This design comes from an exercise in tuning for small area, a short achievable clock period and few clock cycles on the open sky130 flow, not from production work.
Where RTL was checked, it was by simulation tests only, not by an equivalence proof against the original.
Some runs may be left out. An edit can pass the tests and still lose a function that they never use.
Function not checked in runs 2 to 6, 9 and 10: the RTL went through the layout flow alone.
Power figures rest on the tool's default switching activity, not on a simulated workload.

==> flow/design.v <==
module cpu(input clk, reset, input [15:0] i_mem_rddata, output logic o_mem_rd, o_mem_wr, output logic [15:0] o_mem_addr, o_mem_wrdata);
	logic ld_pc, pc_inc, ldpc7, Ain, Gin, AddSub, ldnz, ld_ir, ld_addr, ld_data, done;
	logic Gout, pcout, out8, s8out, s11out, wr, n, z;
	logic [15:0] buswire, wA, wG, wPC, wr0, wr1, wr2, wr3, wr4, wr5, wr6, wr7, sext_imm8, sext_imm11, IR, addr, data, sum;
	logic [7:0] Xreg, Yreg, Rin, Rout;
	logic [12:0] Sel;
	logic [7:0] imm8;
	logic [10:0] imm11;
	logic [4:0] inst;
	enum int unsigned
	{
		INIT,
		T0,
		T1,
		T2,
		T3,
		T4,
		T5,
		T6
	} state, nextstate;
	always @(posedge clk)
		if (reset)
			state <= INIT;
		else
			state <= nextstate;	
	always @(state, done)
	begin
		case (state)
			INIT:
				nextstate = T0;
			T0:  
				nextstate = T1;
			T1: begin
 				if (done) nextstate = T0;
 				else nextstate = T2;
 			end
			T2: 
 			begin
 				if (done) nextstate = T0;
				else nextstate = T3;
			end
	 		T3:  
	 		begin
				if (done) nextstate = T0;
 				else nextstate = T4;
 			end
			T4:  
			begin
 				if (done) nextstate = T0;
 				else nextstate = T5;
 			end
			T5:  
			begin
 				if (done) nextstate = T0;
 				else nextstate = T6;
 			end
 			T6: nextstate = T0;
			default: nextstate = INIT;
		endcase
	end
	always @(*)
	begin
		parameter 
		mv = 5'b0, add = 5'b1, sub = 5'b10, cmp = 5'b11, ld = 5'b100, st = 5'b101, 
		mvi = 5'b10000, addi = 5'b10001, subi = 5'b10010, cmpi = 5'b10011, mvhi = 5'b10110,
		jr = 5'b1000, jzr = 5'b1001, jnr = 5'b1010, callr = 5'b1100, 
		j = 5'b11000, jz = 5'b11001, jn = 5'b11010, call = 5'b11100;
		ld_pc = 0; pc_inc = 0; ldpc7 = 0; out8 = 0; Ain = 0; Gin = 0; AddSub = 0; ldnz = 0; 
		ld_ir = 0; ld_addr = 0; ld_data = 0; done = 0;
		Gout = 0; pcout = 0; s8out = 0; s11out = 0;
		o_mem_rd = 0; o_mem_wr = 0; wr = 0;
		Rin = 0;
		Rout = 0;
		case (state)
			INIT: begin
				ld_addr = 1;
				o_mem_rd = 1;
			end
			T0:  
				begin
					ld_ir = 1;
					pc_inc = 1;  
				end
			T1:
				case (inst)
					mv:
					begin
						Rout = Yreg;
						Rin = Xreg;
						ld_addr = 1;
					end
					add, sub, cmp: begin
						Rout = Xreg;
						Ain = 1;
					end
					ld, st: begin
						Rout = Yreg;
						wr = 1;
						ld_addr = 1;
					end
					mvi: begin
						s8out = 1;
						Rin = Xreg;
						ld_addr = 1;
					end
					addi, subi, cmpi: begin
						Rout = Xreg;
						Ain = 1;
					end
					mvhi: begin
						out8 = 1;
						Rin = Xreg;
						ld_addr = 1;
					end
					jr: begin
						Rout = Xreg;
						ld_pc = 1;
					end
					jzr: begin
						if (z) begin
							Rout = Xreg;
							ld_pc = 1;
						end
						else begin
							ld_addr = 1;
						end
					end
					jnr: begin
						if (n) begin
							Rout = Xreg;
							ld_pc = 1;
						end
						else begin
							ld_addr = 1;
						end					
					end
					callr: begin
						pcout = 1;
						Rin = 8'b10000000;
						ldpc7 = 1;
					end
					j: begin
						s11out = 1;
						Ain = 1;
					end
					jz: begin
						if (z) begin
							s11out = 1;
							Ain = 1;
						end
						else begin
							ld_addr = 1;
						end
					end
					jn: begin
						if (n) begin
							s11out = 1;
							Ain = 1;
						end
						else begin
							ld_addr = 1;
						end					
					end
					call: begin
						pcout = 1;
						Rin = 8'b10000000;
						ldpc7 = 1;
					end
					default: ;
			   endcase
			T2:
				case (inst)
					mv, mvi, mvhi:
					begin
						done = 1;
						o_mem_rd = 1;
					end
					add: begin
						Rout = Yreg;
						Gin = 1;
					end
					sub, cmp: begin
						Rout = Yreg;
						Gin = 1;
						AddSub = 1;
					end
					ld: begin
						o_mem_rd = 1;
					end
					st: begin
						Rout = Xreg;
						wr = 1;
						ld_data = 1;
					end
					addi: begin
						s8out = 1;
						Gin = 1;
					end
					subi, cmpi: begin
						s8out = 1;
						Gin = 1;
						AddSub = 1;	
					end
					jr: begin
						ld_addr = 1;
					end
					jzr: begin
						if (z) begin
							ld_addr = 1;
						end
						else begin
							done = 1;
							o_mem_rd = 1;
						end
					end
					jnr: begin
						if (n) begin
							ld_addr = 1;
						end
						else begin
							done = 1;
							o_mem_rd = 1;
						end					
					end
					callr: begin
						Rout = Xreg;
						ld_pc = 1;
					end
					j: begin
						pcout = 1;
						Gin = 1;
					end
					jz: begin
						if (z) begin
							pcout = 1;
							Gin = 1;
						end
						else begin
							done = 1;
							o_mem_rd = 1;
						end
					end
					jn: begin
						if (n) begin
							pcout = 1;
							Gin = 1;
						end
						else begin
							done = 1;
							o_mem_rd = 1;
						end					
					end
					call: begin
						s11out = 1;
						Ain = 1;
					end
					default: ;
			   endcase
			T3:
				case (inst)
					add, sub: begin
						Gout = 1;
						Rin = Xreg;
						ldnz = 1;
						ld_addr = 1;
					end
					cmp: begin
						Gout = 1;
						ldnz = 1;
						ld_addr = 1;
					end
					ld: begin
						Rout = 0;
						Rin = Xreg;
						ld_addr = 1;
					end
					st: begin
						o_mem_wr = 1;
					end
					addi, subi: begin
						Gout = 1;
						Rin = Xreg;
						ldnz = 1;
						ld_addr = 1;
					end
					cmpi: begin
						Gout = 1;
						ldnz = 1;
						ld_addr = 1;
					end
					jr, jzr, jnr: begin
						done = 1;
						o_mem_rd = 1;
					end
					callr: begin
						ld_addr = 1;
					end
					j, jz, jn: begin
						Gout = 1;
						ld_pc = 1;
					end
					call: begin
						pcout = 1;
						Gin = 1;
					end
					default: ;
			   endcase
			T4:
				case (inst)
					add, sub, cmp, ld, addi, subi, cmpi, callr: begin
						done = 1;
						o_mem_rd = 1;
					end
					cmp: begin
						Gout = 1;
						ldnz = 1;
						ld_addr = 1;
					end
					st: begin
						ld_addr = 1;
					end
					j, jz, jn: begin
						ld_addr = 1;
					end
					call: begin
						Gout = 1;
						ld_pc = 1;
					end
					default: ;
			   endcase
			T5:
				case (inst)
					st, j, jz, jn: begin
						done = 1;
						o_mem_rd = 1;
					end
					call: begin
						ld_addr = 1;
					end
					default: ;
			   endcase
			T6:
				case (inst)
					call: begin
						done = 1;
						o_mem_rd = 1;
					end
					default: ;
			   endcase
			default: ;
		endcase
	end
	assign inst = IR[4:0];
	assign imm8 = IR[15:8];
	assign imm11 = IR[15:5];
	dec3to8 decX (IR[7:5], 1'b1, Xreg);
	dec3to8 decY (IR[10:8], 1'b1, Yreg);
	regn IRreg (i_mem_rddata, ld_ir, clk, IR);	
	genpurp r0 (buswire, Rin[0], out8, 1'b0, clk, reset, wr0);
	genpurp r1 (buswire, Rin[1], out8, 1'b0, clk, reset, wr1);
	genpurp r2 (buswire, Rin[2], out8, 1'b0, clk, reset, wr2);
	genpurp r3 (buswire, Rin[3], out8, 1'b0, clk, reset, wr3);
	genpurp r4 (buswire, Rin[4], out8, 1'b0, clk, reset, wr4);
	genpurp r5 (buswire, Rin[5], out8, 1'b0, clk, reset, wr5);
	genpurp r6 (buswire, Rin[6], out8, 1'b0, clk, reset, wr6);
	genpurp r7 (buswire, Rin[7], out8, ldpc7, clk, reset, wr7);  
	pc_count pc(buswire, reset, clk, ld_pc, pc_inc, wPC);
	regn rA (buswire, Ain, clk, wA);
	regn rG (sum, Gin, clk, wG);
	regn raddr (addr, ld_addr, clk, o_mem_addr);
	regn rdata (data, ld_data, clk, o_mem_wrdata);
	always @(posedge clk) begin
	 	if (reset) begin
	 		n = 0;
	 		z = 0;
	 	end
	 	if (ldnz) begin
	 		n = buswire[15];
	 		z = (buswire == 16'b0) ? 1 : 0;
	 	end
	end
	always @(AddSub or wA or buswire)
		begin
		if (!AddSub)
			sum = wA + buswire;
	    else
			sum = wA - buswire;
		end
	assign addr = (wr) ? buswire : wPC;
	assign data = (wr) ? buswire : 16'b0;
	assign Sel = {Rout, Gout, pcout, out8, s8out, s11out};
	always @(*)
	begin
		if (Sel == 13'b1000000000000)
			buswire = wr7;
   	else if (Sel == 13'b100000000000)
			buswire = wr6;
		else if (Sel == 13'b10000000000)
			buswire = wr5;
		else if (Sel == 13'b1000000000)
			buswire = wr4;
		else if (Sel == 13'b100000000)
			buswire = wr3;
		else if (Sel == 10'b10000000)
			buswire = wr2;
		else if (Sel == 10'b1000000)
			buswire = wr1;
		else if (Sel == 10'b100000)
			buswire = wr0;
		else if (Sel == 10'b10000)
			buswire = wG;
		else if (Sel == 10'b1000)
			buswire = wPC;
		else if (Sel == 10'b100)
			buswire = {imm8, 8'b0};  
		else if (Sel == 10'b10)
			buswire = {{8{imm8[7]}}, imm8};  
		else if (Sel == 10'b1)
			buswire = 2*{{4{imm11[10]}}, imm11};  
   		else buswire = i_mem_rddata;
	end
endmodule
module dec3to8(input [2:0] in, input enable, output logic [7:0] Y);
	always @(in or enable)
	begin
		if (enable)
			case (in)
				3'b000: Y = 8'b1;
	   	   		3'b001: Y = 8'b10;
				3'b010: Y = 8'b100;
				3'b011: Y = 8'b1000;
				3'b100: Y = 8'b10000;
				3'b101: Y = 8'b100000;
				3'b110: Y = 8'b1000000;
				3'b111: Y = 8'b10000000;
			endcase
		else 
			Y = 8'b0;
	end
endmodule
module genpurp(input [15:0] R, input Rin, out8, ldpc7, clk, reset, output logic [15:0] Q);
	always @(posedge clk)
	 	if (reset)
	 		Q <= 16'b0;
	 	else if (out8 & Rin)
			Q <= Q + R;
		else if (Rin) 
			Q <= R;  
		else if (ldpc7)
			Q <= R;  
endmodule
module pc_count(input [15:0] R, input reset, Clock, ld_pc, pc_inc, output logic [15:0] Q);
	always @(posedge Clock)
	 	if (reset)
			Q <= 16'b0;
		else if (ld_pc)
			Q <= R;
		else if (pc_inc)
			Q <= Q + 2'b10;  
endmodule
module regn(R, Rin, Clock, Q);
	parameter n = 16;
	input [n-1:0] R;
	input Rin, Clock;
	output [n-1:0] Q;
	reg [n-1:0] Q;
	always @(posedge Clock)
	 	if (Rin)
			Q <= R;
endmodule
==> flow/run.sh <==
#!/bin/bash
# synth_recipe.tcl (not shown) runs the flow's synth.tcl, then flattens the netlist and writes it again
# the make line also repeats each setting of config.mk as NAME=value (left out here)
make -C /OpenROAD-flow-scripts/flow DESIGN_CONFIG=/design/flow/config.mk WORK_HOME=/design/flow/orfs CLKGATE_MAP_FILE= SYNTH_SCRIPT=/design/flow/synth_recipe.tcl finish
==> flow/config.mk <==
export PLATFORM = sky130hd
export DESIGN_NAME = cpu
export DESIGN_NICKNAME = cpu
export VERILOG_FILES = /design/flow/design.v
export SDC_FILE = /design/flow/constraint.sdc
export NUM_CORES = 4
export LEC_CHECK = 0
export CAP_MARGIN = 20
export CORE_MARGIN = 2
export CORE_UTILIZATION = 40
export SLEW_MARGIN = 20
==> flow/constraint.sdc <==
create_clock -name core_clock -period 7.5 [get_ports {clk}]
set_input_delay 1.5000 -clock core_clock [delete_from_list [all_inputs] [get_ports {clk}]]
set_output_delay 1.5000 -clock core_clock [all_outputs]
set_load 0.01 [all_outputs]
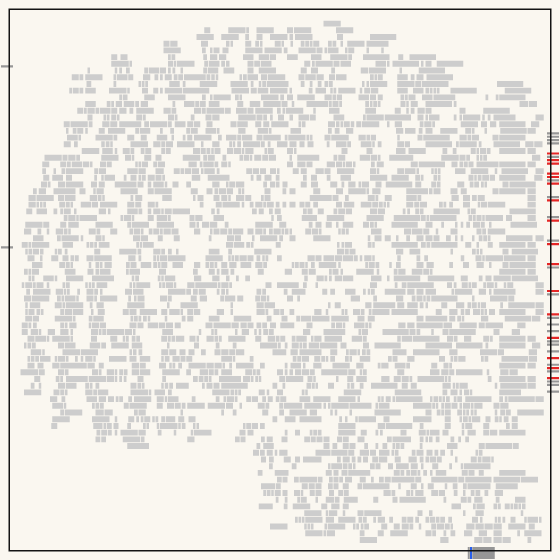
Fig. 1. I/O pins on the die edge (run 1).
Pins as bars across the die edge, other pins in gray.
[blue] o_mem_wr | pins: 1 | direction: output | edge: bottom
[red] o_mem_addr | pins: 16 | direction: output | edge: right

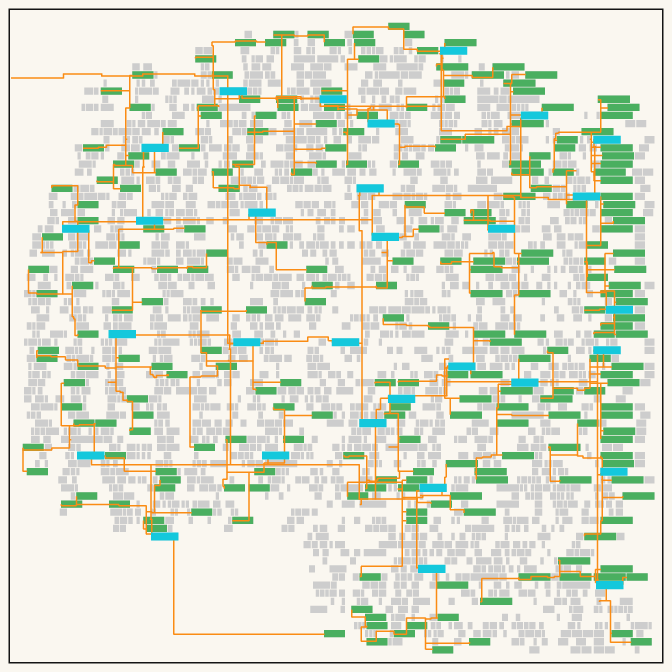
Fig. 2. Routed clock nets over the placement (run 1).
[orange] clock wires | length: 4020 um
[green] flip-flops | count: 248
[cyan] cells driving clock nets | count: 30
routed clock nets: 31
flops lie: spread over the die

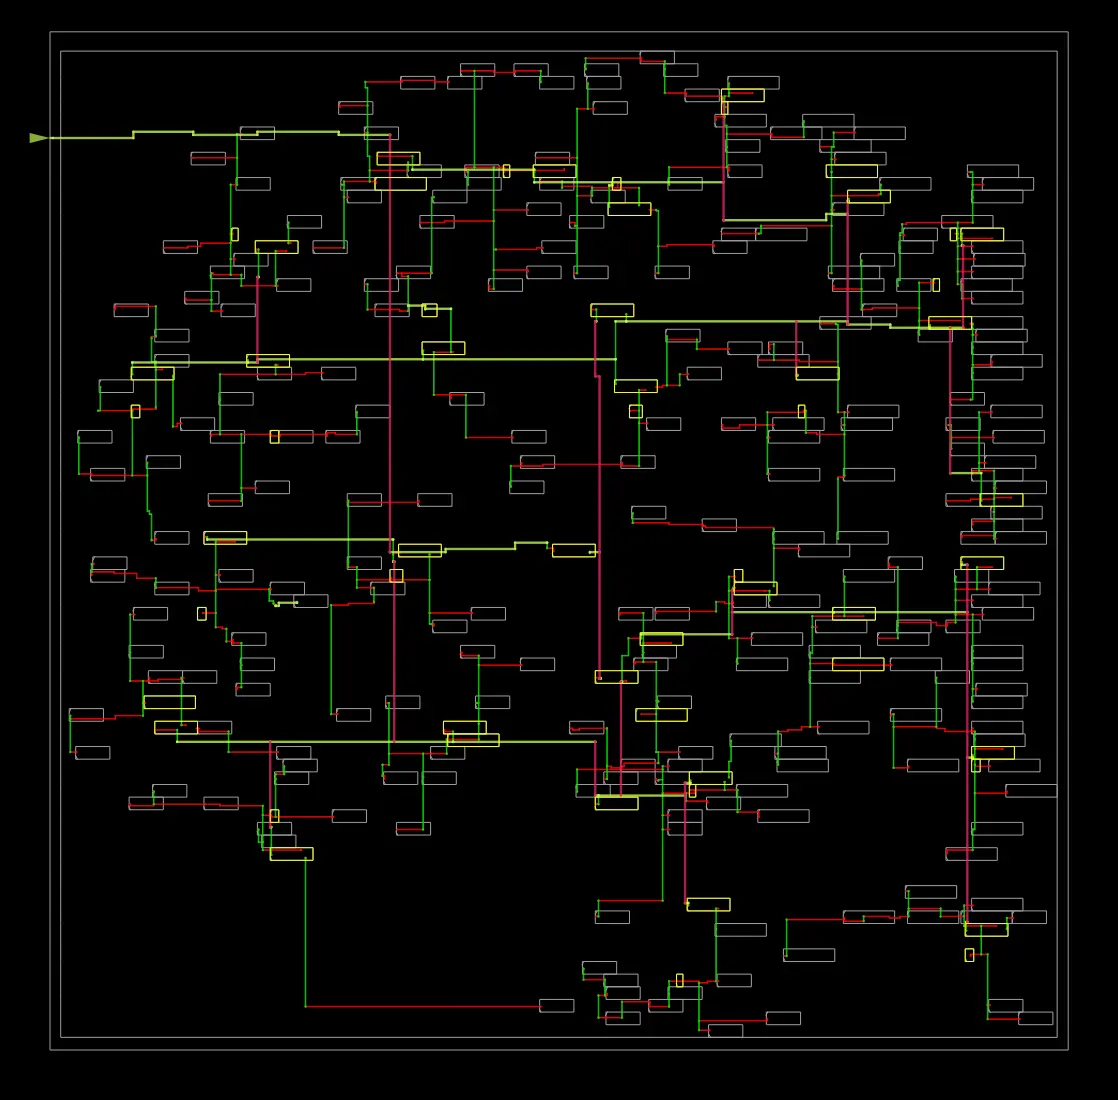
Fig. 3. Clock wiring as the flow saved it (run 1).
FFs & Latches: 248
clk pwr: 1.59 mW

-- run 1: layer usage --
layer	vias up	routed length (um)
met5	-	0
met3	156	5120
met2	773	30100
met4	0	2470
li1	8392	-
met1	8633	28800
-- run 1: kinds of logic (layout without fill, tap and decap cells) --
family                     after synthesis  count (layout)
and+or+nand+nor                        758             758
AOI/OAI and AO/OA                      699             699
DFF                                    248             248
buffers and inverters                  198             290
adders and majority gates              148             148
xor gates and xnor gates               142             142
muxes                                   22              22
-- run 1: path summary, 6_finish.rpt --
| kind | slack, ps | start | endpoint | depth (start not counted) |
|---|---|---|---|---|
| hold / removal | 480 | r6.Q[11] | r6.Q[11] | 2 |
| setup reg to reg | 280 | IRreg.Q[3] | r5.Q[15] | 26 |
| setup / recovery | 280 | IRreg.Q[3] | r5.Q[15] | 26 |
| hold reg to reg | 480 | r6.Q[11] | r6.Q[11] | 2 |
-- run 1: Yosys cell counts, types with 25 or more instances --
library cell	count	area, um^2
a211oi_1	77	578
a21o_1	37	278
a21oi_1	165	826
a311oi_1	25	219
a31oi_1	29	181
clkbuf_1	81	304
dfxtp_1	166	3320
edfxtp_1	82	2460
ha_1	139	1740
inv_1	67	251
nand2_1	182	683
nand3_1	31	155
nand4_1	26	163
nor2_1	305	1140
nor3_1	84	420
o211ai_1	35	263
o21ai_0	78	390
o21bai_1	33	248
o22ai_1	31	194
xnor2_1	114	998
xor2_1	27	236
-- run 1: stage by stage --
step / setup TNS (ps) / area, um^2
6_report: 0 / 21200
5_1_grt: 0 / 21200
4_1_cts: 0 / 21000
3_5_place_dp: -298 / 20000
3_3_place_gp: 0 / 20000
2_1_floorplan: 0 / 18500
-- run 1: repair_timing --
item,4_1_cts,5_1_grt
buffers inserted,0,15
gates resized for setup,0,7
endpoints found under the setup margin,0,13
-- run 1: area by class of cell --
cell class,count,area [um^2],area share
Clock buffer,34,787,0.0372
Inverter,73,275,0.0130
Tap cell,600,751,0.0355
Multi-Input combinational cell,1769,12000,0.565
Clock inverter,22,263,0.0124
Sequential cell,248,5790,0.273
Timing Repair Buffer,161,1350,0.0636
-- run 1: tightest hold or removal path: stages, from the launching register on --
cell and delay, ps:
dfxtp_1 330, nand2_1 60, a21oi_1 50
==> notes.md, run 1 <==
first-pass GRT wire length = 102000 um
Clock Path Buffers = 3
CP Buf/Inv Count = 5
ys flop type = dfxtp_1
Slew @ Worst Pin = 1270 ps
Top Usage Layer GRT = met2
Area growth, synth to finish = 14.4%
status = timing/DRC/antenna clean
# hold bufs at CTS = 0
sequential-to-total area share from yosys stat = 0.313
clock root cell = clkbuf_16
Netlist cell types = 110
post-synthesis xor/xnor area fraction = 0.0676
RSZ-0062 raised after global routing = false
largest family of logic cells by synthesized area = compound AO/OA/AOI/OAI gates
Flop pwr share = 0.364
Num CTS Buffers = 30
Layout Nets = 2449
combinational share of power = 0.251
Pre-antenna DRT Iters = 6
CP max-delay cell = a2111oi_1
placed insts = 2836
post-DR wirelength/cell = 22.9 um
commonest non-fill, non-tap cell in the layout = nor2_1
Port Buffer Count = 51
post-synthesis mux area share = 0.0122
CP endpoint kind = register
Core Area = 45500 um^2
Most common cell on crit path = buf_4
layout cells sized above 1 = 0.101
chip height = 219 um
post-synthesis compound-gate area fraction = 0.268
type of origin of the critical path = register
# H-tree levels = 1
Leak = 8.21 nW
GRT Overall Usage = 0.275
largest net degree at the start of global routing = 56
row cnt = 78
CP delay by family, top = compound AO/OA/AOI/OAI gates
grt ovf = 0
minimum clock period = 7220 ps
clock-pin slew on the worst setup and hold paths = 60 ps
Setup WS post-layout = 275 ps
max cap viols = 0
Filler cells = 4480
sw power = 1.32 mW
final hold violation count = 0
Ports = 52
Final Non-Filler Cells = 2907
worst stage delay on the critical path = 900 ps
Pwr Total = 4.12 mW
dpl hpwl = 50400 um
Cell Area, Synth = 18500 um^2
Setup WS pre-CTS = -163 ps
syn nets = 2381
clock sink count = 248
initial antenna violation count = 0
Testbench counts for the RTL of run 1, summed over its fixed seeds: cycles 249,582.
Fig. 4: run 1, cell density map
Scale bar: 50 um. The die is cut into 22 by 22 equal tiles; black is low, pale yellow is high, 0 to 100% covered.
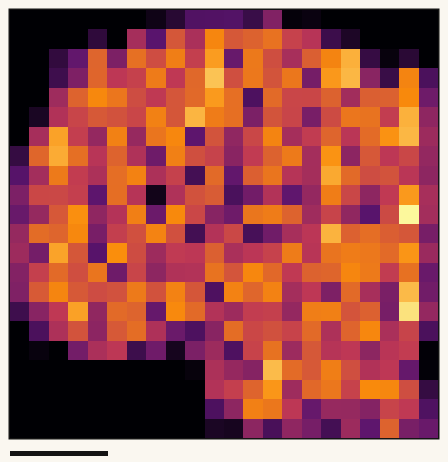

==> run 2: changes to the inputs <==
==> flow/design.v (replaced) <==
module cpu(input clk, reset, input [15:0] i_mem_rddata, output logic o_mem_rd, o_mem_wr, output logic [15:0] o_mem_addr, o_mem_wrdata);
	logic [15:0] r0, r1, r2, r3, r4, r5, r6, r7;
	logic n, z;
	logic [15:0] IR;      
	logic v;              
	logic s;              
	logic ldp;            
	logic [2:0] ldx;      
	logic [15:1] P;       
	wire [4:0] op = IR[4:0];
	wire [2:0] X = IR[7:5];
	wire [2:0] Y = IR[10:8];
	wire [7:0] imm8 = IR[15:8];
	wire [10:0] imm11 = IR[15:5];
	logic [15:0] rx, ry;
	always @(*) begin
		case (X)
			3'd0: rx = r0; 3'd1: rx = r1; 3'd2: rx = r2; 3'd3: rx = r3;
			3'd4: rx = r4; 3'd5: rx = r5; 3'd6: rx = r6; default: rx = r7;
		endcase
		case (Y)
			3'd0: ry = r0; 3'd1: ry = r1; 3'd2: ry = r2; 3'd3: ry = r3;
			3'd4: ry = r4; 3'd5: ry = r5; 3'd6: ry = r6; default: ry = r7;
		endcase
	end
	wire ex = v & ~s;
	wire jmp   = op[3];
	wire ldst  = ~op[4] & ~op[3] & op[2];
	wire isst  = op[0];
	wire mvhi  = op[4] & op[2];
	wire alu   = ~op[3] & ~ldst;
	wire domov = ~op[1] & ~op[0] & ~mvhi;           
	wire dosub = op[1] & ~mvhi;                     
	wire aluw  = alu & ~(op[1] & op[0]);            
	wire aluf  = alu & ~domov & ~mvhi;              
	wire link  = jmp & op[2];                       
	wire cond  = (~op[1] & ~op[0]) | (op[0] & z) | (op[1] & n);
	wire dacc = ex & ldst;
	wire tk   = ex & jmp & cond;
	logic [15:0] b;
	always @(*) begin
		if (~op[4]) b = ry;
		else if (op[2]) b = {imm8, 8'b0};
		else b = {{8{imm8[7]}}, imm8};
	end
	wire [15:0] a = domov ? 16'b0 : rx;
	wire [15:0] res = a + (dosub ? ~b : b) + {15'b0, dosub};
	wire [15:1] tgt = op[4] ? (P + {{4{imm11[10]}}, imm11}) :
	                  ((op[2] & (X == 3'd7)) ? P : rx[15:1]);
	wire [15:1] faddr = tk ? tgt : (P + {14'b0, ~s | v});
	always @(*) begin
		o_mem_wr = dacc & isst;
		o_mem_rd = ~o_mem_wr;
		o_mem_addr = dacc ? ry : {faddr, 1'b0};
		o_mem_wrdata = rx;
	end
	wire hit = (ry[15:1] == P);
	logic [15:0] wd;
	logic [2:0] wi;
	logic we;
	always @(*) begin
		if (ldp) begin
			wd = i_mem_rddata; wi = ldx; we = 1'b1;
		end else if (link) begin
			wd = {P, 1'b0}; wi = 3'd7; we = ex;
		end else begin
			wd = res; wi = X; we = ex & aluw;
		end
	end
	wire [15:0] wdr = reset ? 16'b0 : wd;
	wire [7:0] wen = {8{reset}} | ({7'b0, we} << wi);
	always @(posedge clk) begin
		if (wen[0]) r0 <= wdr;
		if (wen[1]) r1 <= wdr;
		if (wen[2]) r2 <= wdr;
		if (wen[3]) r3 <= wdr;
		if (wen[4]) r4 <= wdr;
		if (wen[5]) r5 <= wdr;
		if (wen[6]) r6 <= wdr;
		if (wen[7]) r7 <= wdr;
	end
	always @(posedge clk) begin
		if (reset) begin
			n <= 1'b0;
			z <= 1'b0;
		end else if (ex & aluf) begin
			n <= res[15];
			z <= (res == 16'b0);
		end
	end
	always @(posedge clk) begin
		if (reset) begin
			s <= 1'b1;
			v <= 1'b0;
			ldp <= 1'b0;
			P <= 15'b0;
		end else begin
			s <= dacc;
			v <= s ? v : ~(tk | (dacc & isst & hit));
			ldp <= dacc & ~isst;
			if (~dacc) P <= faddr;
		end
	end
	always @(posedge clk) begin
		if (~s) IR <= i_mem_rddata;
		ldx <= X;
	end
endmodule
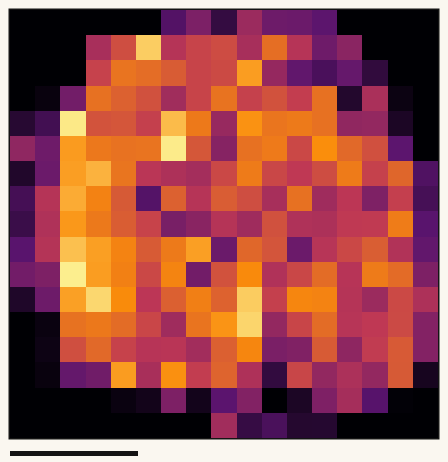
Fig. 5. Cell density map (run 2).
Scale bar: 50 um. The die is cut into 17 by 17 equal tiles; black is low, pale yellow is high, 0 to 100% covered.
tiles over 75% full: 8.3%
fullest tile: 96%
nearly empty tiles: 16%
mean over tiles: 41%
final core occ: 0.461
Core Area: 26200 um^2
initial cell density of the core: 0.410

==> notes.md, run 2 <==
RSZ-0062 raised after global routing = false
type of origin of the critical path = register
Hold Crit Start = z
Register-to-Register Path Depth = 17 (-35%)
top-count cell post-synth = edfxtp_1
clock root cell = clkbuf_16
Final Instance Area = 12100 um^2 (-43%)
# H-tree levels = 4 (+3)
# hold bufs at CTS = 0 (unchanged)
Final Non-Filler Cells = 1478 (-49%)
DP Area = 11500 um^2 (-43%)
Area growth, synth to finish = 12.6%
Port Buffer Count = 51 (unchanged)
commonest non-fill, non-tap cell in the layout = edfxtp_1
clock-pin slew on the worst setup and hold paths = 70 ps (about the same)
largest net degree at the start of global routing = 49 (-13%)
layout cells sized above 1 = 0.0840 (-0.0174)
cell taking the most area after synthesis = edfxtp_1
placed insts = 1443 (-49%)
Final TNS setup = 0 ps (unchanged)
row cnt = 59 (-24%)
synth cell count leaders = edfxtp_1 (144), nand2_1 (121), nor2_1 (115)
sequential-to-total area share from yosys stat = 0.446 (+0.133)
Netlist cell types = 71 (-35%)
Clock Path Buffers = 2 (-1)
status = timing/DRC/antenna clean
Pre-antenna DRT Iters = 6 (unchanged)
Critical Path Start = IR[6]
initial antenna violation count = 0 (unchanged)
minimum clock period = 6070 ps (-1150 ps)
Setup WS post-layout = 1430 ps (+1150 ps)
Min-Delay Path Depth = 2 (unchanged)
Ports = 52 (unchanged)
max cap viols = 0 (unchanged)
worst r2r dst = r7[13]
Leak = 4.56 nW (-44%)
Hold Path End = z
syn nets = 1169 (-51%)
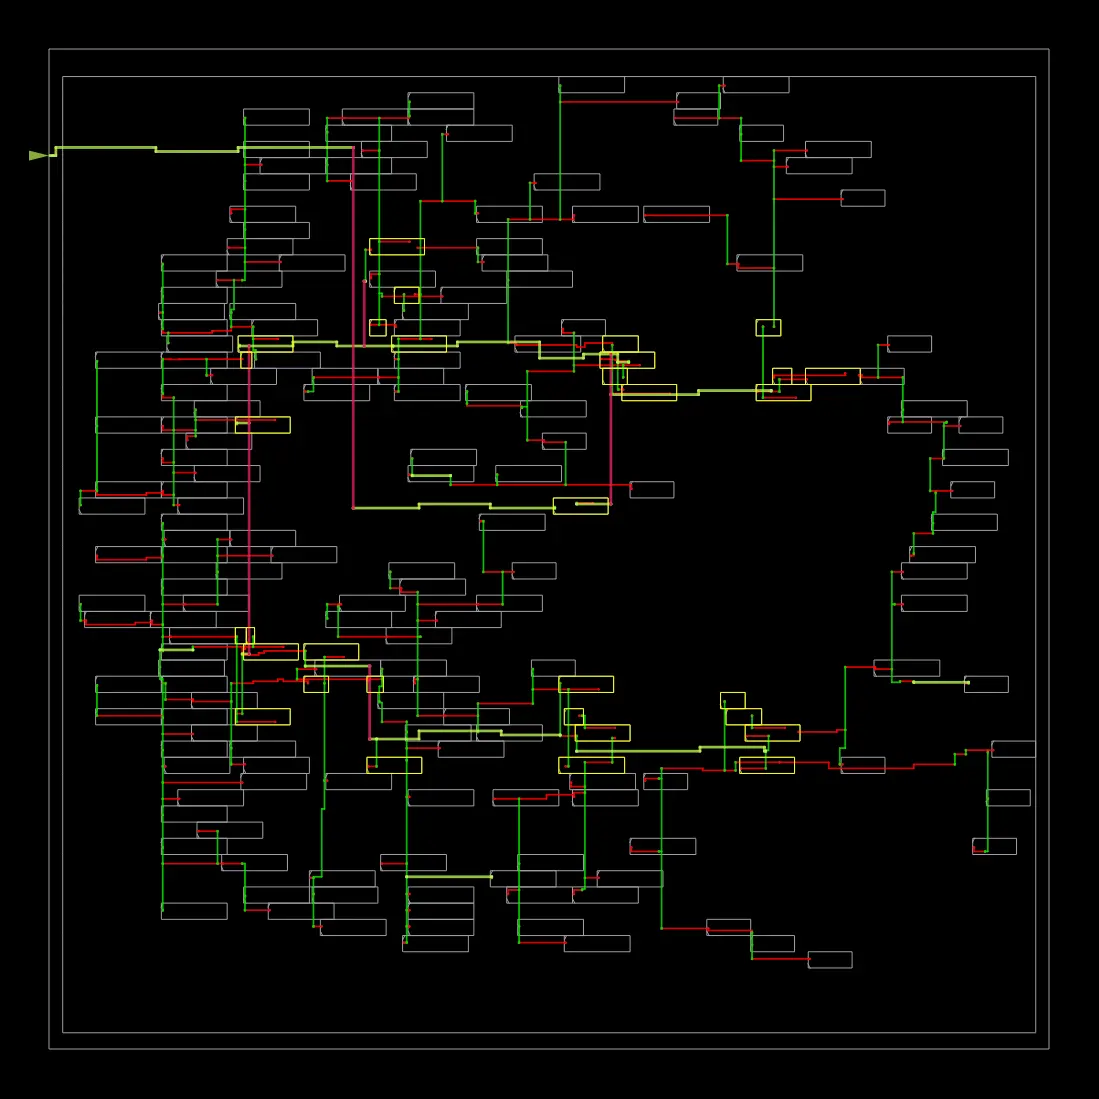
Fig. 6. Clock wiring as the flow saved it (run 2).
Clock Latency Late Sink: 450 ps
clk pwr: 898 uW
clock sink count: 167
Num CTS Buffers: 17
FFs & Latches: 167

## run 2: critical path, stage by stage (launching register included)
cell	delay, ps
edfxtp_1	360
clkinv_1	490
fa_1	630
nor2b_1	170
o21ai_0	120
a21oi_1	180
o21ai_0	190
a21oi_1	300
o2111ai_1	180
a31oi_1	260
xor2_1	240
a211oi_1	100
o21ai_0	320
clkdlybuf4s50_1	600
## run 2: cell families after synthesis
group,after synthesis,share of synthesized area
buf+inv,119,0.0443
flops,167,0.446
fa+ha+maj,32,0.0387
mux,68,0.0838
compound gates,320,0.189
simple gates,352,0.149
xor+xnor,61,0.0498
## run 2: cell type report
type / count / area, um^2
fillers: 2435 / 14100
multi-input cells: 833 / 5480
flip-flops and latches: 167 / 4780
repair buffers: 73 / 676
clock buffers: 18 / 429
well taps: 335 / 419
clock inverters: 14 / 161
inverters: 38 / 143
## run 2: worst max-delay path by stage
stage	endpoint	slack, ps	depth (start not counted)
CTS	r2[14]	1490	17
global route	r2[13]	1120	17
detailed placement	r6[14]	1530	17
finish	o_mem_addr[13]	1430	13
floorplan	o_mem_addr[13]	2900	13
global placement	r5[14]	1570	17
## run 2: layer usage
metal	global-route usage	share of wire
met5	0	0
met4	0.127	0.047
met3	0.0585	0.094
met2	0.393	0.44
met1	0.362	0.42
## run 2: report_power, final
group / internal [mW] / switching (mW)
Clock: 0.475 / 0.424
Combinational: 0.368 / 0.597
Sequential: 1.22 / 0.0990
Fig. 7: run 2, wire density map
The die is cut into 34 by 34 equal tiles; black is low, pale yellow is high, scaled to the fullest tile. Values are wire area over tile area, all layers added.
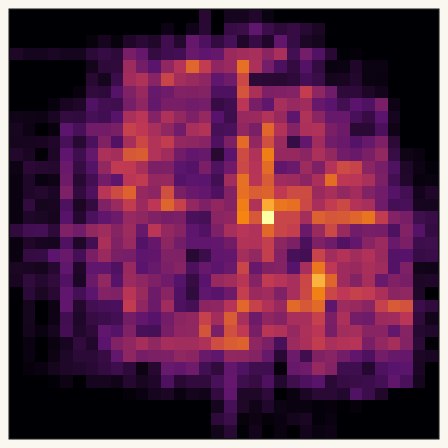

==> run 3: changes to the inputs <==
--- a/flow/config.mk
+++ b/flow/config.mk
@@ -5,7 +5,9 @@
 export SDC_FILE = /design/flow/constraint.sdc
 export NUM_CORES = 4
 export LEC_CHECK = 0
+export ABC_AREA = 1
 export CAP_MARGIN = 20
 export CORE_MARGIN = 2
 export CORE_UTILIZATION = 40
+export SETUP_SLACK_MARGIN = 3.5
 export SLEW_MARGIN = 20
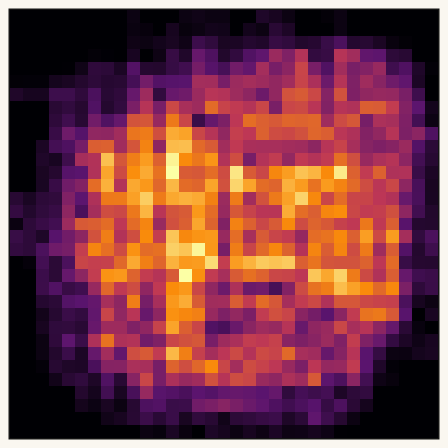
Fig. 8. Wire density map (run 3).
The die is cut into 33 by 33 equal tiles; black is low, pale yellow is high, scaled to the fullest tile. Values are wire area over tile area, all layers added.
emptiest ninth of the die: top left
tiles over half the peak: 31%
densest ninth of the die: middle
nearly empty tiles: 17%

==> notes.md, run 3 <==
initial antenna violation count = 0 (unchanged)
synth cell count leaders = inv_1 (162), nand2_1 (150), edfxtp_1 (144)
uppermost layer routed = met4
max cap viols = 0 (unchanged)
Final Instance Area = 14100 um^2 (+16%)
crit-path cells = ha_2, inv_2, fa_2, inv_2, nand3_2, nand2_2, a21oi_4, o21bai_4, a21boi_2, o21ai_2, nand4_1, nand3_1, nand2_1, o21ai_2, nand2_2, a21boi_2, buf_2
metal2 WL = 19100 um (+18%)
area taken by multi-input logic gates = 5530 um^2 (+1.1%)
RSZ-0062 raised after global routing = true
Netlist cell types = 52 (-27%)
Ports = 52 (unchanged)
Min-Delay Path Depth = 2 (unchanged)
Pre-antenna DRT Iters = 7 (+1)
metal3 WL = 4870 um (+40%)
Core Area = 25300 um^2 (-3.4%)
sequential-to-total area share from yosys stat = 0.461 (+0.0151)
status = timing/DRC/antenna clean
Area growth, synth to finish = 35.6%
row cnt = 58 (-1.7%)
cell taking the most area after synthesis = edfxtp_1
Flop pwr share = 0.389 (-0.025)
top-count cell post-synth = inv_1
largest net degree at the start of global routing = 34 (-31%)
Clock Latency Late Sink = 450 ps (about the same)
Final TNS setup = 0 ps (unchanged)
Final Non-Filler Cells = 1762 (+19%)
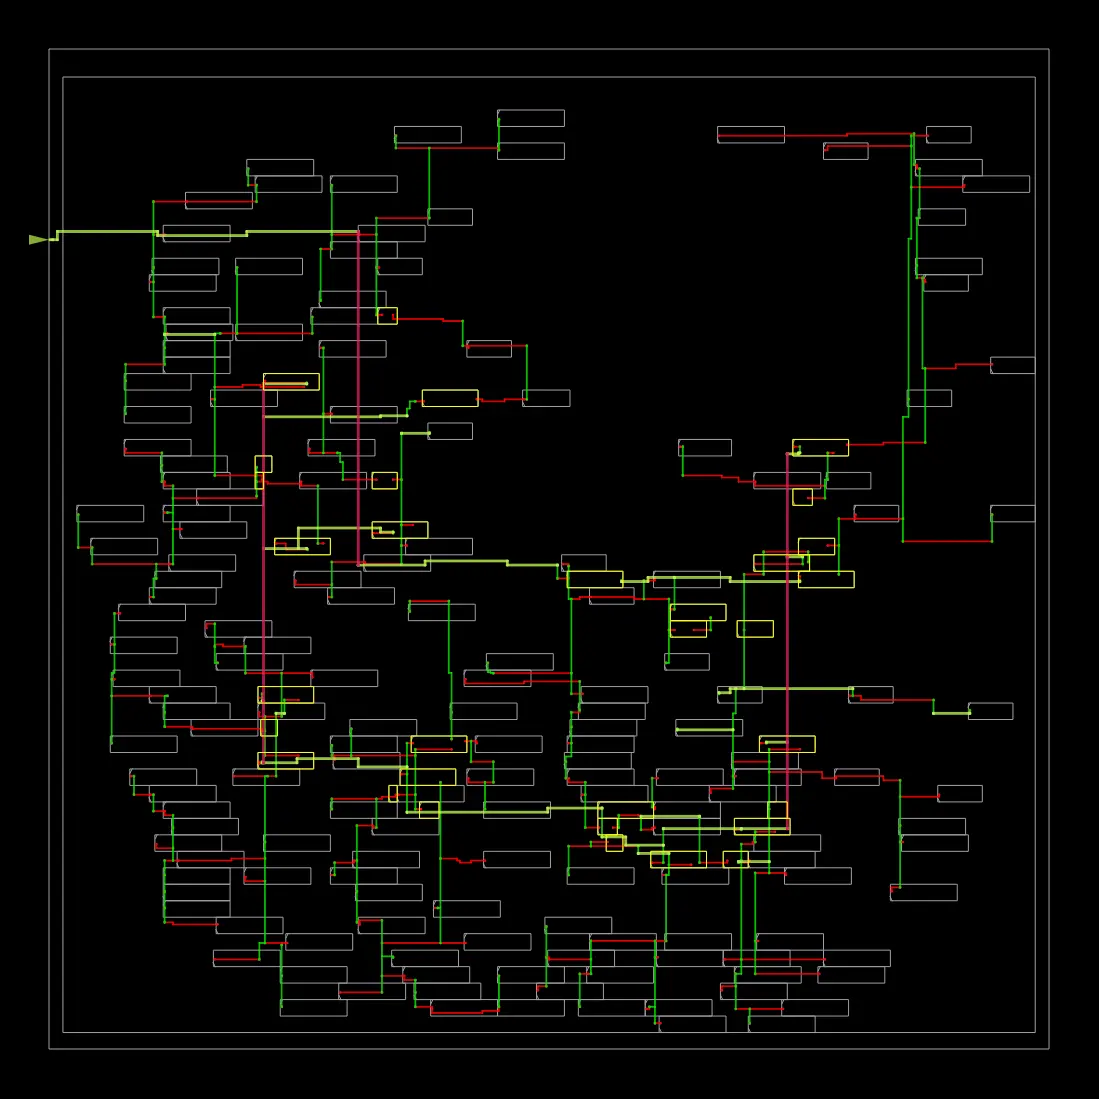
Fig. 9. Clock wiring as the flow saved it (run 3).
clk pwr: 875 uW
Layout clock buffers: 19
Final Skew: 16.2 ps

run 3: cell types whose count changed in the layout (fill, tap and decap cells not counted), moves of 31 or more:
cell             delta
buf_4             +139
inv_1             +116
o22ai_1            +62
nor2_1             -45
mux2i_1            -37
clkdlybuf4s50_1    -31
o21ai_2            +31
run 3: metal layers:
layer  track usage  vias to the layer above
met5             0                        -
met3        0.0709                      177
met1         0.403                     5238
li1              -                     4714
met4         0.145                        0
met2         0.489                      777
run 3: layout make-up:
cell class,instances,area share
tap,330,0.0293
sequential,167,0.340
timing repair inverter,2,0.000711
clock buffer,19,0.0307
timing repair buffer,239,0.144
multi-input combinational,812,0.393
clock inverter,13,0.00977
inverter,180,0.0520
run 3: worst min path at each step:
stage	from	endpoint	slack (ps)
after global placement	z	z	460
after global routing	z	z	510
after detailed placement	z	z	460
after CTS	z	z	470
after floorplan	IR[7]	ldx[2]	380
final	z	z	480
run 3: worst reg2reg max path, delay by kind of cell, from the launching register on:
kind / cells / cell delay (ps)
AOI/OAI and AO/OA: 6 / 840
and+or+nand+nor: 6 / 620
adders and majority gates: 2 / 570
DFF: 1 / 430
buffers and inverters: 19 / 2190
run 3: kinds of logic after synthesis:
family,count (synthesis),synth area share
simple gates,351,0.159
xor+xnor,42,0.0354
flops,167,0.461
compound gates,385,0.217
fa+ha+maj,32,0.0400
buf+inv,226,0.0872
run 3: per-stage QoR:
step | hold slack, ps | worst slack, ps
after floorplan | 375 | 3460
after global placement | 457 | 2460
after detailed placement | 459 | 2410
after CTS | 471 | 2940
after global routing | 508 | 2640
final | 477 | 2810
run 3: what timing repair did:
| action | 4_1_cts | 5_1_grt |
|---|---|---|
| pin swaps | 33 | 46 |
| setup buffers | 126 | 46 |
| gates cloned | 3 | 1 |
| setup endpoints to repair | 175 | 149 |
| hold endpoints to repair | 0 | 0 |
| resized for setup | 206 | 140 |
run 3: power by group through the flow:
| stage | Sequential (mW) | Clock (mW) | Combinational, mW |
|---|---|---|---|
| finish | 1.26 | 0.875 | 1.10 |
| global route | 1.27 | 0.910 | 1.16 |
| CTS | 1.25 | 0.877 | 0.954 |
| detailed placement | 1.27 | 0 | 0.846 |
| global placement | 1.27 | 0 | 0.850 |
| floorplan | 1.24 | 0 | 0.536 |
Fig. 10: run 3, routed clock nets over the placement
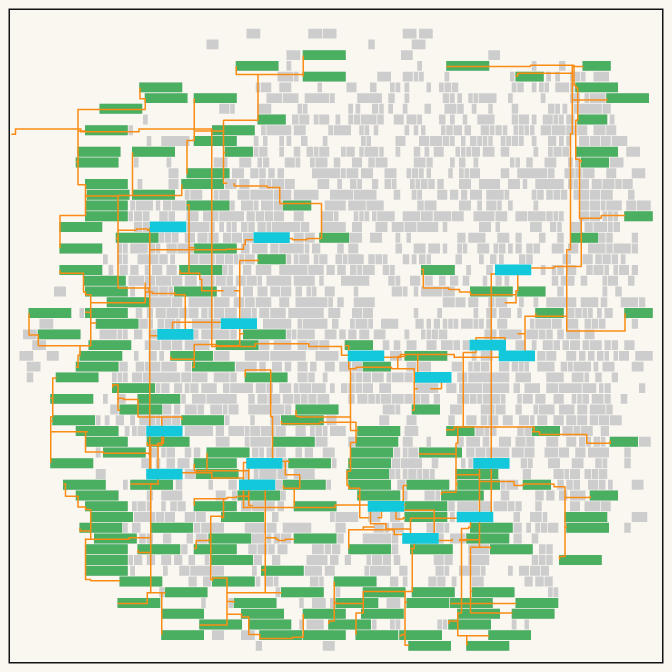

==> run 4: changes to the inputs <==
--- a/flow/config.mk
+++ b/flow/config.mk
@@ -9,5 +9,4 @@
 export CAP_MARGIN = 20
 export CORE_MARGIN = 2
 export CORE_UTILIZATION = 40
-export SETUP_SLACK_MARGIN = 3.5
 export SLEW_MARGIN = 20
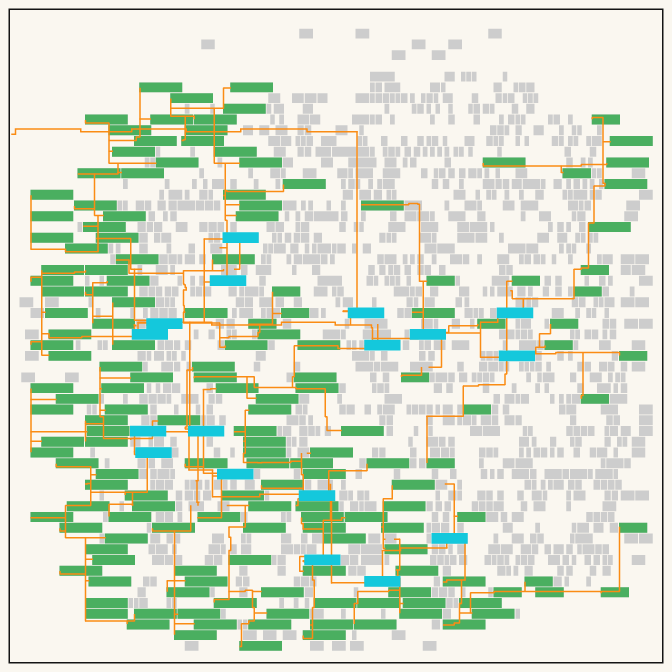
Fig. 11. Routed clock nets over the placement (run 4).
[orange] clock wires | length: 2230 um
[cyan] cells driving clock nets | count: 17
[green] flip-flops | count: 167
flops lie: spread over the die
share of total power in the clock network: 0.290
Final Skew: 12.6 ps

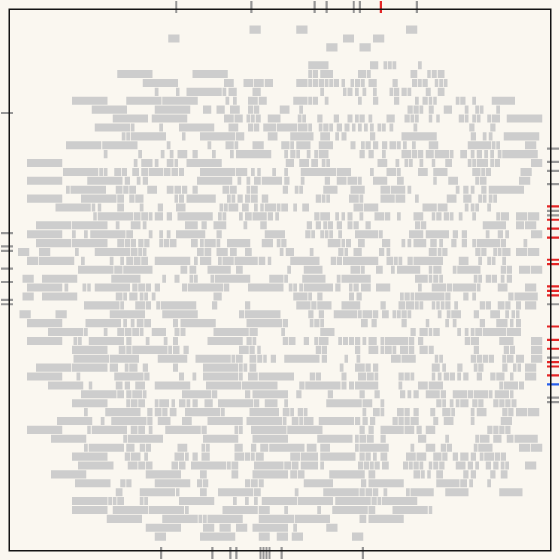
Fig. 12. I/O pins on the die edge (run 4).
Pins as bars across the die edge, other pins in gray.
[blue] o_mem_wr | pins: 1 | direction: output | edge: right
[red] o_mem_addr | pins: 16 | direction: output | edge: 15 right, 1 top
all pins by edge: 26 right, 10 bottom, 8 left, 8 top
chip height: 165 um
Port Buffer Count: 51
die width: 165 um

==> notes.md, run 4 <==
status = timing/DRC/antenna clean
FFs & Latches = 167 (unchanged)
Final Non-Filler Cells = 1584 (-10%)
Min-Delay Path Depth = 2 (unchanged)
Layout clock buffers = 18 (-1)
Non-clk invs = 180 (-1.1%)
fin crit share = 0.742
sequential share of cell area = 0.406 (+0.0655)
Clock Latency Late Sink = 440 ps (about the same)
area taken by multi-input logic gates = 4730 um^2 (-15%)
Core Area = 25300 um^2 (unchanged)
GRT Overall Usage = 0.285
cell taking the most area after synthesis = edfxtp_1
Post CTS Setup Buffer Count = 0 (-100%)
crit-path cells = ha_1, a21oi_1, o21ai_0, inv_1, o21ai_0, a21boi_0, o21ai_0, a21oi_1, o21ai_0, nand3_1, nand2_1, o21ai_0, clkdlybuf4s50_1
Final TNS setup = 0 ps (unchanged)
Tap Cells = 330 (unchanged)
Pre-antenna DRT Iters = 8 (+1)
initial antenna violation count = 0 (unchanged)
buffering overhead = 0.0522 (-0.0921)
post-CTS sizing = 0 (-100%)
non-clock buffer count = 65 (-73%)
row cnt = 58 (unchanged)
largest net degree at the start of global routing = 33 (-2.9%)
RSZ-0062 raised after global routing = false
Largest area class, layout = registers
first-pass GRT wire length = 56100 um
fraction of area in multi-input gates = 0.401 (+0.00786)
commonest non-fill, non-tap cell in the layout = inv_1
Hold Path End = z
max-slew violations = 0
Hold Crit Start = z
sequential-to-total area share from yosys stat = 0.461 (unchanged)
Ports = 52 (unchanged)
[run 4: cell types whose count changed in the layout (fill, tap and decap cells not counted), sizes merged, moves of 2 or more]
cell	previous run	this run
dlygate4sd2	11	0
buf	204	14
inv	182	186
clkinvlp	7	2
clkdlybuf4s50	19	51
clkbuf	22	18
dlymetal6s2s	2	0
[run 4: metrics by stage]
| stage | hold slack, ps | utilization | setup WS [ps] | cell area, um^2 | power (mW) |
|---|---|---|---|---|---|
| 3_3_place_gp | 460 | 0.443 | 2440 | 11200 | 2.12 |
| 2_1_floorplan | 375 | - | 3420 | 10400 | 1.78 |
| 4_1_cts | 469 | 0.465 | 1970 | 11800 | 2.99 |
| 3_5_place_dp | 457 | 0.443 | 2310 | 11200 | 2.13 |
| 6_report | 485 | 0.466 | 1930 | 11800 | 3.01 |
| 5_1_grt | 493 | 0.466 | 1660 | 11800 | 3.13 |
[run 4: cell families (layout without fill, tap and decap cells)]
| logic type | count (synthesis) | count (layout) | share of synthesized area |
|---|---|---|---|
| fa+ha+maj | 32 | 32 | 0.0400 |
| buf+inv | 226 | 277 | 0.0872 |
| compound gates | 385 | 385 | 0.217 |
| simple gates | 351 | 351 | 0.159 |
| xor+xnor | 42 | 42 | 0.0354 |
| flops | 167 | 167 | 0.461 |
[run 4: worst reg2reg max path: stages (launching register included)]
cell and delay [ps]:
edfxtp_1 600, inv_2 190, nand3_1 610, o22ai_1 340, nor2_1 80, nand3_1 90, o21ai_0 380, o22ai_1 370
xor2_1 160, fa_1 450, inv_1 110, nand3_1 70, nand2_1 140, nand3_1 90, nand3_1 130, a21oi_1 70
o21ai_0 200, xor2_1 330, o21ai_0 210, a21oi_1 560
[run 4: layer usage]
layer / part of all wire / vias up / track usage
met4: 0.046 / 0 / 0.127
li1: - / 4339 / -
met3: 0.091 / 98 / 0.0480
met5: 0 / - / 0
met1: 0.41 / 4492 / 0.386
met2: 0.45 / 583 / 0.450
[run 4: power by group]
part	internal [mW]	total [mW]	switching, mW
clock network	0.445	0.873	0.428
logic	0.271	0.884	0.613
registers	1.19	1.25	0.0649
total	1.90	3.01	1.11
[run 4: how the worst max path moves through the flow]
stage / from / endpoint
after floorplan: IR[5] / o_mem_addr[15]
after global placement: IR[9] / r1[14]
after detailed placement: IR[9] / r2[14]
after CTS: IR[5] / o_mem_addr[15]
after global routing: IR[5] / o_mem_addr[15]
final: IR[7] / o_mem_addr[12]
Fig. 13: run 4, clock wiring as the flow saved it
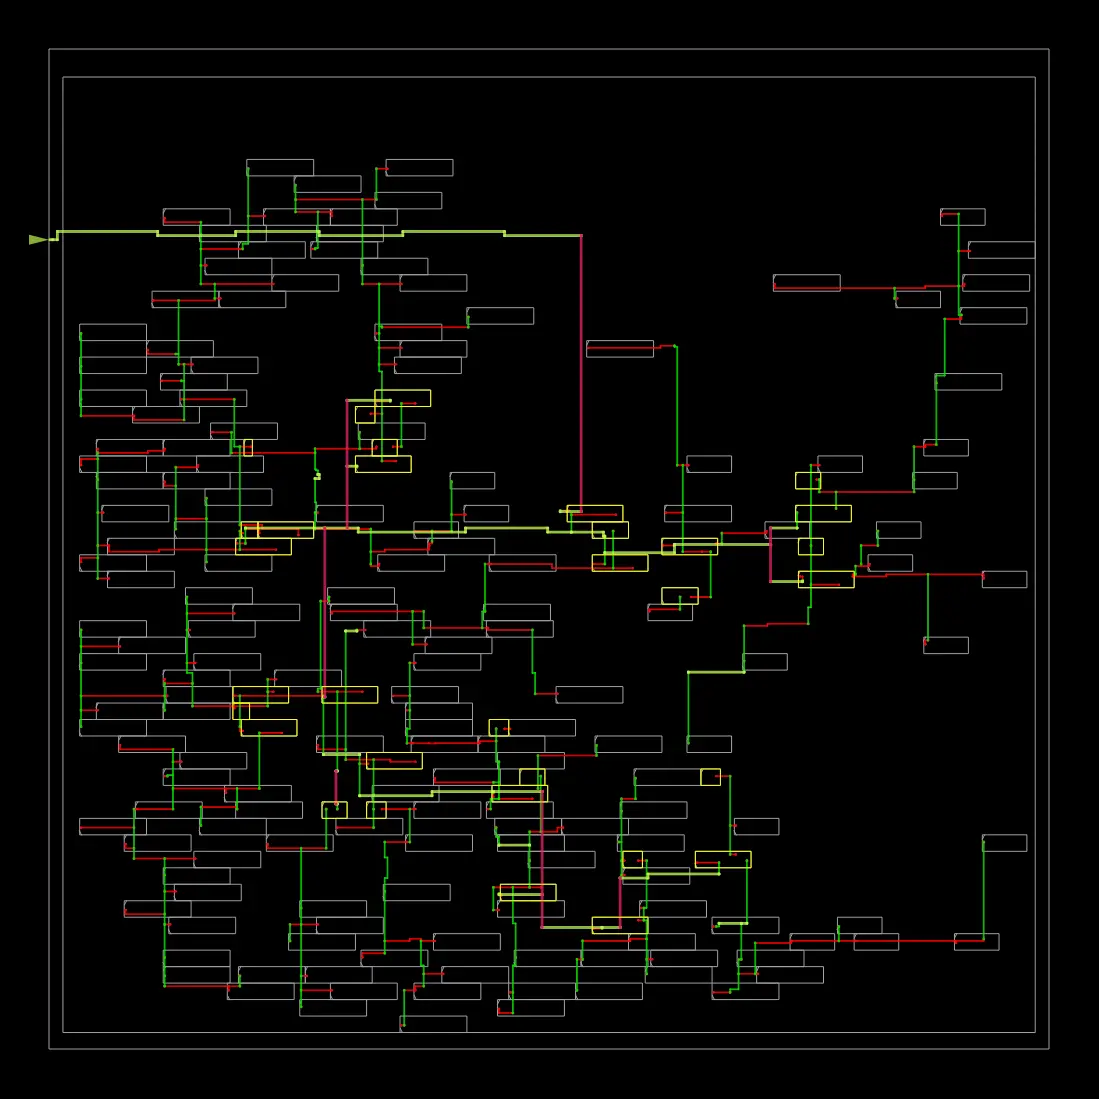

==> run 5: changes to the inputs <==
==> flow/design.v (replaced) <==
module cpu(input clk, reset, input [15:0] i_mem_rddata, output logic o_mem_rd, o_mem_wr, output logic [15:0] o_mem_addr, o_mem_wrdata);
	logic [15:0] r0, r1, r2, r3, r4, r5, r6, r7;
	logic n, z;
	logic [15:0] A;       
	logic wr;             
	logic [15:0] wd;      
	logic ldc;            
	logic av;             
	logic [15:1] L;       
	logic lw;             
	logic [2:0] ldx;      
	wire [15:0] I = i_mem_rddata;
	wire [4:0] op = I[4:0];
	wire [2:0] X = I[7:5];
	wire [2:0] Y = I[10:8];
	wire [7:0] imm8 = I[15:8];
	wire [10:0] imm11 = I[15:5];
	logic [15:0] rx, ry;
	always @(*) begin
		case (X)
			3'd0: rx = r0; 3'd1: rx = r1; 3'd2: rx = r2; 3'd3: rx = r3;
			3'd4: rx = r4; 3'd5: rx = r5; 3'd6: rx = r6; default: rx = r7;
		endcase
		case (Y)
			3'd0: ry = r0; 3'd1: ry = r1; 3'd2: ry = r2; 3'd3: ry = r3;
			3'd4: ry = r4; 3'd5: ry = r5; 3'd6: ry = r6; default: ry = r7;
		endcase
	end
	wire jmp   = op[3];
	wire ldst  = ~op[4] & ~op[3] & op[2];
	wire isst  = op[0];
	wire mvhi  = op[4] & op[2];
	wire alu   = ~op[3] & ~ldst;
	wire domov = ~op[1] & ~op[0] & ~mvhi;           
	wire dosub = op[1] & ~mvhi;                     
	wire aluw  = alu & ~(op[1] & op[0]);            
	wire aluf  = alu & ~domov & ~mvhi;              
	wire link  = jmp & op[2];                       
	wire cond  = (~op[1] & ~op[0]) | (op[0] & z) | (op[1] & n);
	wire xrel  = ~(op[4] & op[3]);                  
	wire yrel  = ~op[4] & ~op[3];                   
	wire haz  = (ldc & ((xrel & (X == ldx)) | (yrel & (Y == ldx)) | (link & (ldx == 3'd7))))
	          | (wr & (A[15:1] == L));
	wire ex   = av & ~haz;
	wire dacc = ex & ldst;
	wire tk   = ex & jmp & cond;
	logic [15:0] b;
	always @(*) begin
		if (~op[4]) b = ry;
		else if (op[2]) b = {imm8, 8'b0};
		else b = {{8{imm8[7]}}, imm8};
	end
	wire [15:0] a = domov ? 16'b0 : rx;
	wire [15:0] res = a + (dosub ? ~b : b) + {15'b0, dosub};
	wire now_data = wr | ldc;
	wire [15:1] inc = (now_data ? L : A[15:1]) + 15'd1;   
	wire [15:1] pc2 = now_data ? inc : A[15:1];           
	wire [15:1] tgt = op[4] ? (L + {{4{imm11[10]}}, imm11} + 15'd1) :
	                  ((op[2] & (X == 3'd7)) ? pc2 : rx[15:1]);
	logic [15:0] A_n;
	always @(*) begin
		if (av & haz) A_n = {L, 1'b0};
		else if (dacc) A_n = ry;
		else if (tk) A_n = {tgt, 1'b0};
		else A_n = {inc, 1'b0};
	end
	always @(*) begin
		o_mem_addr = A;
		o_mem_wr = wr;
		o_mem_rd = ~wr;
		o_mem_wrdata = wd;
	end
	logic [15:0] wdat;
	logic [2:0] wi;
	logic we;
	always @(*) begin
		if (lw) begin
			wdat = I; wi = ldx; we = 1'b1;
		end else if (link) begin
			wdat = {pc2, 1'b0}; wi = 3'd7; we = ex;
		end else begin
			wdat = res; wi = X; we = ex & aluw;
		end
	end
	wire [15:0] wdr = reset ? 16'b0 : wdat;
	wire [7:0] wen = {8{reset}} | ({7'b0, we} << wi);
	always @(posedge clk) begin
		if (wen[0]) r0 <= wdr;
		if (wen[1]) r1 <= wdr;
		if (wen[2]) r2 <= wdr;
		if (wen[3]) r3 <= wdr;
		if (wen[4]) r4 <= wdr;
		if (wen[5]) r5 <= wdr;
		if (wen[6]) r6 <= wdr;
		if (wen[7]) r7 <= wdr;
	end
	always @(posedge clk) begin
		if (reset) begin
			n <= 1'b0;
			z <= 1'b0;
		end else if (ex & aluf) begin
			n <= res[15];
			z <= (res == 16'b0);
		end
	end
	always @(posedge clk) begin
		if (reset) begin
			A <= 16'b0;
			wr <= 1'b0;
			ldc <= 1'b0;
			av <= 1'b0;
			lw <= 1'b0;
		end else begin
			A <= A_n;
			wr <= dacc & isst;
			ldc <= dacc & ~isst;
			av <= ~now_data & ~tk;
			lw <= ldc;
		end
	end
	always @(posedge clk) begin
		wd <= rx;
		if (~now_data) L <= A[15:1];
		if (dacc) ldx <= X;
	end
endmodule
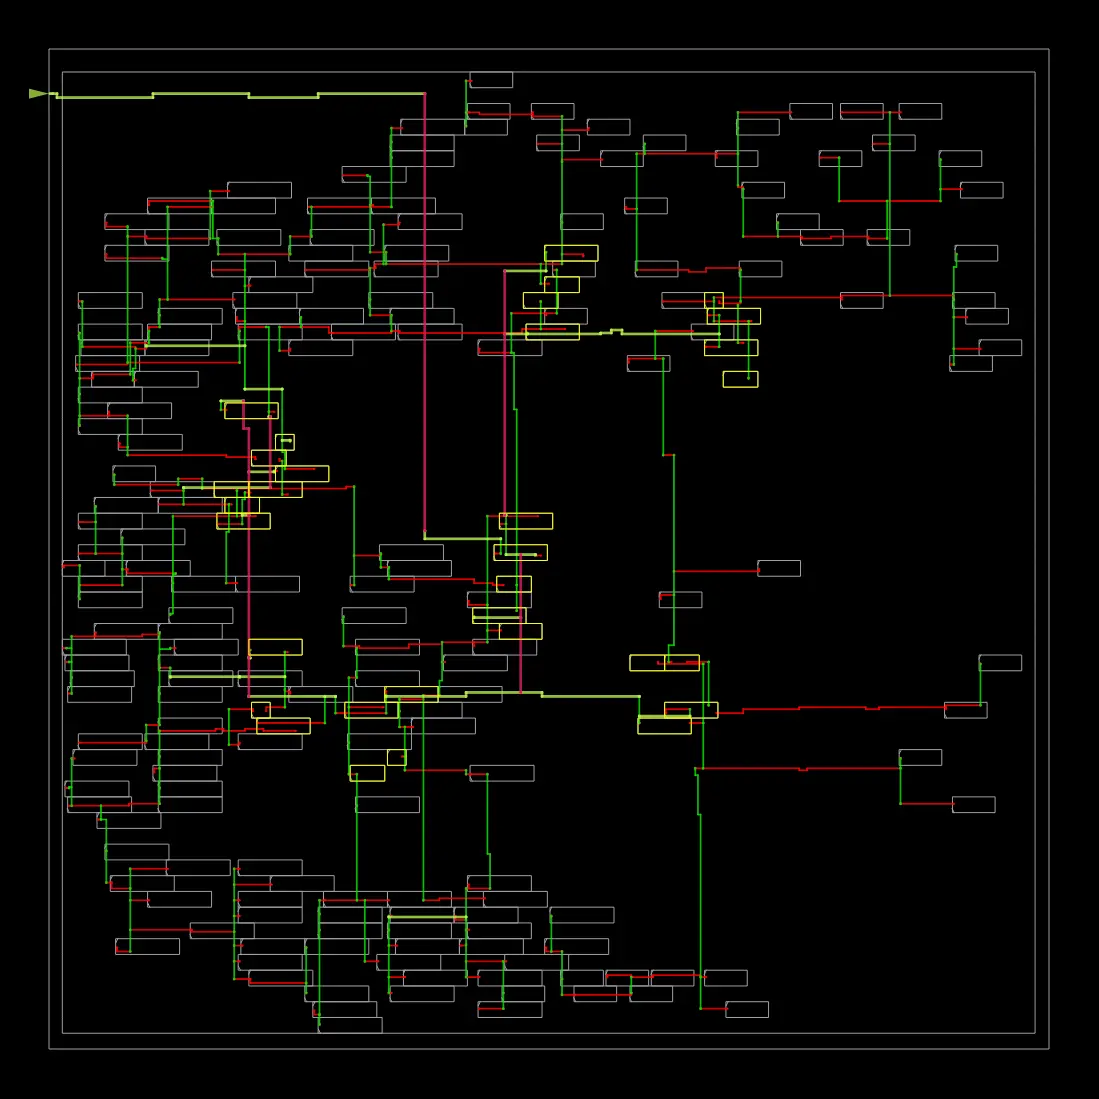
Fig. 14. Clock wiring as the flow saved it (run 5).
Final Skew: 13.7 ps
Layout clock buffers: 17
FFs & Latches: 184
clk pwr: 998 uW
clock sink count: 184

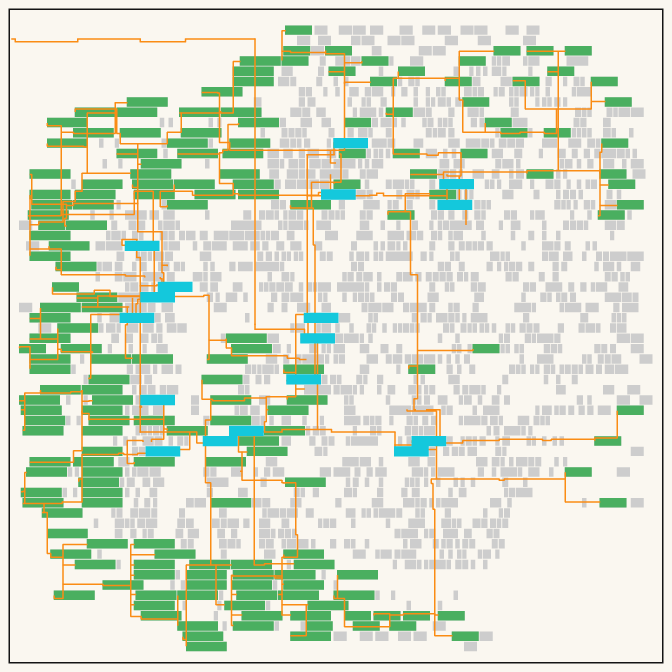
Fig. 15. Routed clock nets over the placement (run 5).
share of total power in the clock network: 0.297

==> notes.md, run 5 <==
status = timing/DRC/antenna clean
GRT Overall Usage = 0.284 (-0.00165)
CP endpoint kind = register
crit-path cells = clkdlybuf4s50_1, inv_1, nand3_1, inv_1, a21oi_1, o221ai_1, o32ai_1, o21ai_0, xor2_1, ha_1, nand2_1, o21ai_0, nand2_1, nand2_1, nand2_1, nand2_1, a21oi_1, or2_2, nand3_1, a31oi_1, a21oi_1
Min-Delay Path Depth = 2 (unchanged)
RSZ-0062 raised after global routing = false
cell taking the most area after synthesis = edfxtp_1
DP Area = 12400 um^2 (+11%)
Clock Latency Late Sink = 450 ps (about the same)
Core Area = 27900 um^2 (+10%)
metal3 WL = 3630 um (+3.0%)
sw power = 1.28 mW (+15%)
die width = 173 um (+4.5%)
Most common cell on crit path = nand2_1
Final Instance Area = 13000 um^2 (+11%)
Hold Path End = lw
uppermost layer routed = met4
max-slew violations = 0 (unchanged)
maximum VDD drop = 0.159 mV
initial cell density of the core = 0.408
Layout Nets = 1475
largest net degree at the start of global routing = 34 (+3.0%)
Port Buffer Count = 51 (unchanged)
final-report setup violation count = 0
final core occ = 0.468 (+0.00230)
Num CTS Buffers = 17
fin crit share = 0.852 (+0.110)
Ports = 52 (unchanged)
Avg Cell Area, Syn = 8.31 um^2
chip height = 173 um (+4.5%)
Hold Crit Start = ldc
Int Power = 2.08 mW (+9.4%)
Pre-antenna DRT Iters = 6 (-2)
M1 WL = 17200 um (+7.6%)
first-pass GRT wire length = 63500 um (+13%)
combinational share of power = 0.293 (about the same)
post-CTS sizing = 0 (unchanged)
top-count cell post-synth = nand2_1
sequential-to-total area share from yosys stat = 0.439 (-0.0216)
Post CTS Setup Buffer Count = 0 (unchanged)
Flop pwr share = 0.410 (-0.006)
initial antenna violation count = 0 (unchanged)
Net Sw Frac = 0.380 (+0.0126)
metal2 WL = 19500 um (+13%)
synth cell count leaders = nand2_1 (222), inv_1 (167), edfxtp_1 (131)
Final TNS setup = 0 ps (unchanged)
==> run 5: cell count changes in the layout (fill, tap and decap cells not counted), sizes merged, moves of 11 or more <==
cell	previous run	this run
a221oi	12	27
buf	14	35
dfxtp	23	53
edfxtp	144	131
nand2	162	253
nor2	84	114
o211ai	20	9
o21ai	119	154
o22ai	86	50
==> run 5: final cells by class <==
| cell class | instances | area (um^2) |
|---|---|---|
| flip-flops and latches | 184 | 4990 |
| fillers | 2761 | 14800 |
| clock buffers | 17 | 425 |
| multi-input cells | 950 | 5430 |
| repair buffers | 86 | 773 |
| clock inverters | 15 | 218 |
| well taps | 378 | 473 |
| inverters | 187 | 719 |
==> run 5: worst max path at each step <==
| stage | depth (start not counted) | slack, ps | start | endpoint |
|---|---|---|---|---|
| floorplan | 21 | 2430 | i_mem_rddata[10] | r0[10] |
| global placement | 21 | 910 | i_mem_rddata[8] | r1[12] |
| detailed placement | 21 | 800 | i_mem_rddata[8] | r5[12] |
| CTS | 21 | 1270 | i_mem_rddata[8] | r7[12] |
| global route | 21 | 810 | i_mem_rddata[8] | r2[12] |
| finish | 21 | 1110 | i_mem_rddata[8] | r7[12] |
==> run 5: routing by layer <==
layer	vias up	track usage
met5	-	0
met1	5057	0.362
met4	0	0.162
met3	149	0.0457
li1	4889	-
met2	648	0.458
==> run 5: power by group through the flow <==
stage | Clock [mW] | Combinational, mW | Sequential (mW)
floorplan | 0 | 0.582 | 1.38
global placement | 0 | 0.963 | 1.40
detailed placement | 0 | 0.954 | 1.40
CTS | 1.00 | 0.960 | 1.37
global route | 1.04 | 1.06 | 1.39
finish | 0.998 | 0.985 | 1.38
==> run 5: cells by family after synthesis <==
family / share of synthesized area
adders and majority gates: 0.0354
DFF: 0.439
AOI/OAI and AO/OA: 0.208
buffers and inverters: 0.0855
xor gates and xnor gates: 0.0324
and+or+nand+nor: 0.199
==> run 5: per-stage QoR <==
step / std cells / hold slack (ps) / total power, mW / setup slack, ps
floorplan: 1369 / 449 / 1.96 / 2430
detailed placement: 1785 / 470 / 2.35 / 803
global placement: 1785 / 465 / 2.36 / 910
finish: 1817 / 480 / 3.36 / 1110
global route: 1817 / 509 / 3.49 / 814
CTS: 1817 / 481 / 3.34 / 1270
Fig. 16: run 5, cell density map
Scale bar: 50 um. The die is cut into 17 by 17 equal tiles; black is low, pale yellow is high, 0 to 100% covered.
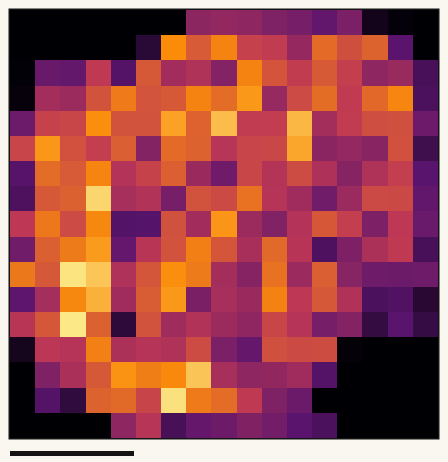

==> run 6: changes to the inputs <==
--- a/flow/config.mk
+++ b/flow/config.mk
@@ -9,4 +9,5 @@
 export CAP_MARGIN = 20
 export CORE_MARGIN = 2
 export CORE_UTILIZATION = 40
+export SETUP_SLACK_MARGIN = 4.0
 export SLEW_MARGIN = 20
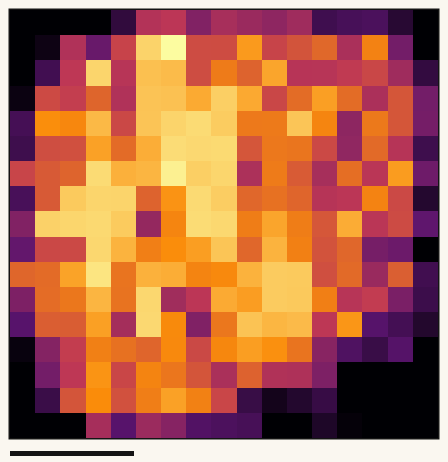
Fig. 17. Cell density map (run 6).
Scale bar: 50 um. The die is cut into 17 by 17 equal tiles; black is low, pale yellow is high, 0 to 100% covered.
nearly empty tiles: 10%
mean over tiles: 53%
emptiest ninth of the die: bottom right
densest ninth of the die: middle
Core Area: 27900 um^2
initial cell density of the core: 0.408
final core occ: 0.583

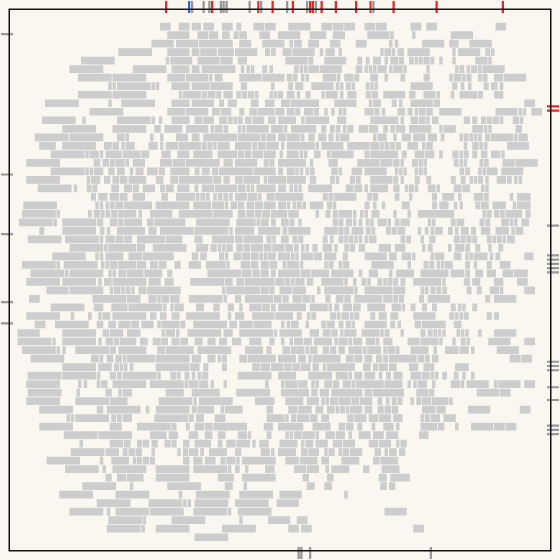
Fig. 18. I/O pins on the die edge (run 6).
Pins as bars across the die edge, other pins in gray.
die width: 173 um
chip height: 173 um

==> notes.md, run 6 <==
CP endpoint kind = register
top-count cell post-synth = nand2_1
status = timing/DRC/antenna clean
sw power = 1.55 mW (+21%)
Most common cell on crit path = nand2_2
Port Buffer Count = 51 (unchanged)
placed insts = 1769 (-0.90%)
Avg Cell Area, Syn = 8.31 um^2 (unchanged)
Final TNS setup = 0 ps (unchanged)
max-slew violations = 0 (unchanged)
clock sink count = 184 (unchanged)
Fin Hold WS = 505 ps (+24.9 ps)
Num CTS Buffers = 17 (unchanged)
uppermost layer routed = met4
HP Class = register to register
Layout Nets = 1639 (+11%)
Ports = 52 (unchanged)
Final Skew = 16.3 ps (+2.60 ps)
met1 Use GR = 0.396 (+0.0337)
synth cell count leaders = nand2_1 (222), inv_1 (167), edfxtp_1 (131)
metal3 WL = 5390 um (+49%)
Flop pwr share = 0.348 (-0.062)
final-report setup violation count = 0 (unchanged)
met3 Usage GRT = 0.0695 (+0.0237)
combinational share of power = 0.401 (+0.108)
maximum VDD drop = 0.168 mV (+5.3%)
largest net degree at the start of global routing = 31 (-8.8%)
Int Power = 2.44 mW (+17%)
Final Non-Filler Cells = 1981 (+9.0%)
Top Usage Layer GRT = met2
initial antenna violation count = 0 (unchanged)
RSZ-0062 raised after global routing = true
Clock Latency Late Sink = 450 ps (about the same)
fin crit share = 0.628 (-0.224)
Pre-antenna DRT Iters = 8 (+2)
M1 WL = 18200 um (+5.8%)
share of total power in the clock network = 0.252 (-0.045)
top cells by area, synth = edfxtp_1 (35%), dfxtp_1 (9.3%), nand2_1 (7.3%)
Net Sw Frac = 0.389 (+0.00851)
sequential-to-total area share from yosys stat = 0.439 (unchanged)
GRT Overall Usage = 0.317 (+0.0335)
first-pass GRT wire length = 71200 um (+12%)
commonest non-fill, non-tap cell in the layout = nand2_1
metal2 WL = 22300 um (+14%)
Power Density = 245 nW/um^2
Synth Warn # = 1
## run 6: cell count changes in the layout (fill, tap and decap cells not counted), sizes merged
cell | before | now
buf | 35 | 197
clkdlybuf4s50 | 51 | 40
clkinvlp | 0 | 11
inv | 193 | 184
dlygate4sd2 | 0 | 3
clkbuf | 17 | 19
clkinv | 9 | 11
bufbuf | 0 | 1
dlymetal6s2s | 0 | 1
nand3 | 77 | 78
nor2 | 114 | 115
## run 6: final timing paths
check | start | to | slack (ps) | cells after the start
setup / recovery | i_mem_rddata[8] | r0[12] | 2790 | 25
hold / removal | L[12] | A[12] | 500 | 2
setup reg to reg | r6[2] | r0[12] | 3980 | 21
hold reg to reg | L[12] | A[12] | 500 | 2
## run 6: layout make-up
| class | instances | area [um^2] |
|---|---|---|
| fill | 2376 | 11600 |
| multi-input combinational | 952 | 6840 |
| sequential | 184 | 4990 |
| timing repair buffer | 244 | 2440 |
| inverter | 187 | 833 |
| tap | 378 | 473 |
| clock buffer | 17 | 425 |
| clock inverter | 15 | 218 |
| timing repair inverter | 4 | 26.3 |
## run 6: critical path, delay by kind of cell
family / cells / cell delay (ps)
buffers and inverters: 6 / 800
AO/OA/AOI/OAI: 8 / 1290
XOR/XNOR: 1 / 200
AND/OR/NAND/NOR: 9 / 830
adder cells (fa/ha/maj): 1 / 300
## run 6: per-stage QoR
step                total power [mW]  instance area [um^2]  utilization  setup WS, ps
floorplan                       1.99                 11600            -          2930
global placement                2.36                 12500        0.447           992
detailed placement              2.36                 12500        0.447           963
global route                    4.11                 16200        0.583          2700
CTS                             3.73                 15400        0.551          2860
finish                          3.99                 16200        0.583          2790
## run 6: logic make-up (layout without fill, tap and decap cells)
group	count (synthesis)	after routing	synth area share
and+or+nand+nor	480	482	0.199
AOI/OAI and AO/OA	397	397	0.208
buffers and inverters	235	467	0.0855
adders and majority gates	31	31	0.0354
xor gates and xnor gates	42	42	0.0324
DFF	184	184	0.439
## run 6: repair_timing
action	in CTS	in global routing
resized for setup	261	158
buffers inserted	135	38
cloned	4	3
endpoints found under the setup margin	284	273
pin swaps	83	84
hold buffers	0	0
## run 6: power by group through the flow
stage	Combinational, mW	Clock [mW]	Sequential, mW
floorplan	0.613	0	1.38
global placement	0.967	0	1.40
detailed placement	0.964	0	1.40
CTS	1.34	1.00	1.38
global route	1.67	1.04	1.40
finish	1.60	1.00	1.39
Fig. 19: run 6, wire density map
The die is cut into 35 by 35 equal tiles; black is low, pale yellow is high, scaled to the fullest tile. Values are wire area over tile area, all layers added.
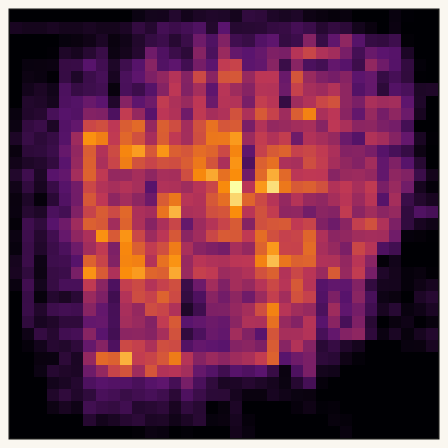

--- run 7 (changed files replaced; the others as in run 6) ---
==> flow/design.v <==
module cpu(input clk, reset, input [15:0] i_mem_rddata, output logic o_mem_rd, o_mem_wr, output logic [15:0] o_mem_addr, o_mem_wrdata);
	logic [15:0] r0, r1, r2, r3, r4, r5, r6, r7;
	logic n, z;
	logic [15:0] A;       
	logic wr;             
	logic ldc;            
	logic av;             
	logic [15:1] L;       
	logic lw;             
	logic [2:0] ldx;      
	logic [15:0] opA, opB;
	logic ecin, ewe, efl;
	logic [2:0] ed;
	wire [15:0] I = i_mem_rddata;
	wire [4:0] op = I[4:0];
	wire [2:0] X = I[7:5];
	wire [2:0] Y = I[10:8];
	wire [7:0] imm8 = I[15:8];
	wire [10:0] imm11 = I[15:5];
	wire [15:0] res = opA + opB + {15'b0, ecin};
	wire res_z = (opA[0] ^ opB[0]) == ecin &&
	             ((opA[15:1] ^ opB[15:1]) == (opA[14:0] | opB[14:0]));
	wire n_e = efl ? res[15] : n;
	wire z_e = efl ? res_z : z;
	wire [15:0] wdr = reset ? 16'b0 : res;
	wire [7:0] wen = {8{reset}} | ({7'b0, ewe} << ed);
	always @(posedge clk) begin
		if (wen[0]) r0 <= wdr;
		if (wen[1]) r1 <= wdr;
		if (wen[2]) r2 <= wdr;
		if (wen[3]) r3 <= wdr;
		if (wen[4]) r4 <= wdr;
		if (wen[5]) r5 <= wdr;
		if (wen[6]) r6 <= wdr;
		if (wen[7]) r7 <= wdr;
	end
	always @(posedge clk) begin
		if (reset) begin
			n <= 1'b0;
			z <= 1'b0;
		end else begin
			n <= n_e;
			z <= z_e;
		end
	end
	logic [15:0] rxf, ryf;
	always @(*) begin
		case (X)
			3'd0: rxf = r0; 3'd1: rxf = r1; 3'd2: rxf = r2; 3'd3: rxf = r3;
			3'd4: rxf = r4; 3'd5: rxf = r5; 3'd6: rxf = r6; default: rxf = r7;
		endcase
		case (Y)
			3'd0: ryf = r0; 3'd1: ryf = r1; 3'd2: ryf = r2; 3'd3: ryf = r3;
			3'd4: ryf = r4; 3'd5: ryf = r5; 3'd6: ryf = r6; default: ryf = r7;
		endcase
	end
	wire [15:0] rx = (ewe && ed == X) ? res : rxf;
	wire [15:0] ry = (ewe && ed == Y) ? res : ryf;
	wire jmp   = op[3];
	wire ldst  = ~op[4] & ~op[3] & op[2];
	wire isst  = op[0];
	wire mvhi  = op[4] & op[2];
	wire alu   = ~op[3] & ~ldst;
	wire domov = ~op[1] & ~op[0] & ~mvhi;           
	wire dosub = op[1] & ~mvhi;                     
	wire aluw  = alu & ~(op[1] & op[0]);            
	wire aluf  = alu & ~domov & ~mvhi;              
	wire link  = jmp & op[2];                       
	wire cond  = (~op[1] & ~op[0]) | (op[0] & z_e) | (op[1] & n_e);
	wire xrel  = ~(op[4] & op[3]);                  
	wire yrel  = ~op[4] & ~op[3];                   
	wire haz  = (ldc & ((xrel & (X == ldx)) | (yrel & (Y == ldx)) | (link & (ldx == 3'd7))))
	          | (wr & (A[15:1] == L));
	wire ex   = av & ~haz;
	wire dacc = ex & ldst;
	wire tk   = ex & jmp & cond;
	wire now_data = wr | ldc;
	wire [15:1] inc = (now_data ? L : A[15:1]) + 15'd1;   
	wire [15:1] pc2 = now_data ? inc : A[15:1];           
	wire [15:1] tgt = op[4] ? (L + {{4{imm11[10]}}, imm11} + 15'd1) :
	                  ((op[2] & (X == 3'd7)) ? pc2 : rx[15:1]);
	logic [15:0] A_n;
	always @(*) begin
		if (av & haz) A_n = {L, 1'b0};
		else if (dacc) A_n = ry;
		else if (tk) A_n = {tgt, 1'b0};
		else A_n = {inc, 1'b0};
	end
	logic [15:0] b;
	always @(*) begin
		if (~op[4]) b = ry;
		else if (op[2]) b = {imm8, 8'b0};
		else b = {{8{imm8[7]}}, imm8};
	end
	always @(posedge clk) begin
		if (lw) begin
			opA <= 16'b0;
			opB <= I;
			ecin <= 1'b0;
			ed <= ldx;
		end else if (link) begin
			opA <= {pc2, 1'b0};
			opB <= 16'b0;
			ecin <= 1'b0;
			ed <= 3'd7;
		end else begin
			opA <= domov ? 16'b0 : rx;
			opB <= dosub ? ~b : b;
			ecin <= dosub;
			ed <= X;
		end
	end
	always @(posedge clk) begin
		if (reset) begin
			A <= 16'b0;
			wr <= 1'b0;
			ldc <= 1'b0;
			av <= 1'b0;
			lw <= 1'b0;
			ewe <= 1'b0;
			efl <= 1'b0;
		end else begin
			A <= A_n;
			wr <= dacc & isst;
			ldc <= dacc & ~isst;
			av <= ~now_data & ~tk;
			lw <= ldc;
			ewe <= lw | (ex & (aluw | link));
			efl <= ex & aluf;
		end
	end
	always @(posedge clk) begin
		if (~now_data) L <= A[15:1];
		if (dacc) ldx <= X;
	end
	always @(*) begin
		o_mem_addr = A;
		o_mem_wr = wr;
		o_mem_rd = ~wr;
		o_mem_wrdata = opA;
	end
endmodule
==> flow/config.mk <==
export PLATFORM = sky130hd
export DESIGN_NAME = cpu
export DESIGN_NICKNAME = cpu
export VERILOG_FILES = /design/flow/design.v
export SDC_FILE = /design/flow/constraint.sdc
export NUM_CORES = 4
export LEC_CHECK = 0
export ABC_AREA = 1
export CAP_MARGIN = 20
export CORE_MARGIN = 2
export CORE_UTILIZATION = 40
export SETUP_SLACK_MARGIN = 3.5
export SLEW_MARGIN = 20
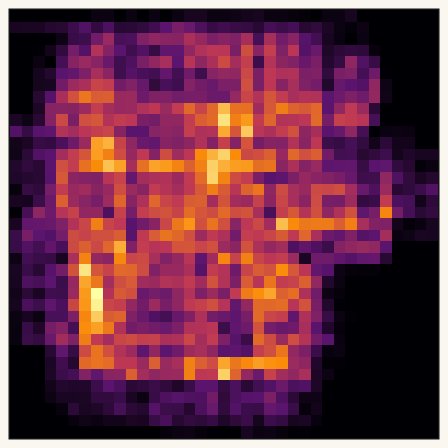
Fig. 20. Wire density map (run 7).
The die is cut into 37 by 37 equal tiles; black is low, pale yellow is high, scaled to the fullest tile. Values are wire area over tile area, all layers added.
mean over tiles: 0.24
emptiest ninth of the die: bottom right
densest ninth of the die: middle
tiles over half the peak: 21%
fullest tile: 0.82
nearly empty tiles: 21%
vias: 12400
post-DR wirelength/cell: 21.8 um
Post-Route WL: 47400 um
GRT Overall Usage: 0.278

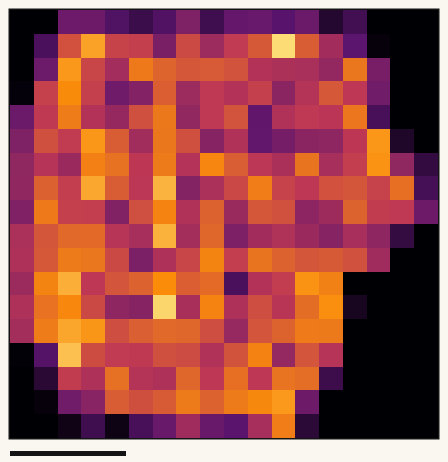
Fig. 21. Cell density map (run 7).
Scale bar: 50 um. The die is cut into 18 by 18 equal tiles; black is low, pale yellow is high, 0 to 100% covered.
nearly empty tiles: 17%
fullest tile: 92%
mean over tiles: 42%

==> notes.md, run 7 <==
metal3 WL = 5070 um (-6.0%)
Synth Warn # = 1 (unchanged)
Final TNS setup = 0 ps (unchanged)
# hold bufs at CTS = 0 (unchanged)
initial cell density of the core = 0.408 (about the same)
largest net degree at the start of global routing = 36 (+16%)
Flop pwr share = 0.418 (+0.070)
Avg Cell Area, Syn = 7.74 um^2 (-6.8%)
HP Class = register to register
max-slew violations = 0 (unchanged)
Power Density = 247 nW/um^2 (+0.71%)
Fin Hold WS = 479 ps (-25.5 ps)
CP endpoint kind = register
Net Sw Frac = 0.348 (-0.0407)
chip height = 184 um (+6.7%)
Final Skew = 12.8 ps (-3.54 ps)
sequential-to-total area share from yosys stat = 0.418 (-0.0208)
Num CTS Buffers = 24 (+7)
status = timing/DRC/antenna clean
RSZ-0062 raised after global routing = true
maximum VDD drop = 0.179 mV (+6.9%)
metal2 WL = 20100 um (-10%)
Final Instance Area = 14700 um^2 (-9.4%)
sw power = 1.27 mW (-18%)
initial antenna violation count = 0 (unchanged)
Port Buffer Count = 51 (unchanged)
Layout Nets = 1786 (+9.0%)
top cells by area, synth = edfxtp_1 (30%), dfxtp_1 (12%), nand2_1 (10%)
share of total power in the clock network = 0.311 (+0.059)
M1 WL = 20900 um (+15%)
combinational share of power = 0.271 (-0.130)
die width = 184 um (+6.7%)
Testbench counts for the RTL of run 7, summed over its fixed seeds: cycles 75,890.
-- run 7: cell types whose count changed in the layout (fill, tap and decap cells not counted), sizes merged, moves of 15 or more --
cell    delta
nand2    +142
a221oi    -24
dfxtp     +22
buf      -182
o21ai     -55
nand3     +68
inv       +63
ha        +15
clkbuf    +15
nor2      +50
-- run 7: power groups by stage --
stage	Clock, mW	Sequential [mW]	Combinational [mW]
detailed placement	0	1.54	0.948
global route	1.19	1.54	1.06
global placement	0	1.54	0.943
floorplan	0	1.51	0.604
CTS	1.14	1.52	0.956
finish	1.13	1.52	0.986
-- run 7: layout make-up --
cell class	instances	area [um^2]
clock buffer	33	654
clock inverter	11	91.3
fill	3192	17100
inverter	250	952
multi-input combinational	1173	6420
sequential	206	5440
tap	435	544
timing repair buffer	66	617
-- run 7: metrics by stage --
step / utilization / std cells / setup slack (ps)
2_1_floorplan: - / 1678 / 4270
3_3_place_gp: 0.437 / 2128 / 2350
3_5_place_dp: 0.437 / 2128 / 2300
4_1_cts: 0.462 / 2174 / 3500
5_1_grt: 0.463 / 2174 / 3480
6_report: 0.463 / 2174 / 3580
-- run 7: worst max-delay path: stages --
cell and delay [ps]:
clkdlybuf4s15_1 600, inv_2 260, nand2_1 390, inv_2 230, nand2_1 100, o21ai_0 80, nor2_1 120, o2111ai_1 150
a22oi_1 460, nor2_1 150, nor2_1 160, a21oi_1 110
-- run 7: kinds of logic (layout without fill, tap and decap cells) --
kind of cell,count (synthesis),in the layout,synth area share
AO/OA/AOI/OAI,338,338,0.156
XOR/XNOR,34,34,0.0235
adder cells (fa/ha/maj),47,47,0.0470
buffers and inverters,299,360,0.0932
flip-flops,206,206,0.418
AND/OR/NAND/NOR,754,754,0.262
-- run 7: metal layers --
metal / vias to the layer above / track usage
li1: 5722 / -
met1: 5843 / 0.407
met2: 725 / 0.414
met3: 105 / 0.0530
met4: 0 / 0.0806
met5: - / 0
-- run 7: path summary, 6_finish.rpt --
path | startpoint | end | slack, ps | depth (start not counted)
setup reg to reg | opA[0] | opB[6] | 4330 | 14
hold reg to reg | z | z | 480 | 2
hold / removal | z | z | 480 | 2
setup / recovery | i_mem_rddata[10] | A[3] | 3580 | 12
-- run 7: what timing repair did --
item                                    CTS  global route
pin swaps                                 2             0
gates cloned                              0             0
resized for setup                        17            12
setup buffers                             2             0
endpoints found under the setup margin   40            23
Fig. 22: run 7, I/O pins on the die edge
Pins as bars across the die edge, other pins in gray.
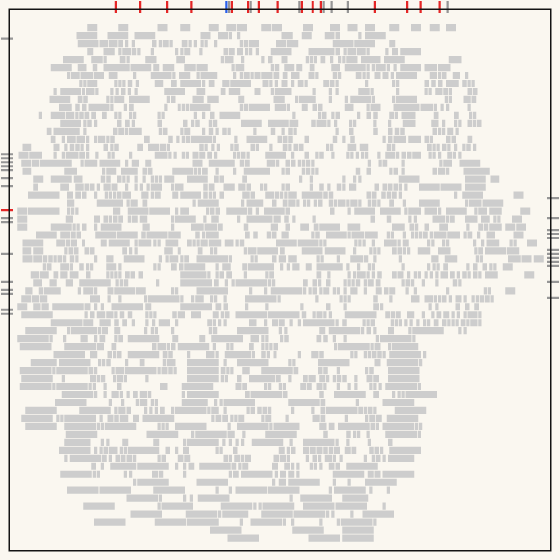

==> run 8: changes to the inputs <==
--- a/flow/config.mk
+++ b/flow/config.mk
@@ -9,5 +9,5 @@
 export CAP_MARGIN = 20
 export CORE_MARGIN = 2
 export CORE_UTILIZATION = 40
-export SETUP_SLACK_MARGIN = 3.5
+export SETUP_SLACK_MARGIN = 4.2
 export SLEW_MARGIN = 20
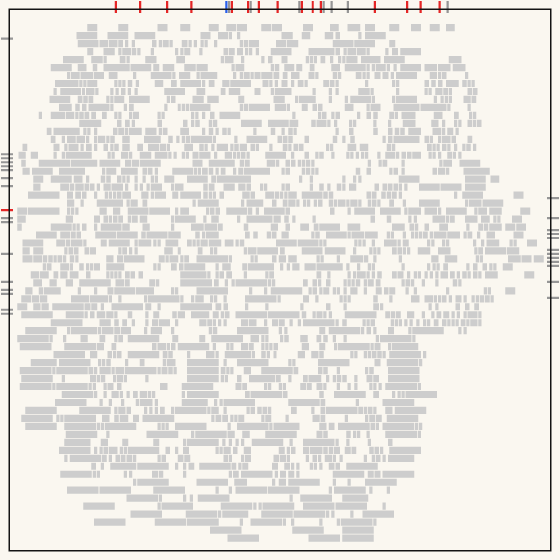
Fig. 23. I/O pins on the die edge (run 8).
Pins as bars across the die edge, other pins in gray.
die width: 184 um
chip height: 184 um

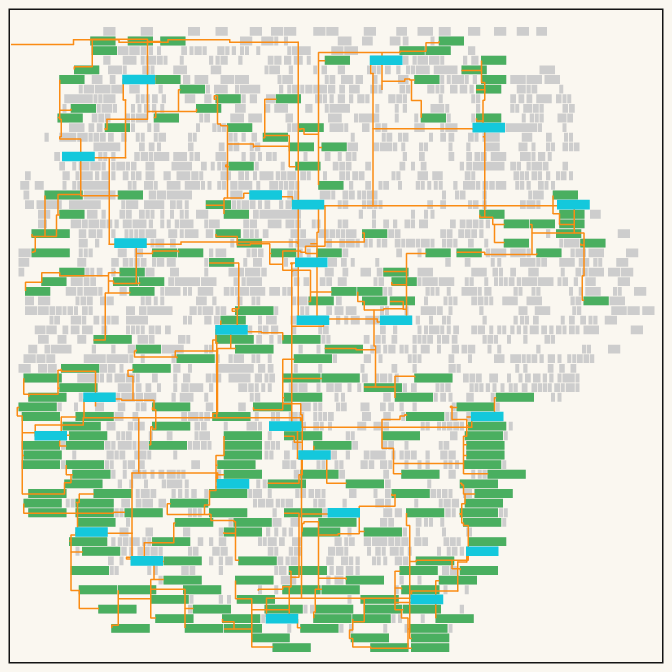
Fig. 24. Routed clock nets over the placement (run 8).
[orange] clock wires | length: 2970 um
[cyan] cells driving clock nets | count: 24
[green] flip-flops | count: 206
routed clock nets: 25
flops lie: spread over the die
Clock Latency Late Sink: 540 ps
Final Skew: 20.2 ps
share of total power in the clock network: 0.308
clk pwr: 1.13 mW

==> notes.md, run 8 <==
Num CTS Buffers = 24 (unchanged)
crit-path cells = clkbuf_4, inv_2, nand3_1, buf_4, inv_1, nand2_1, o21ai_0, nor4_2, a22oi_1, o21ai_0, a22oi_1, o21ai_1
Fin Hold WS = 482 ps (+2.76 ps)
top cells by area, synth = edfxtp_1 (30%), dfxtp_1 (12%), nand2_1 (10%)
post-DR wirelength/cell = 22.0 um (+1.0%)
Net Sw Frac = 0.350 (+0.00226)
Layout Nets = 1806 (+1.1%)
Power Density = 242 nW/um^2 (-2.0%)
Synth Warn # = 1 (unchanged)
Final TNS setup = 0 ps (unchanged)
Setup WS pre-CTS = 2300 ps (unchanged)
vias = 12500 (+1.0%)
# hold bufs at CTS = 0 (unchanged)
Flop pwr share = 0.413 (-0.005)
sw power = 1.29 mW (+1.8%)
largest net degree at the start of global routing = 36 (unchanged)
sequential-to-total area share from yosys stat = 0.418 (unchanged)
Post-Route WL = 48300 um (+1.9%)
worst stage delay on the critical path = 390 ps (-210 ps)
combinational share of power = 0.278 (+0.007)
Setup WS post-layout = 4200 ps (+617 ps)
status = timing/DRC/antenna clean
Avg Cell Area, Syn = 7.74 um^2 (unchanged)
HP Class = register to register
GRT Overall Usage = 0.281 (+0.00315)
syn nets = 1743
CP max-delay cell = nor4_2
Port Buffer Count = 51 (unchanged)
RSZ-0062 raised after global routing = true
maximum VDD drop = 0.179 mV (about the same)
Mapped Cells = 1678
CP delay by family, top = buffers and inverters
Diodes inserted = 0
-- run 8: cell counts after synthesis --
Identical to the previous run, type by type.
-- run 8: power groups by stage --
stage,clock network [mW],logic [mW],registers [mW]
after floorplan,0,0.604,1.51
after global placement,0,0.943,1.54
after detailed placement,0,0.948,1.54
after CTS,1.14,0.974,1.52
after global routing,1.19,1.10,1.54
final,1.13,1.02,1.52
-- run 8: final timing paths --
check | from | to | slack (ps) | depth (start not counted)
worst max-delay path | i_mem_rddata[9] | opB[7] | 4200 | 12
worst min-delay path | z | z | 480 | 2
worst max register to register | opA[0] | opB[6] | 4350 | 14
worst min register to register | z | z | 480 | 2
-- run 8: logic make-up (layout without fill, tap and decap cells) --
kind of cell,after synthesis,after routing,synth area share
AND/OR/NAND/NOR,754,754,0.262
adder cells (fa/ha/maj),47,47,0.0470
flip-flops,206,206,0.418
AO/OA/AOI/OAI,338,338,0.156
buffers and inverters,299,380,0.0932
XOR/XNOR,34,34,0.0235
-- run 8: per-stage QoR --
stage | utilization | std cells
finish | 0.478 | 2194
global route | 0.478 | 2194
CTS | 0.471 | 2184
detailed placement | 0.437 | 2128
global placement | 0.437 | 2128
floorplan | - | 1678
-- run 8: repair_timing --
action                     CTS  global route
pin swaps                    4             3
buffers inserted            10            10
gates cloned                 2             0
resized for setup           92            50
setup endpoints to repair   55            35
-- run 8: cell type report --
class                      count  area (um^2)
tap                          435          544
multi-input combinational   1173         6670
fill                        3146        16600
timing repair buffer          85          788
inverter                     250         1000
sequential                   206         5440
clock buffer                  33          654
clock inverter                11         91.3
timing repair inverter         1         3.75
-- run 8: per-layer routing --
| layer | up-vias | track usage | wire length [um] |
|---|---|---|---|
| li1 | 5771 | - | - |
| met1 | 5923 | 0.409 | 21300 |
| met2 | 718 | 0.418 | 20600 |
| met3 | 107 | 0.0583 | 5080 |
| met4 | 0 | 0.0822 | 1380 |
| met5 | - | 0 | 0 |
-- run 8: worst register-to-register path, cell delays in order, from the launching register on --
cell and delay, ps:
dfxtp_1 450, fa_1 270, inv_1 70, fa_1 410, inv_1 80, nand3_1 60
nand2_1 220, nand2_1 80, nand2_1 150, xor2_1 380, nor2_1 90, a31oi_1 330
o21ai_0 170, a22oi_1 160, o21ai_0 110
Fig. 25: run 8, wire density map
The die is cut into 37 by 37 equal tiles; black is low, pale yellow is high, scaled to the fullest tile. Values are wire area over tile area, all layers added.
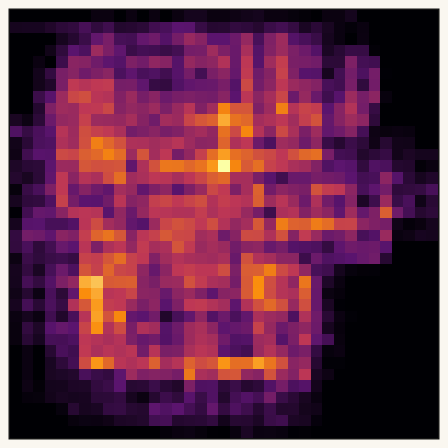

==> run 9: changes to the inputs <==
--- a/flow/design.v
+++ b/flow/design.v
@@ -17,9 +17,30 @@
 	wire [2:0] Y = I[10:8];
 	wire [7:0] imm8 = I[15:8];
 	wire [10:0] imm11 = I[15:5];
-	wire [15:0] res = opA + opB + {15'b0, ecin};
-	wire res_z = (opA[0] ^ opB[0]) == ecin &&
-	             ((opA[15:1] ^ opB[15:1]) == (opA[14:0] | opB[14:0]));
+	function automatic [15:0] bkadd(input [15:0] x, input [15:0] y, input c0);
+		logic [15:0] g, p, G, P;
+		integer i, s;
+		begin
+			g = x & y;
+			p = x ^ y;
+			G = g;
+			P = p;
+			G[0] = g[0] | (p[0] & c0);
+			for (s = 1; s < 16; s = s * 2)
+				for (i = 2*s-1; i < 16; i = i + 2*s) begin
+					G[i] = G[i] | (P[i] & G[i-s]);
+					P[i] = P[i] & P[i-s];
+				end
+			for (s = 4; s >= 1; s = s / 2)
+				for (i = 3*s-1; i < 16; i = i + 2*s) begin
+					G[i] = G[i] | (P[i] & G[i-s]);
+					P[i] = P[i] & P[i-s];
+				end
+			bkadd = p ^ {G[14:0], c0};
+		end
+	endfunction
+	wire [15:0] res = bkadd(opA, opB ^ {16{ecin}}, ecin);
+	wire res_z = (res == 16'b0);
 	wire n_e = efl ? res[15] : n;
 	wire z_e = efl ? res_z : z;
 	wire [15:0] wdr = reset ? 16'b0 : res;
@@ -75,7 +96,8 @@
 	wire dacc = ex & ldst;
 	wire tk   = ex & jmp & cond;
 	wire now_data = wr | ldc;
-	wire [15:1] inc = (now_data ? L : A[15:1]) + 15'd1;   
+	wire [15:0] incw = bkadd({1'b0, now_data ? L : A[15:1]}, 16'b0, 1'b1);
+	wire [15:1] inc = incw[14:0];                          
 	wire [15:1] pc2 = now_data ? inc : A[15:1];           
 	wire [15:1] tgt = op[4] ? (L + {{4{imm11[10]}}, imm11} + 15'd1) :
 	                  ((op[2] & (X == 3'd7)) ? pc2 : rx[15:1]);
@@ -105,7 +127,7 @@
 			ed <= 3'd7;
 		end else begin
 			opA <= domov ? 16'b0 : rx;
-			opB <= dosub ? ~b : b;
+			opB <= b;
 			ecin <= dosub;
 			ed <= X;
 		end
--- a/flow/config.mk
+++ b/flow/config.mk
@@ -9,5 +9,5 @@
 export CAP_MARGIN = 20
 export CORE_MARGIN = 2
 export CORE_UTILIZATION = 40
-export SETUP_SLACK_MARGIN = 4.2
+export SETUP_SLACK_MARGIN = 4.6
 export SLEW_MARGIN = 20
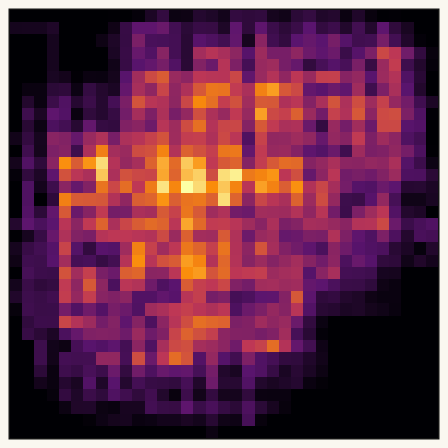
Fig. 26. Wire density map (run 9).
The die is cut into 35 by 35 equal tiles; black is low, pale yellow is high, scaled to the fullest tile. Values are wire area over tile area, all layers added.
post-DR wirelength/cell: 23.4 um
Post-Route WL: 46900 um
GRT Overall Usage: 0.295
vias: 11900

==> notes.md, run 9 <==
FF/Latch Area = 5460 um^2 (+0.48%)
Synth Warn # = 1 (unchanged)
final core occ = 0.526 (+0.0484)
Final Non-Filler Cells = 2000 (-8.8%)
Power Density = 260 nW/um^2 (+7.2%)
syn nets = 1516 (-13%)
die area = 31300 um^2
Post-DRT Antenna Nets = 0
Mapped Cells = 1456 (-13%)
CTS tree = done
crit-path cells = buf_8, xor2_1, ha_1, a21oi_2, nand2_2, buf_4, fa_1, xor2_4, nor3_1, nand3_2, o21bai_4, nand2_2, nand2_4, nand2_8, inv_6, nand3_1, nand3_1, a21oi_1
Filler cells = 2735 (-13%)
area taken by multi-input logic gates = 6260 um^2 (-6.2%)
Setup WS pre-CTS = 2520 ps (+218 ps)
worst stage delay on the critical path = 480 ps (+90 ps)
Cell Area, Synth = 12000 um^2
Area growth, synth to finish = 30.0%
Setup WS post-layout = 3620 ps (-579 ps)
vias per std cell = 5.95
Diodes inserted = 0 (unchanged)
die width = 177 um (-3.9%)
clock sink count = 206
RSZ-0062 raised after global routing = true
WP data arrival = 4300 ps
HP Class = register to register
Clock Latency Late Sink = 530 ps (about the same)
dpl hpwl = 31700 um
cell taking the most area after synthesis = edfxtp_1
# DRC = 0
CP delay by family, top = simple AND/OR/NAND/NOR gates
most frequent cells in the layout = nand2_1 (214), inv_1 (180), nor2_1 (144), edfxtp_1 (131), a21oi_1 (91)
placed insts = 1856 (-13%)
Avg Cell Area, Syn = 8.22 um^2 (+6.2%)
Layout Nets = 1652 (-8.5%)
vias in the first global route = 11300
Port Buffer Count = 51 (unchanged)
Clock Path Buffers = 3
Final Skew = 14.2 ps (-6.02 ps)
Num CTS Buffers = 24 (unchanged)
Post-synth EDFFs = 131
Async SR Flop Fraction = 0
status = timing/DRC/antenna clean
top cells by area, synth = edfxtp_1 (33%), dfxtp_1 (13%), nand2_1 (7.4%)
first-pass GRT wire length = 69200 um
max cap viols = 0
sequential-to-total area share from yosys stat = 0.454 (+0.0358)
maximum VDD drop = 0.158 mV (-12%)
gpl congestion = 1.00
CP max-delay cell = fa_1
chip height = 177 um (-3.9%)
largest net degree at the start of global routing = 31 (-14%)
layout cells sized above 1 = 0.222
Final TNS setup = 0 ps (unchanged)
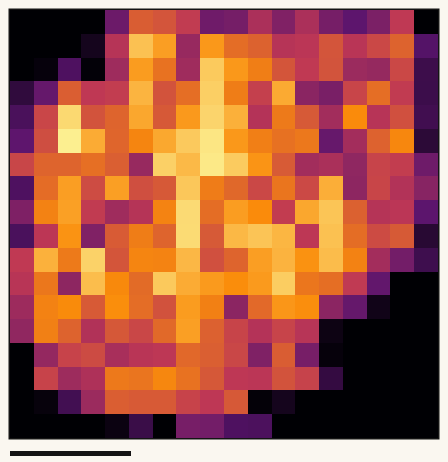
Fig. 27. Cell density map (run 9).
Scale bar: 50 um. The die is cut into 18 by 18 equal tiles; black is low, pale yellow is high, 0 to 100% covered.
emptiest ninth of the die: bottom right
nearly empty tiles: 16%
tiles over 75% full: 18%
mean over tiles: 48%
densest ninth of the die: middle
initial cell density of the core: 0.405
Core Area: 29600 um^2

run 9: layout make-up:
| cell class | instances | share of cell area |
|---|---|---|
| inverter | 209 | 0.0565 |
| clock inverter | 9 | 0.00603 |
| tap | 390 | 0.0314 |
| timing repair inverter | 5 | 0.00290 |
| timing repair buffer | 162 | 0.107 |
| multi-input combinational | 984 | 0.403 |
| sequential | 206 | 0.351 |
| clock buffer | 35 | 0.0426 |
run 9: kinds of logic after synthesis:
kind of cell	after synthesis	synth area share
compound gates	369	0.181
xor+xnor	43	0.0327
fa+ha+maj	42	0.0496
buf+inv	268	0.0925
flops	206	0.454
mux	1	0.000941
simple gates	527	0.189
run 9: path summary, 6_finish.rpt:
kind	from	end	slack, ps	cells after the start
worst max register to register	ecin	A[2]	3620	18
worst min-delay path	n	n	500	2
worst max-delay path	ecin	A[2]	3620	18
worst min register to register	n	n	500	2
run 9: worst reg2reg max path, stage by stage, from the launching register on:
cell	delay, ps
dfxtp_4	430
buf_8	150
xor2_1	160
ha_1	290
a21oi_2	150
nand2_2	90
buf_4	150
fa_1	480
xor2_4	250
nor3_1	430
nand3_2	220
o21bai_4	190
nand2_2	90
nand2_4	140
nand2_8	130
inv_6	150
nand3_1	100
nand3_1	100
a21oi_1	60
run 9: power breakdown:
group          leakage (nW)  total (mW)  internal [mW]  switching (mW)
sequential             1.96        1.60           1.48           0.114
combinational          4.31        1.28          0.468           0.814
clock                 0.365        1.16          0.680           0.479
run 9: repair_timing:
item | in CTS | in global routing
hold buffers | 0 | 0
gates cloned | 8 | 1
resized for setup | 239 | 99
endpoints found under the setup margin | 321 | 188
setup buffers | 61 | 30
pin swaps | 31 | 54
endpoints found under the hold margin | 0 | 0
run 9: per-stage QoR:
stage / hold WS, ps / area [um^2] / total power, mW
6_report: 502 / 15600 / 4.04
5_1_grt: 524 / 15600 / 4.19
4_1_cts: 509 / 14900 / 3.90
3_5_place_dp: 495 / 12900 / 2.57
3_3_place_gp: 496 / 12900 / 2.56
2_1_floorplan: 450 / 12100 / 2.19
run 9: layer usage:
metal  vias up  global-route usage  wire length (um)
li1       5240                   -                 -
met1      5660               0.406             19100
met2       820               0.460             20700
met3       176              0.0492              4740
met4         0               0.124              2380
met5         -                   0                 0
Fig. 28: run 9, clock wiring as the flow saved it
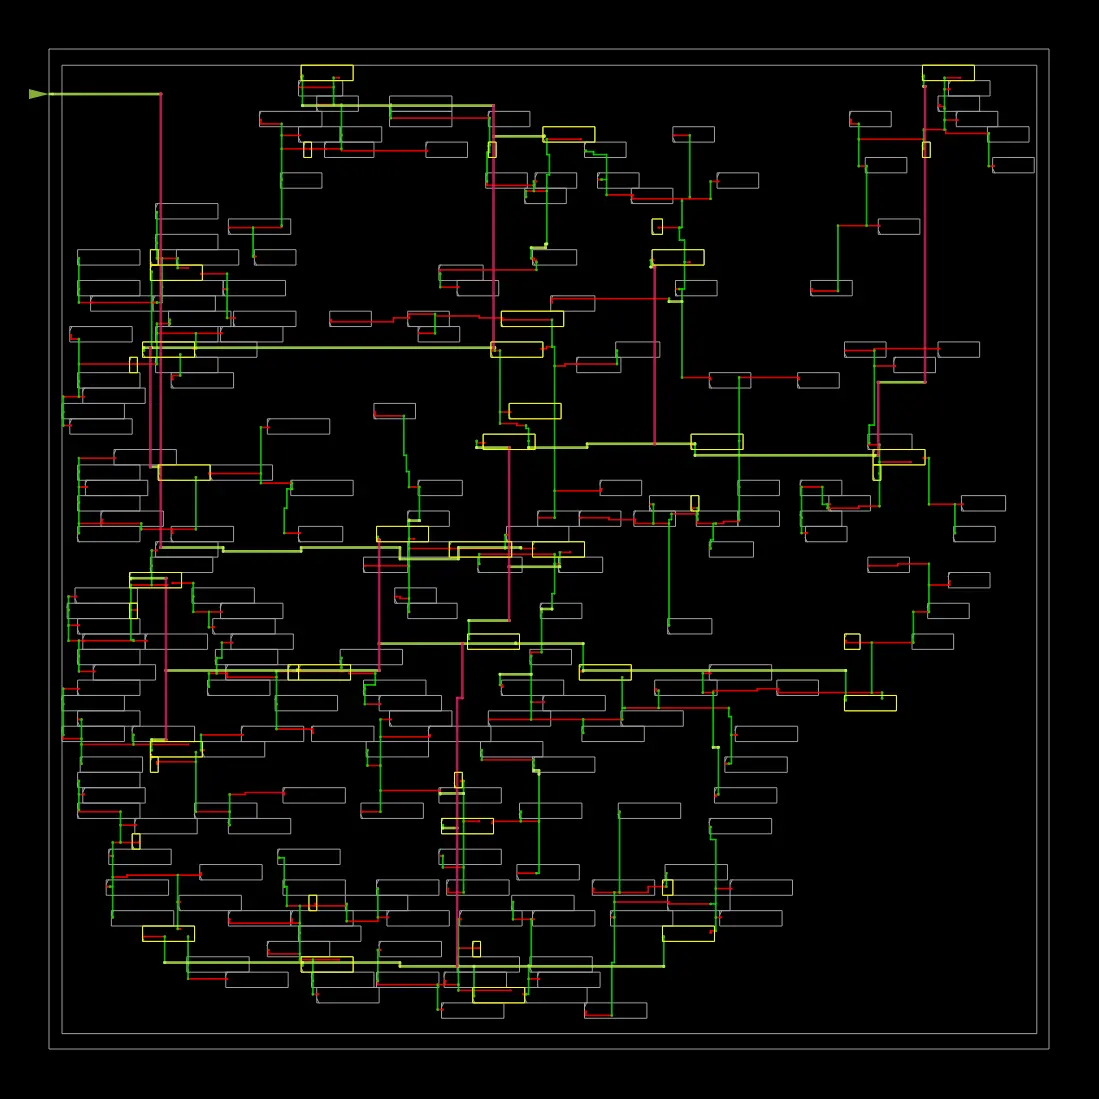

==> run 10: changes to the inputs <==
--- a/flow/design.v
+++ b/flow/design.v
@@ -3,6 +3,7 @@
 	logic n, z;
 	logic [15:0] A;       
 	logic wr;             
+	logic rd;             
 	logic ldc;            
 	logic av;             
 	logic [15:1] L;       
@@ -39,8 +40,10 @@
 			bkadd = p ^ {G[14:0], c0};
 		end
 	endfunction
-	wire [15:0] res = bkadd(opA, opB ^ {16{ecin}}, ecin);
-	wire res_z = (res == 16'b0);
+	wire [15:0] opBx = opB ^ {16{ecin}};
+	wire [15:0] res = opA + opBx + {15'b0, ecin};
+	wire res_z = (opA[0] ^ opBx[0]) == ecin &&
+	             ((opA[15:1] ^ opBx[15:1]) == (opA[14:0] | opBx[14:0]));
 	wire n_e = efl ? res[15] : n;
 	wire z_e = efl ? res_z : z;
 	wire [15:0] wdr = reset ? 16'b0 : res;
@@ -136,6 +139,7 @@
 		if (reset) begin
 			A <= 16'b0;
 			wr <= 1'b0;
+			rd <= 1'b1;
 			ldc <= 1'b0;
 			av <= 1'b0;
 			lw <= 1'b0;
@@ -144,6 +148,7 @@
 		end else begin
 			A <= A_n;
 			wr <= dacc & isst;
+			rd <= ~(dacc & isst);
 			ldc <= dacc & ~isst;
 			av <= ~now_data & ~tk;
 			lw <= ldc;
@@ -158,7 +163,7 @@
 	always @(*) begin
 		o_mem_addr = A;
 		o_mem_wr = wr;
-		o_mem_rd = ~wr;
+		o_mem_rd = rd;
 		o_mem_wrdata = opA;
 	end
 endmodule
--- a/flow/config.mk
+++ b/flow/config.mk
@@ -9,5 +9,5 @@
 export CAP_MARGIN = 20
 export CORE_MARGIN = 2
 export CORE_UTILIZATION = 40
-export SETUP_SLACK_MARGIN = 4.6
+export SETUP_SLACK_MARGIN = 4.5
 export SLEW_MARGIN = 20
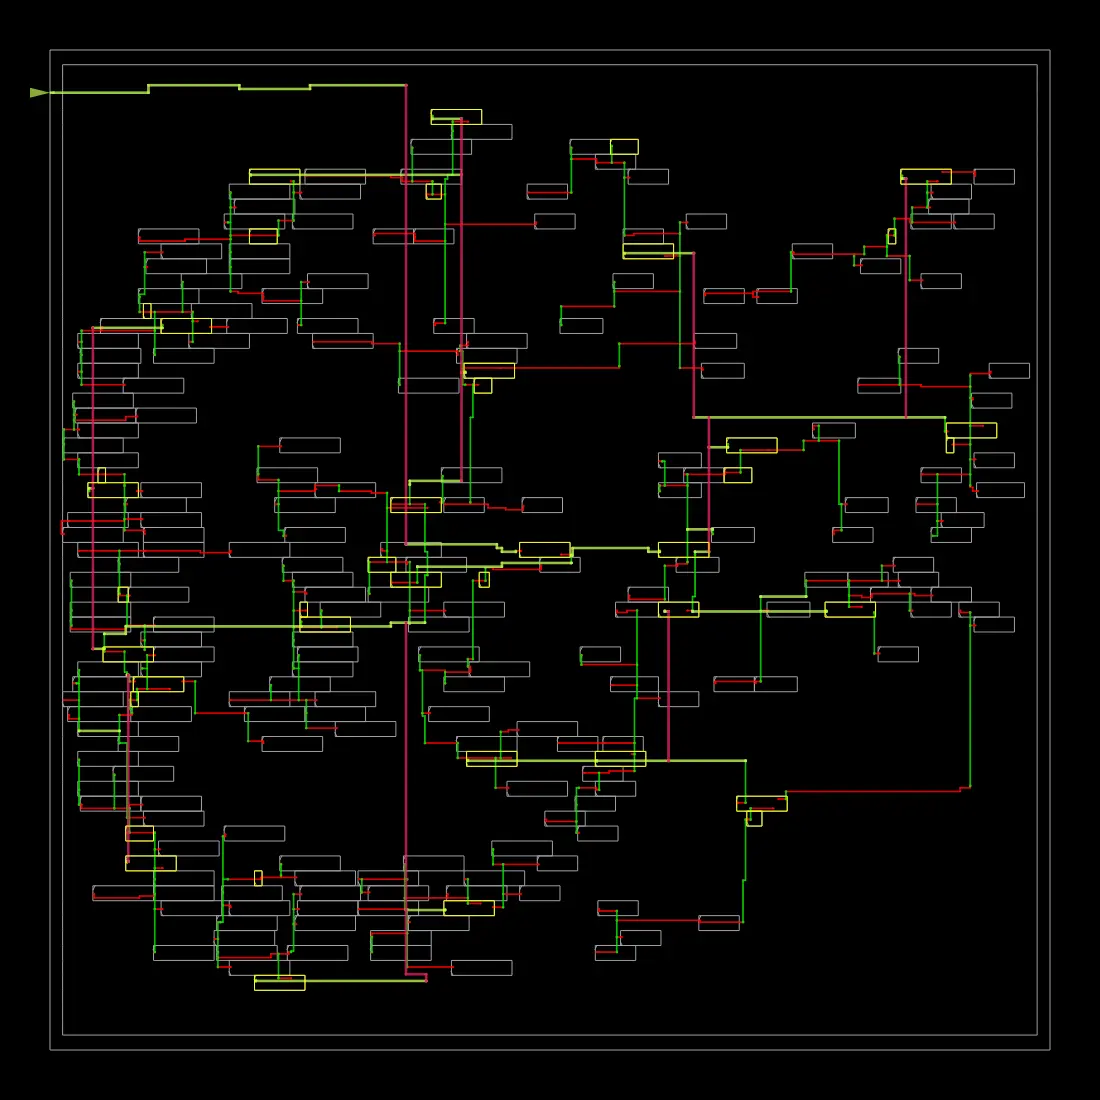
Fig. 29. Clock wiring as the flow saved it (run 10).
FFs & Latches: 207
clock sink count: 207

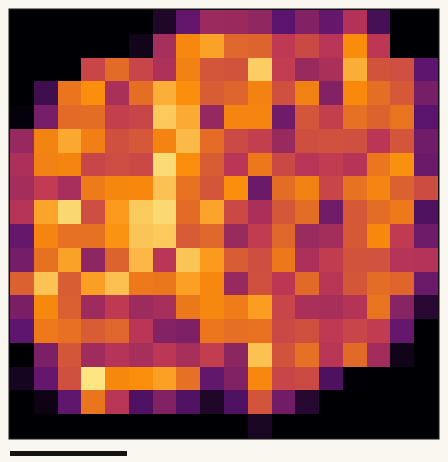
Fig. 30. Cell density map (run 10).
Scale bar: 50 um. The die is cut into 18 by 18 equal tiles; black is low, pale yellow is high, 0 to 100% covered.
initial cell density of the core: 0.405
Core Area: 31400 um^2
final core occ: 0.513

==> notes.md, run 10 <==
FF/Latch Area = 5480 um^2 (+0.37%)
dpl hpwl = 34600 um (+9.1%)
RSZ-0062 raised after global routing = true
Layout Nets = 1814 (+9.8%)
gpl congestion = 1.05 (+4.4%)
Port Buffer Count = 51 (unchanged)
Filler cells = 2992 (+9.4%)
max cap viols = 0 (unchanged)
Mapped Cells = 1610 (+11%)
cell taking the most area after synthesis = edfxtp_1
Avg Cell Area, Syn = 7.89 um^2 (-4.0%)
post-DR wirelength/cell = 23.2 um (-0.91%)
# DRC = 0 (unchanged)
Clock Latency Late Sink = 550 ps (+20 ps)
largest net degree at the start of global routing = 33 (+6.5%)
r2r startpoint = ldc
most frequent cells in the layout = nand2_1 (283), inv_1 (229), edfxtp_1 (131), nor2_1 (121), o21ai_0 (98)
Post-synth EDFFs = 131 (unchanged)
sequential-to-total area share from yosys stat = 0.429 (-0.0248)
status = timing/DRC/antenna clean
area taken by multi-input logic gates = 6800 um^2 (+8.6%)
vias in the first global route = 11800 (+4.1%)
Async SR Flop Fraction = 0 (unchanged)
Area growth, synth to finish = 26.9%
Post-DRT Antenna Nets = 0 (unchanged)
[run 10: final timing paths]
path	endpoint	slack, ps	cells after the start
setup / recovery	opA[15]	4470	8
hold / removal	z	490	2
hold reg to reg	z	490	2
setup reg to reg	A[12]	4570	19
[run 10: final cells by class]
class,instances,share of cell area
multi-input combinational,1093,0.422
inverter,257,0.0658
timing repair inverter,1,0.000466
sequential,207,0.340
clock buffer,35,0.0416
clock inverter,6,0.00334
tap,402,0.0312
timing repair buffer,161,0.0959
[run 10: cell families after synthesis]
family,synth area share
XOR/XNOR,0.0310
flip-flops,0.429
AO/OA/AOI/OAI,0.181
AND/OR/NAND/NOR,0.205
adder cells (fa/ha/maj),0.0524
buffers and inverters,0.101
[run 10: critical path, delay by kind of cell]
kind / cells / cell delay [ps]
AOI/OAI and AO/OA: 1 / 60
buffers and inverters: 2 / 790
and+or+nand+nor: 5 / 1070
[run 10: per-stage QoR]
stage	utilization	setup slack, ps	power (mW)	hold WS (ps)	cell area, um^2
floorplan	-	4310	2.29	451	12800
finish	0.513	4470	4.02	489	16100
global placement	0.432	2030	2.73	463	13600
CTS	0.487	4420	3.90	494	15300
detailed placement	0.432	1990	2.73	483	13600
global route	0.513	4390	4.19	526	16100
[run 10: timing repair]
| action | 4_1_cts | 5_1_grt |
|---|---|---|
| gates resized for setup | 187 | 124 |
| cloned | 5 | 3 |
| setup endpoints to repair | 307 | 158 |
| hold buffers | 0 | 0 |
| pin swaps | 15 | 34 |
| buffers inserted | 57 | 36 |
[run 10: power by group]
part           internal (mW)  total, mW  switching [mW]  leakage, nW
Sequential              1.47       1.59           0.117         1.97
Combinational          0.450       1.33           0.881         4.63
Clock                  0.621       1.10           0.484        0.350
[run 10: routing by layer]
layer	GRT usage	part of all wire
met1	0.397	0.40
met2	0.458	0.44
met3	0.0411	0.097
met4	0.149	0.062
met5	0	0
Fig. 31: run 10, I/O pins on the die edge
Pins as bars across the die edge, other pins in gray.
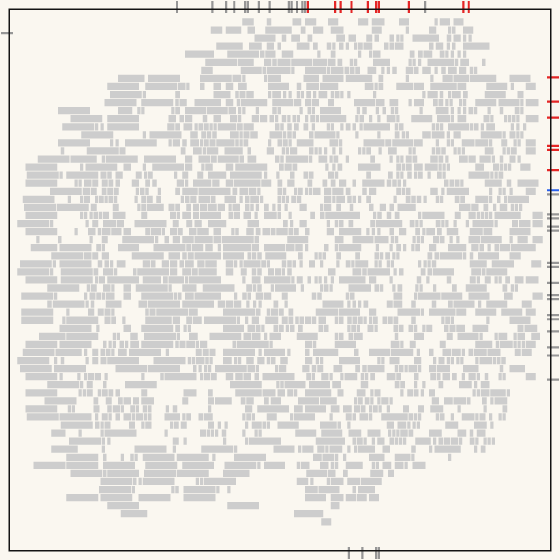

==> run 11: changes to the inputs <==
--- a/flow/design.v
+++ b/flow/design.v
@@ -40,10 +40,9 @@
 			bkadd = p ^ {G[14:0], c0};
 		end
 	endfunction
-	wire [15:0] opBx = opB ^ {16{ecin}};
-	wire [15:0] res = opA + opBx + {15'b0, ecin};
-	wire res_z = (opA[0] ^ opBx[0]) == ecin &&
-	             ((opA[15:1] ^ opBx[15:1]) == (opA[14:0] | opBx[14:0]));
+	wire [15:0] res = opA + opB + {15'b0, ecin};
+	wire res_z = (opA[0] ^ opB[0]) == ecin &&
+	             ((opA[15:1] ^ opB[15:1]) == (opA[14:0] | opB[14:0]));
 	wire n_e = efl ? res[15] : n;
 	wire z_e = efl ? res_z : z;
 	wire [15:0] wdr = reset ? 16'b0 : res;
@@ -130,7 +129,7 @@
 			ed <= 3'd7;
 		end else begin
 			opA <= domov ? 16'b0 : rx;
-			opB <= b;
+			opB <= dosub ? ~b : b;
 			ecin <= dosub;
 			ed <= X;
 		end
--- a/flow/config.mk
+++ b/flow/config.mk
@@ -9,5 +9,5 @@
 export CAP_MARGIN = 20
 export CORE_MARGIN = 2
 export CORE_UTILIZATION = 40
-export SETUP_SLACK_MARGIN = 4.5
+export SETUP_SLACK_MARGIN = 4.35
 export SLEW_MARGIN = 20
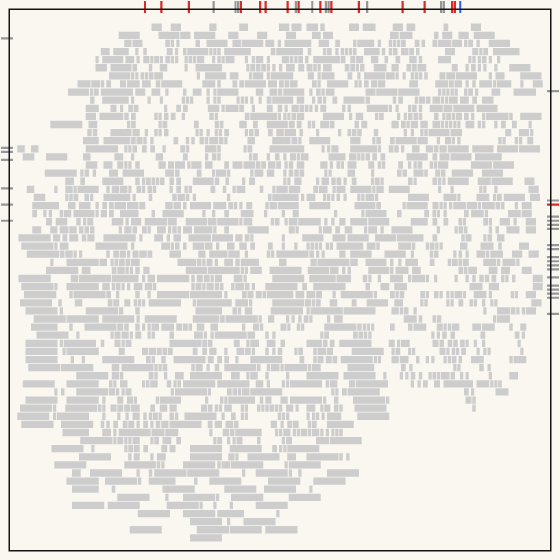
Fig. 32. I/O pins on the die edge (run 11).
Pins as bars across the die edge, other pins in gray.
[red] o_mem_addr | pins: 16 | direction: output | edge: 15 top, 1 right
[blue] o_mem_wr | pins: 1 | direction: output | edge: top
all pins by edge: 26 top, 19 right, 7 left
chip height: 181 um
die width: 181 um

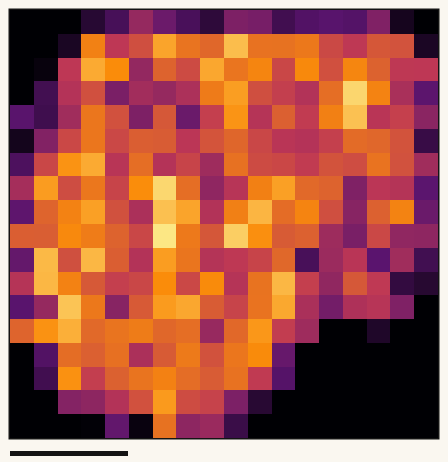
Fig. 33. Cell density map (run 11).
Scale bar: 50 um. The die is cut into 18 by 18 equal tiles; black is low, pale yellow is high, 0 to 100% covered.
densest ninth of the die: middle
fullest tile: 95%
nearly empty tiles: 15%
tiles over 75% full: 11%
mean over tiles: 46%
initial cell density of the core: 0.409
final core occ: 0.504
Core Area: 30700 um^2

==> notes.md, run 11 <==
Filler cells = 2960 (-1.1%)
Async SR Flop Fraction = 0 (unchanged)
metal3 WL = 6490 um (+34%)
post-synthesis xor/xnor area fraction = 0.0250 (-0.00603)
Fin Hold WS = 488 ps (-0.913 ps)
Clock Latency Late Sink = 550 ps (about the same)
Mapped Cells = 1613 (+0.19%)
Layout Nets = 1794 (-1.1%)
area share of fa/ha/maj cells after synthesis = 0.0546 (+0.00217)
Port Buffer Count = 51 (unchanged)
post-synthesis mux area share = 0 (unchanged)
clock sink count = 207 (unchanged)
sequential-to-total area share from yosys stat = 0.434 (+0.00475)
post-DR wirelength/cell = 23.6 um (+1.7%)
simple logic cell fraction of the synthesized area = 0.221 (+0.0161)
uppermost layer routed = met5
most frequent cells in the layout = nand2_1 (347), inv_1 (211), nor2_1 (138), edfxtp_1 (131), a21oi_1 (101)
gpl congestion = 0.965 (-7.7%)
Area growth, synth to finish = 23.4%
vias in the first global route = 11900 (+1.4%)
FF/Latch Area = 5460 um^2 (-0.37%)
max cap viols = 0 (unchanged)
Avg Cell Area, Syn = 7.79 um^2 (-1.3%)
area taken by multi-input logic gates = 6440 um^2 (-5.3%)
# DRC = 0 (unchanged)
status = timing/DRC/antenna clean
Post-DRT Antenna Nets = 0 (unchanged)
dpl hpwl = 35800 um (+3.7%)
Testbench counts for the RTL of run 11, summed over its fixed seeds: cycles 75,890.
run 11: final timing paths:
kind | start | endpoint | slack [ps] | depth (start not counted)
worst max-delay path | i_mem_rddata[4] | A[13] | 4360 | 16
worst min-delay path | z | z | 490 | 2
worst max register to register | opA[0] | r3[8] | 4400 | 12
worst min register to register | z | z | 490 | 2
run 11: logic make-up (layout without fill, tap and decap cells):
kind of cell	after synthesis	after routing
compound gates	366	366
xor+xnor	35	35
fa+ha+maj	53	53
buf+inv	292	418
flops	207	207
simple gates	660	661
run 11: power by group:
| group | switching [mW] | internal, mW |
|---|---|---|
| combinational | 0.740 | 0.365 |
| sequential | 0.119 | 1.43 |
| clock | 0.495 | 0.724 |
run 11: layout make-up:
| type | count | area share |
|---|---|---|
| sequential | 207 | 0.352 |
| clock buffer | 28 | 0.0416 |
| timing repair buffer | 130 | 0.0809 |
| inverter | 242 | 0.0648 |
| tap | 396 | 0.0320 |
| clock inverter | 15 | 0.0118 |
| multi-input combinational | 1115 | 0.415 |
| timing repair inverter | 3 | 0.00153 |
run 11: layer usage:
| layer | global-route usage | vias to the layer above |
|---|---|---|
| met5 | 0 | - |
| met4 | 0.122 | 2 |
| met3 | 0.0736 | 169 |
| met2 | 0.448 | 949 |
| met1 | 0.423 | 6017 |
| li1 | - | 5663 |
run 11: metrics by stage:
step | instances | util | area (um^2) | power (mW) | setup WS [ps]
floorplan | 1613 | - | 12600 | 2.14 | 4290
global placement | 2032 | 0.441 | 13600 | 2.55 | 2370
detailed placement | 2032 | 0.441 | 13600 | 2.55 | 2440
CTS | 2117 | 0.494 | 15200 | 3.82 | 4320
global route | 2136 | 0.504 | 15500 | 4.03 | 4300
finish | 2136 | 0.504 | 15500 | 3.87 | 4360
run 11: worst max-delay path: stages:
cell,delay [ps]
clkdlybuf4s15_2,250
buf_12,200
inv_16,120
nand2_2,100
a21oi_2,140
nand3_1,100
nand3_2,90
nand2_1,90
nand2_2,110
inv_2,60
nand3_4,70
buf_12,160
inv_4,110
a21oi_4,220
nand2_1,90
a21oi_1,130
run 11: repair_timing:
action,CTS,global route
pin swaps,12,6
gates cloned,5,1
setup buffers,37,18
gates resized for setup,144,55
hold buffers,0,0
setup endpoints to repair,152,57

==> gallery <==
Wire density map.
panel A
The die is cut into 36 by 36 equal tiles; black is low, pale yellow is high, scaled to the fullest tile. Values are wire area over tile area, all layers added.
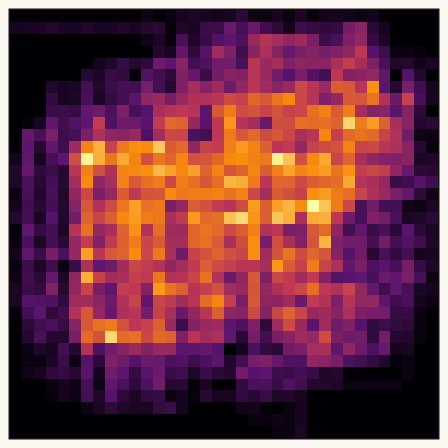
panel B
The die is cut into 22 by 22 equal tiles; black is low, pale yellow is high, scaled to the fullest tile. Values are wire area over tile area, all layers added.
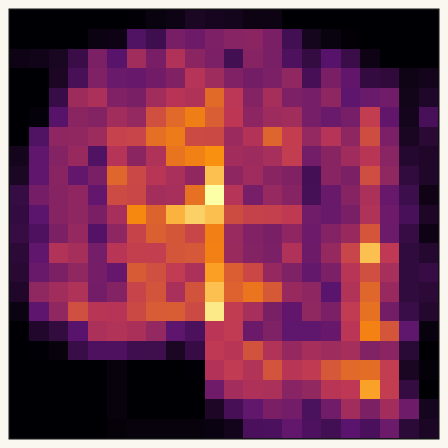
panel C
The die is cut into 36 by 36 equal tiles; black is low, pale yellow is high, scaled to the fullest tile. Values are wire area over tile area, all layers added.
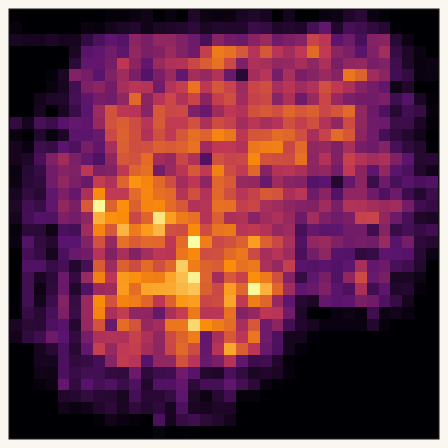
panel D
The die is cut into 35 by 35 equal tiles; black is low, pale yellow is high, scaled to the fullest tile. Values are wire area over tile area, all layers added.
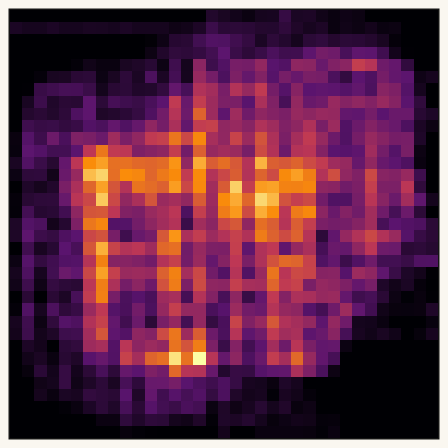
panel E
The die is cut into 33 by 33 equal tiles; black is low, pale yellow is high, scaled to the fullest tile. Values are wire area over tile area, all layers added.
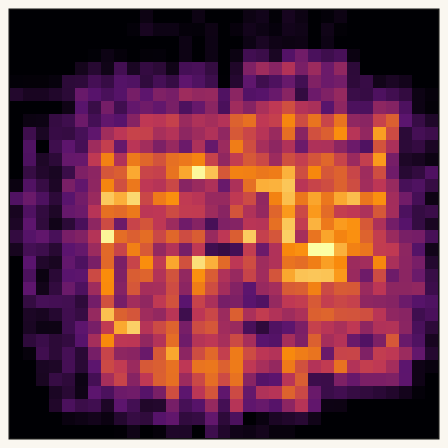
Panel D is run 5.
Panel C is run 11.
Panel A is run 10.
Panel B is run 1.
Panel E is run 4.

[re-timing with driven ports]
No port has a modelled driver above. Below, the same layouts with a new extraction and two added sets of constraints. Step 1 (the two cells are an assumption about what drives the block):
set clk [get_ports {clk}]
set_driving_cell -lib_cell sky130_fd_sc_hd__clkbuf_16 $clk
set_driving_cell -lib_cell sky130_fd_sc_hd__buf_2 [delete_from_list [all_inputs] $clk]
Step 2 times the ports against the registers' clock, not the clock port: input delays grow and output delays shrink by t, the midpoint of the rising clock arrivals with the driver on. Three values: ideal, step 1, step 2; two values: the first two.
run | t, ns | slack for setup (ns) | hold slack, ns | latest minus earliest clock arrival (ns) | cell pins on the clock port's net
run 1 | 0.633 | 0.275 / 0.275 / -0.116 | 0.484 / 0.484 / 0.484 | 0.011 / 0.011 | 1
run 2 | 0.486 | 1.428 / 1.380 / 1.608 | 0.497 / 0.497 / 0.497 | 0.018 / 0.019 | 1
run 3 | 0.489 | 2.805 / 2.757 / 2.827 | 0.477 / 0.477 / 0.477 | 0.016 / 0.017 | 1
run 4 | 0.482 | 1.932 / 1.884 / 2.017 | 0.485 / 0.485 / 0.485 | 0.013 / 0.013 | 1
run 5 | 0.490 | 1.110 / 1.130 / 0.640 | 0.480 / 0.480 / 0.480 | 0.014 / 0.014 | 1
run 6 | 0.495 | 2.790 / 2.794 / 2.299 | 0.505 / 0.505 / 0.505 | 0.016 / 0.016 | 1
run 7 | 0.585 | 3.585 / 3.612 / 3.027 | 0.479 / 0.479 / 0.479 | 0.014 / 0.014 | 1
run 8 | 0.584 | 4.201 / 4.224 / 3.640 | 0.482 / 0.482 / 0.482 | 0.021 / 0.020 | 1
run 9 | 0.581 | 3.623 / 3.623 / 3.579 | 0.502 / 0.502 / 0.502 | 0.014 / 0.015 | 1
run 10 | 0.588 | 4.469 / 4.461 / 3.873 | 0.489 / 0.489 / 0.489 | 0.025 / 0.026 | 1
run 11 | 0.585 | 4.359 / 4.370 / 3.807 | 0.488 / 0.488 / 0.488 | 0.035 / 0.034 | 1
Met with ideal ports but missed after step 2: setup timing in run 1. The setup slack of run 10, which loses most, moves by -0.008 ns with the drivers and by -0.596 ns with both steps.
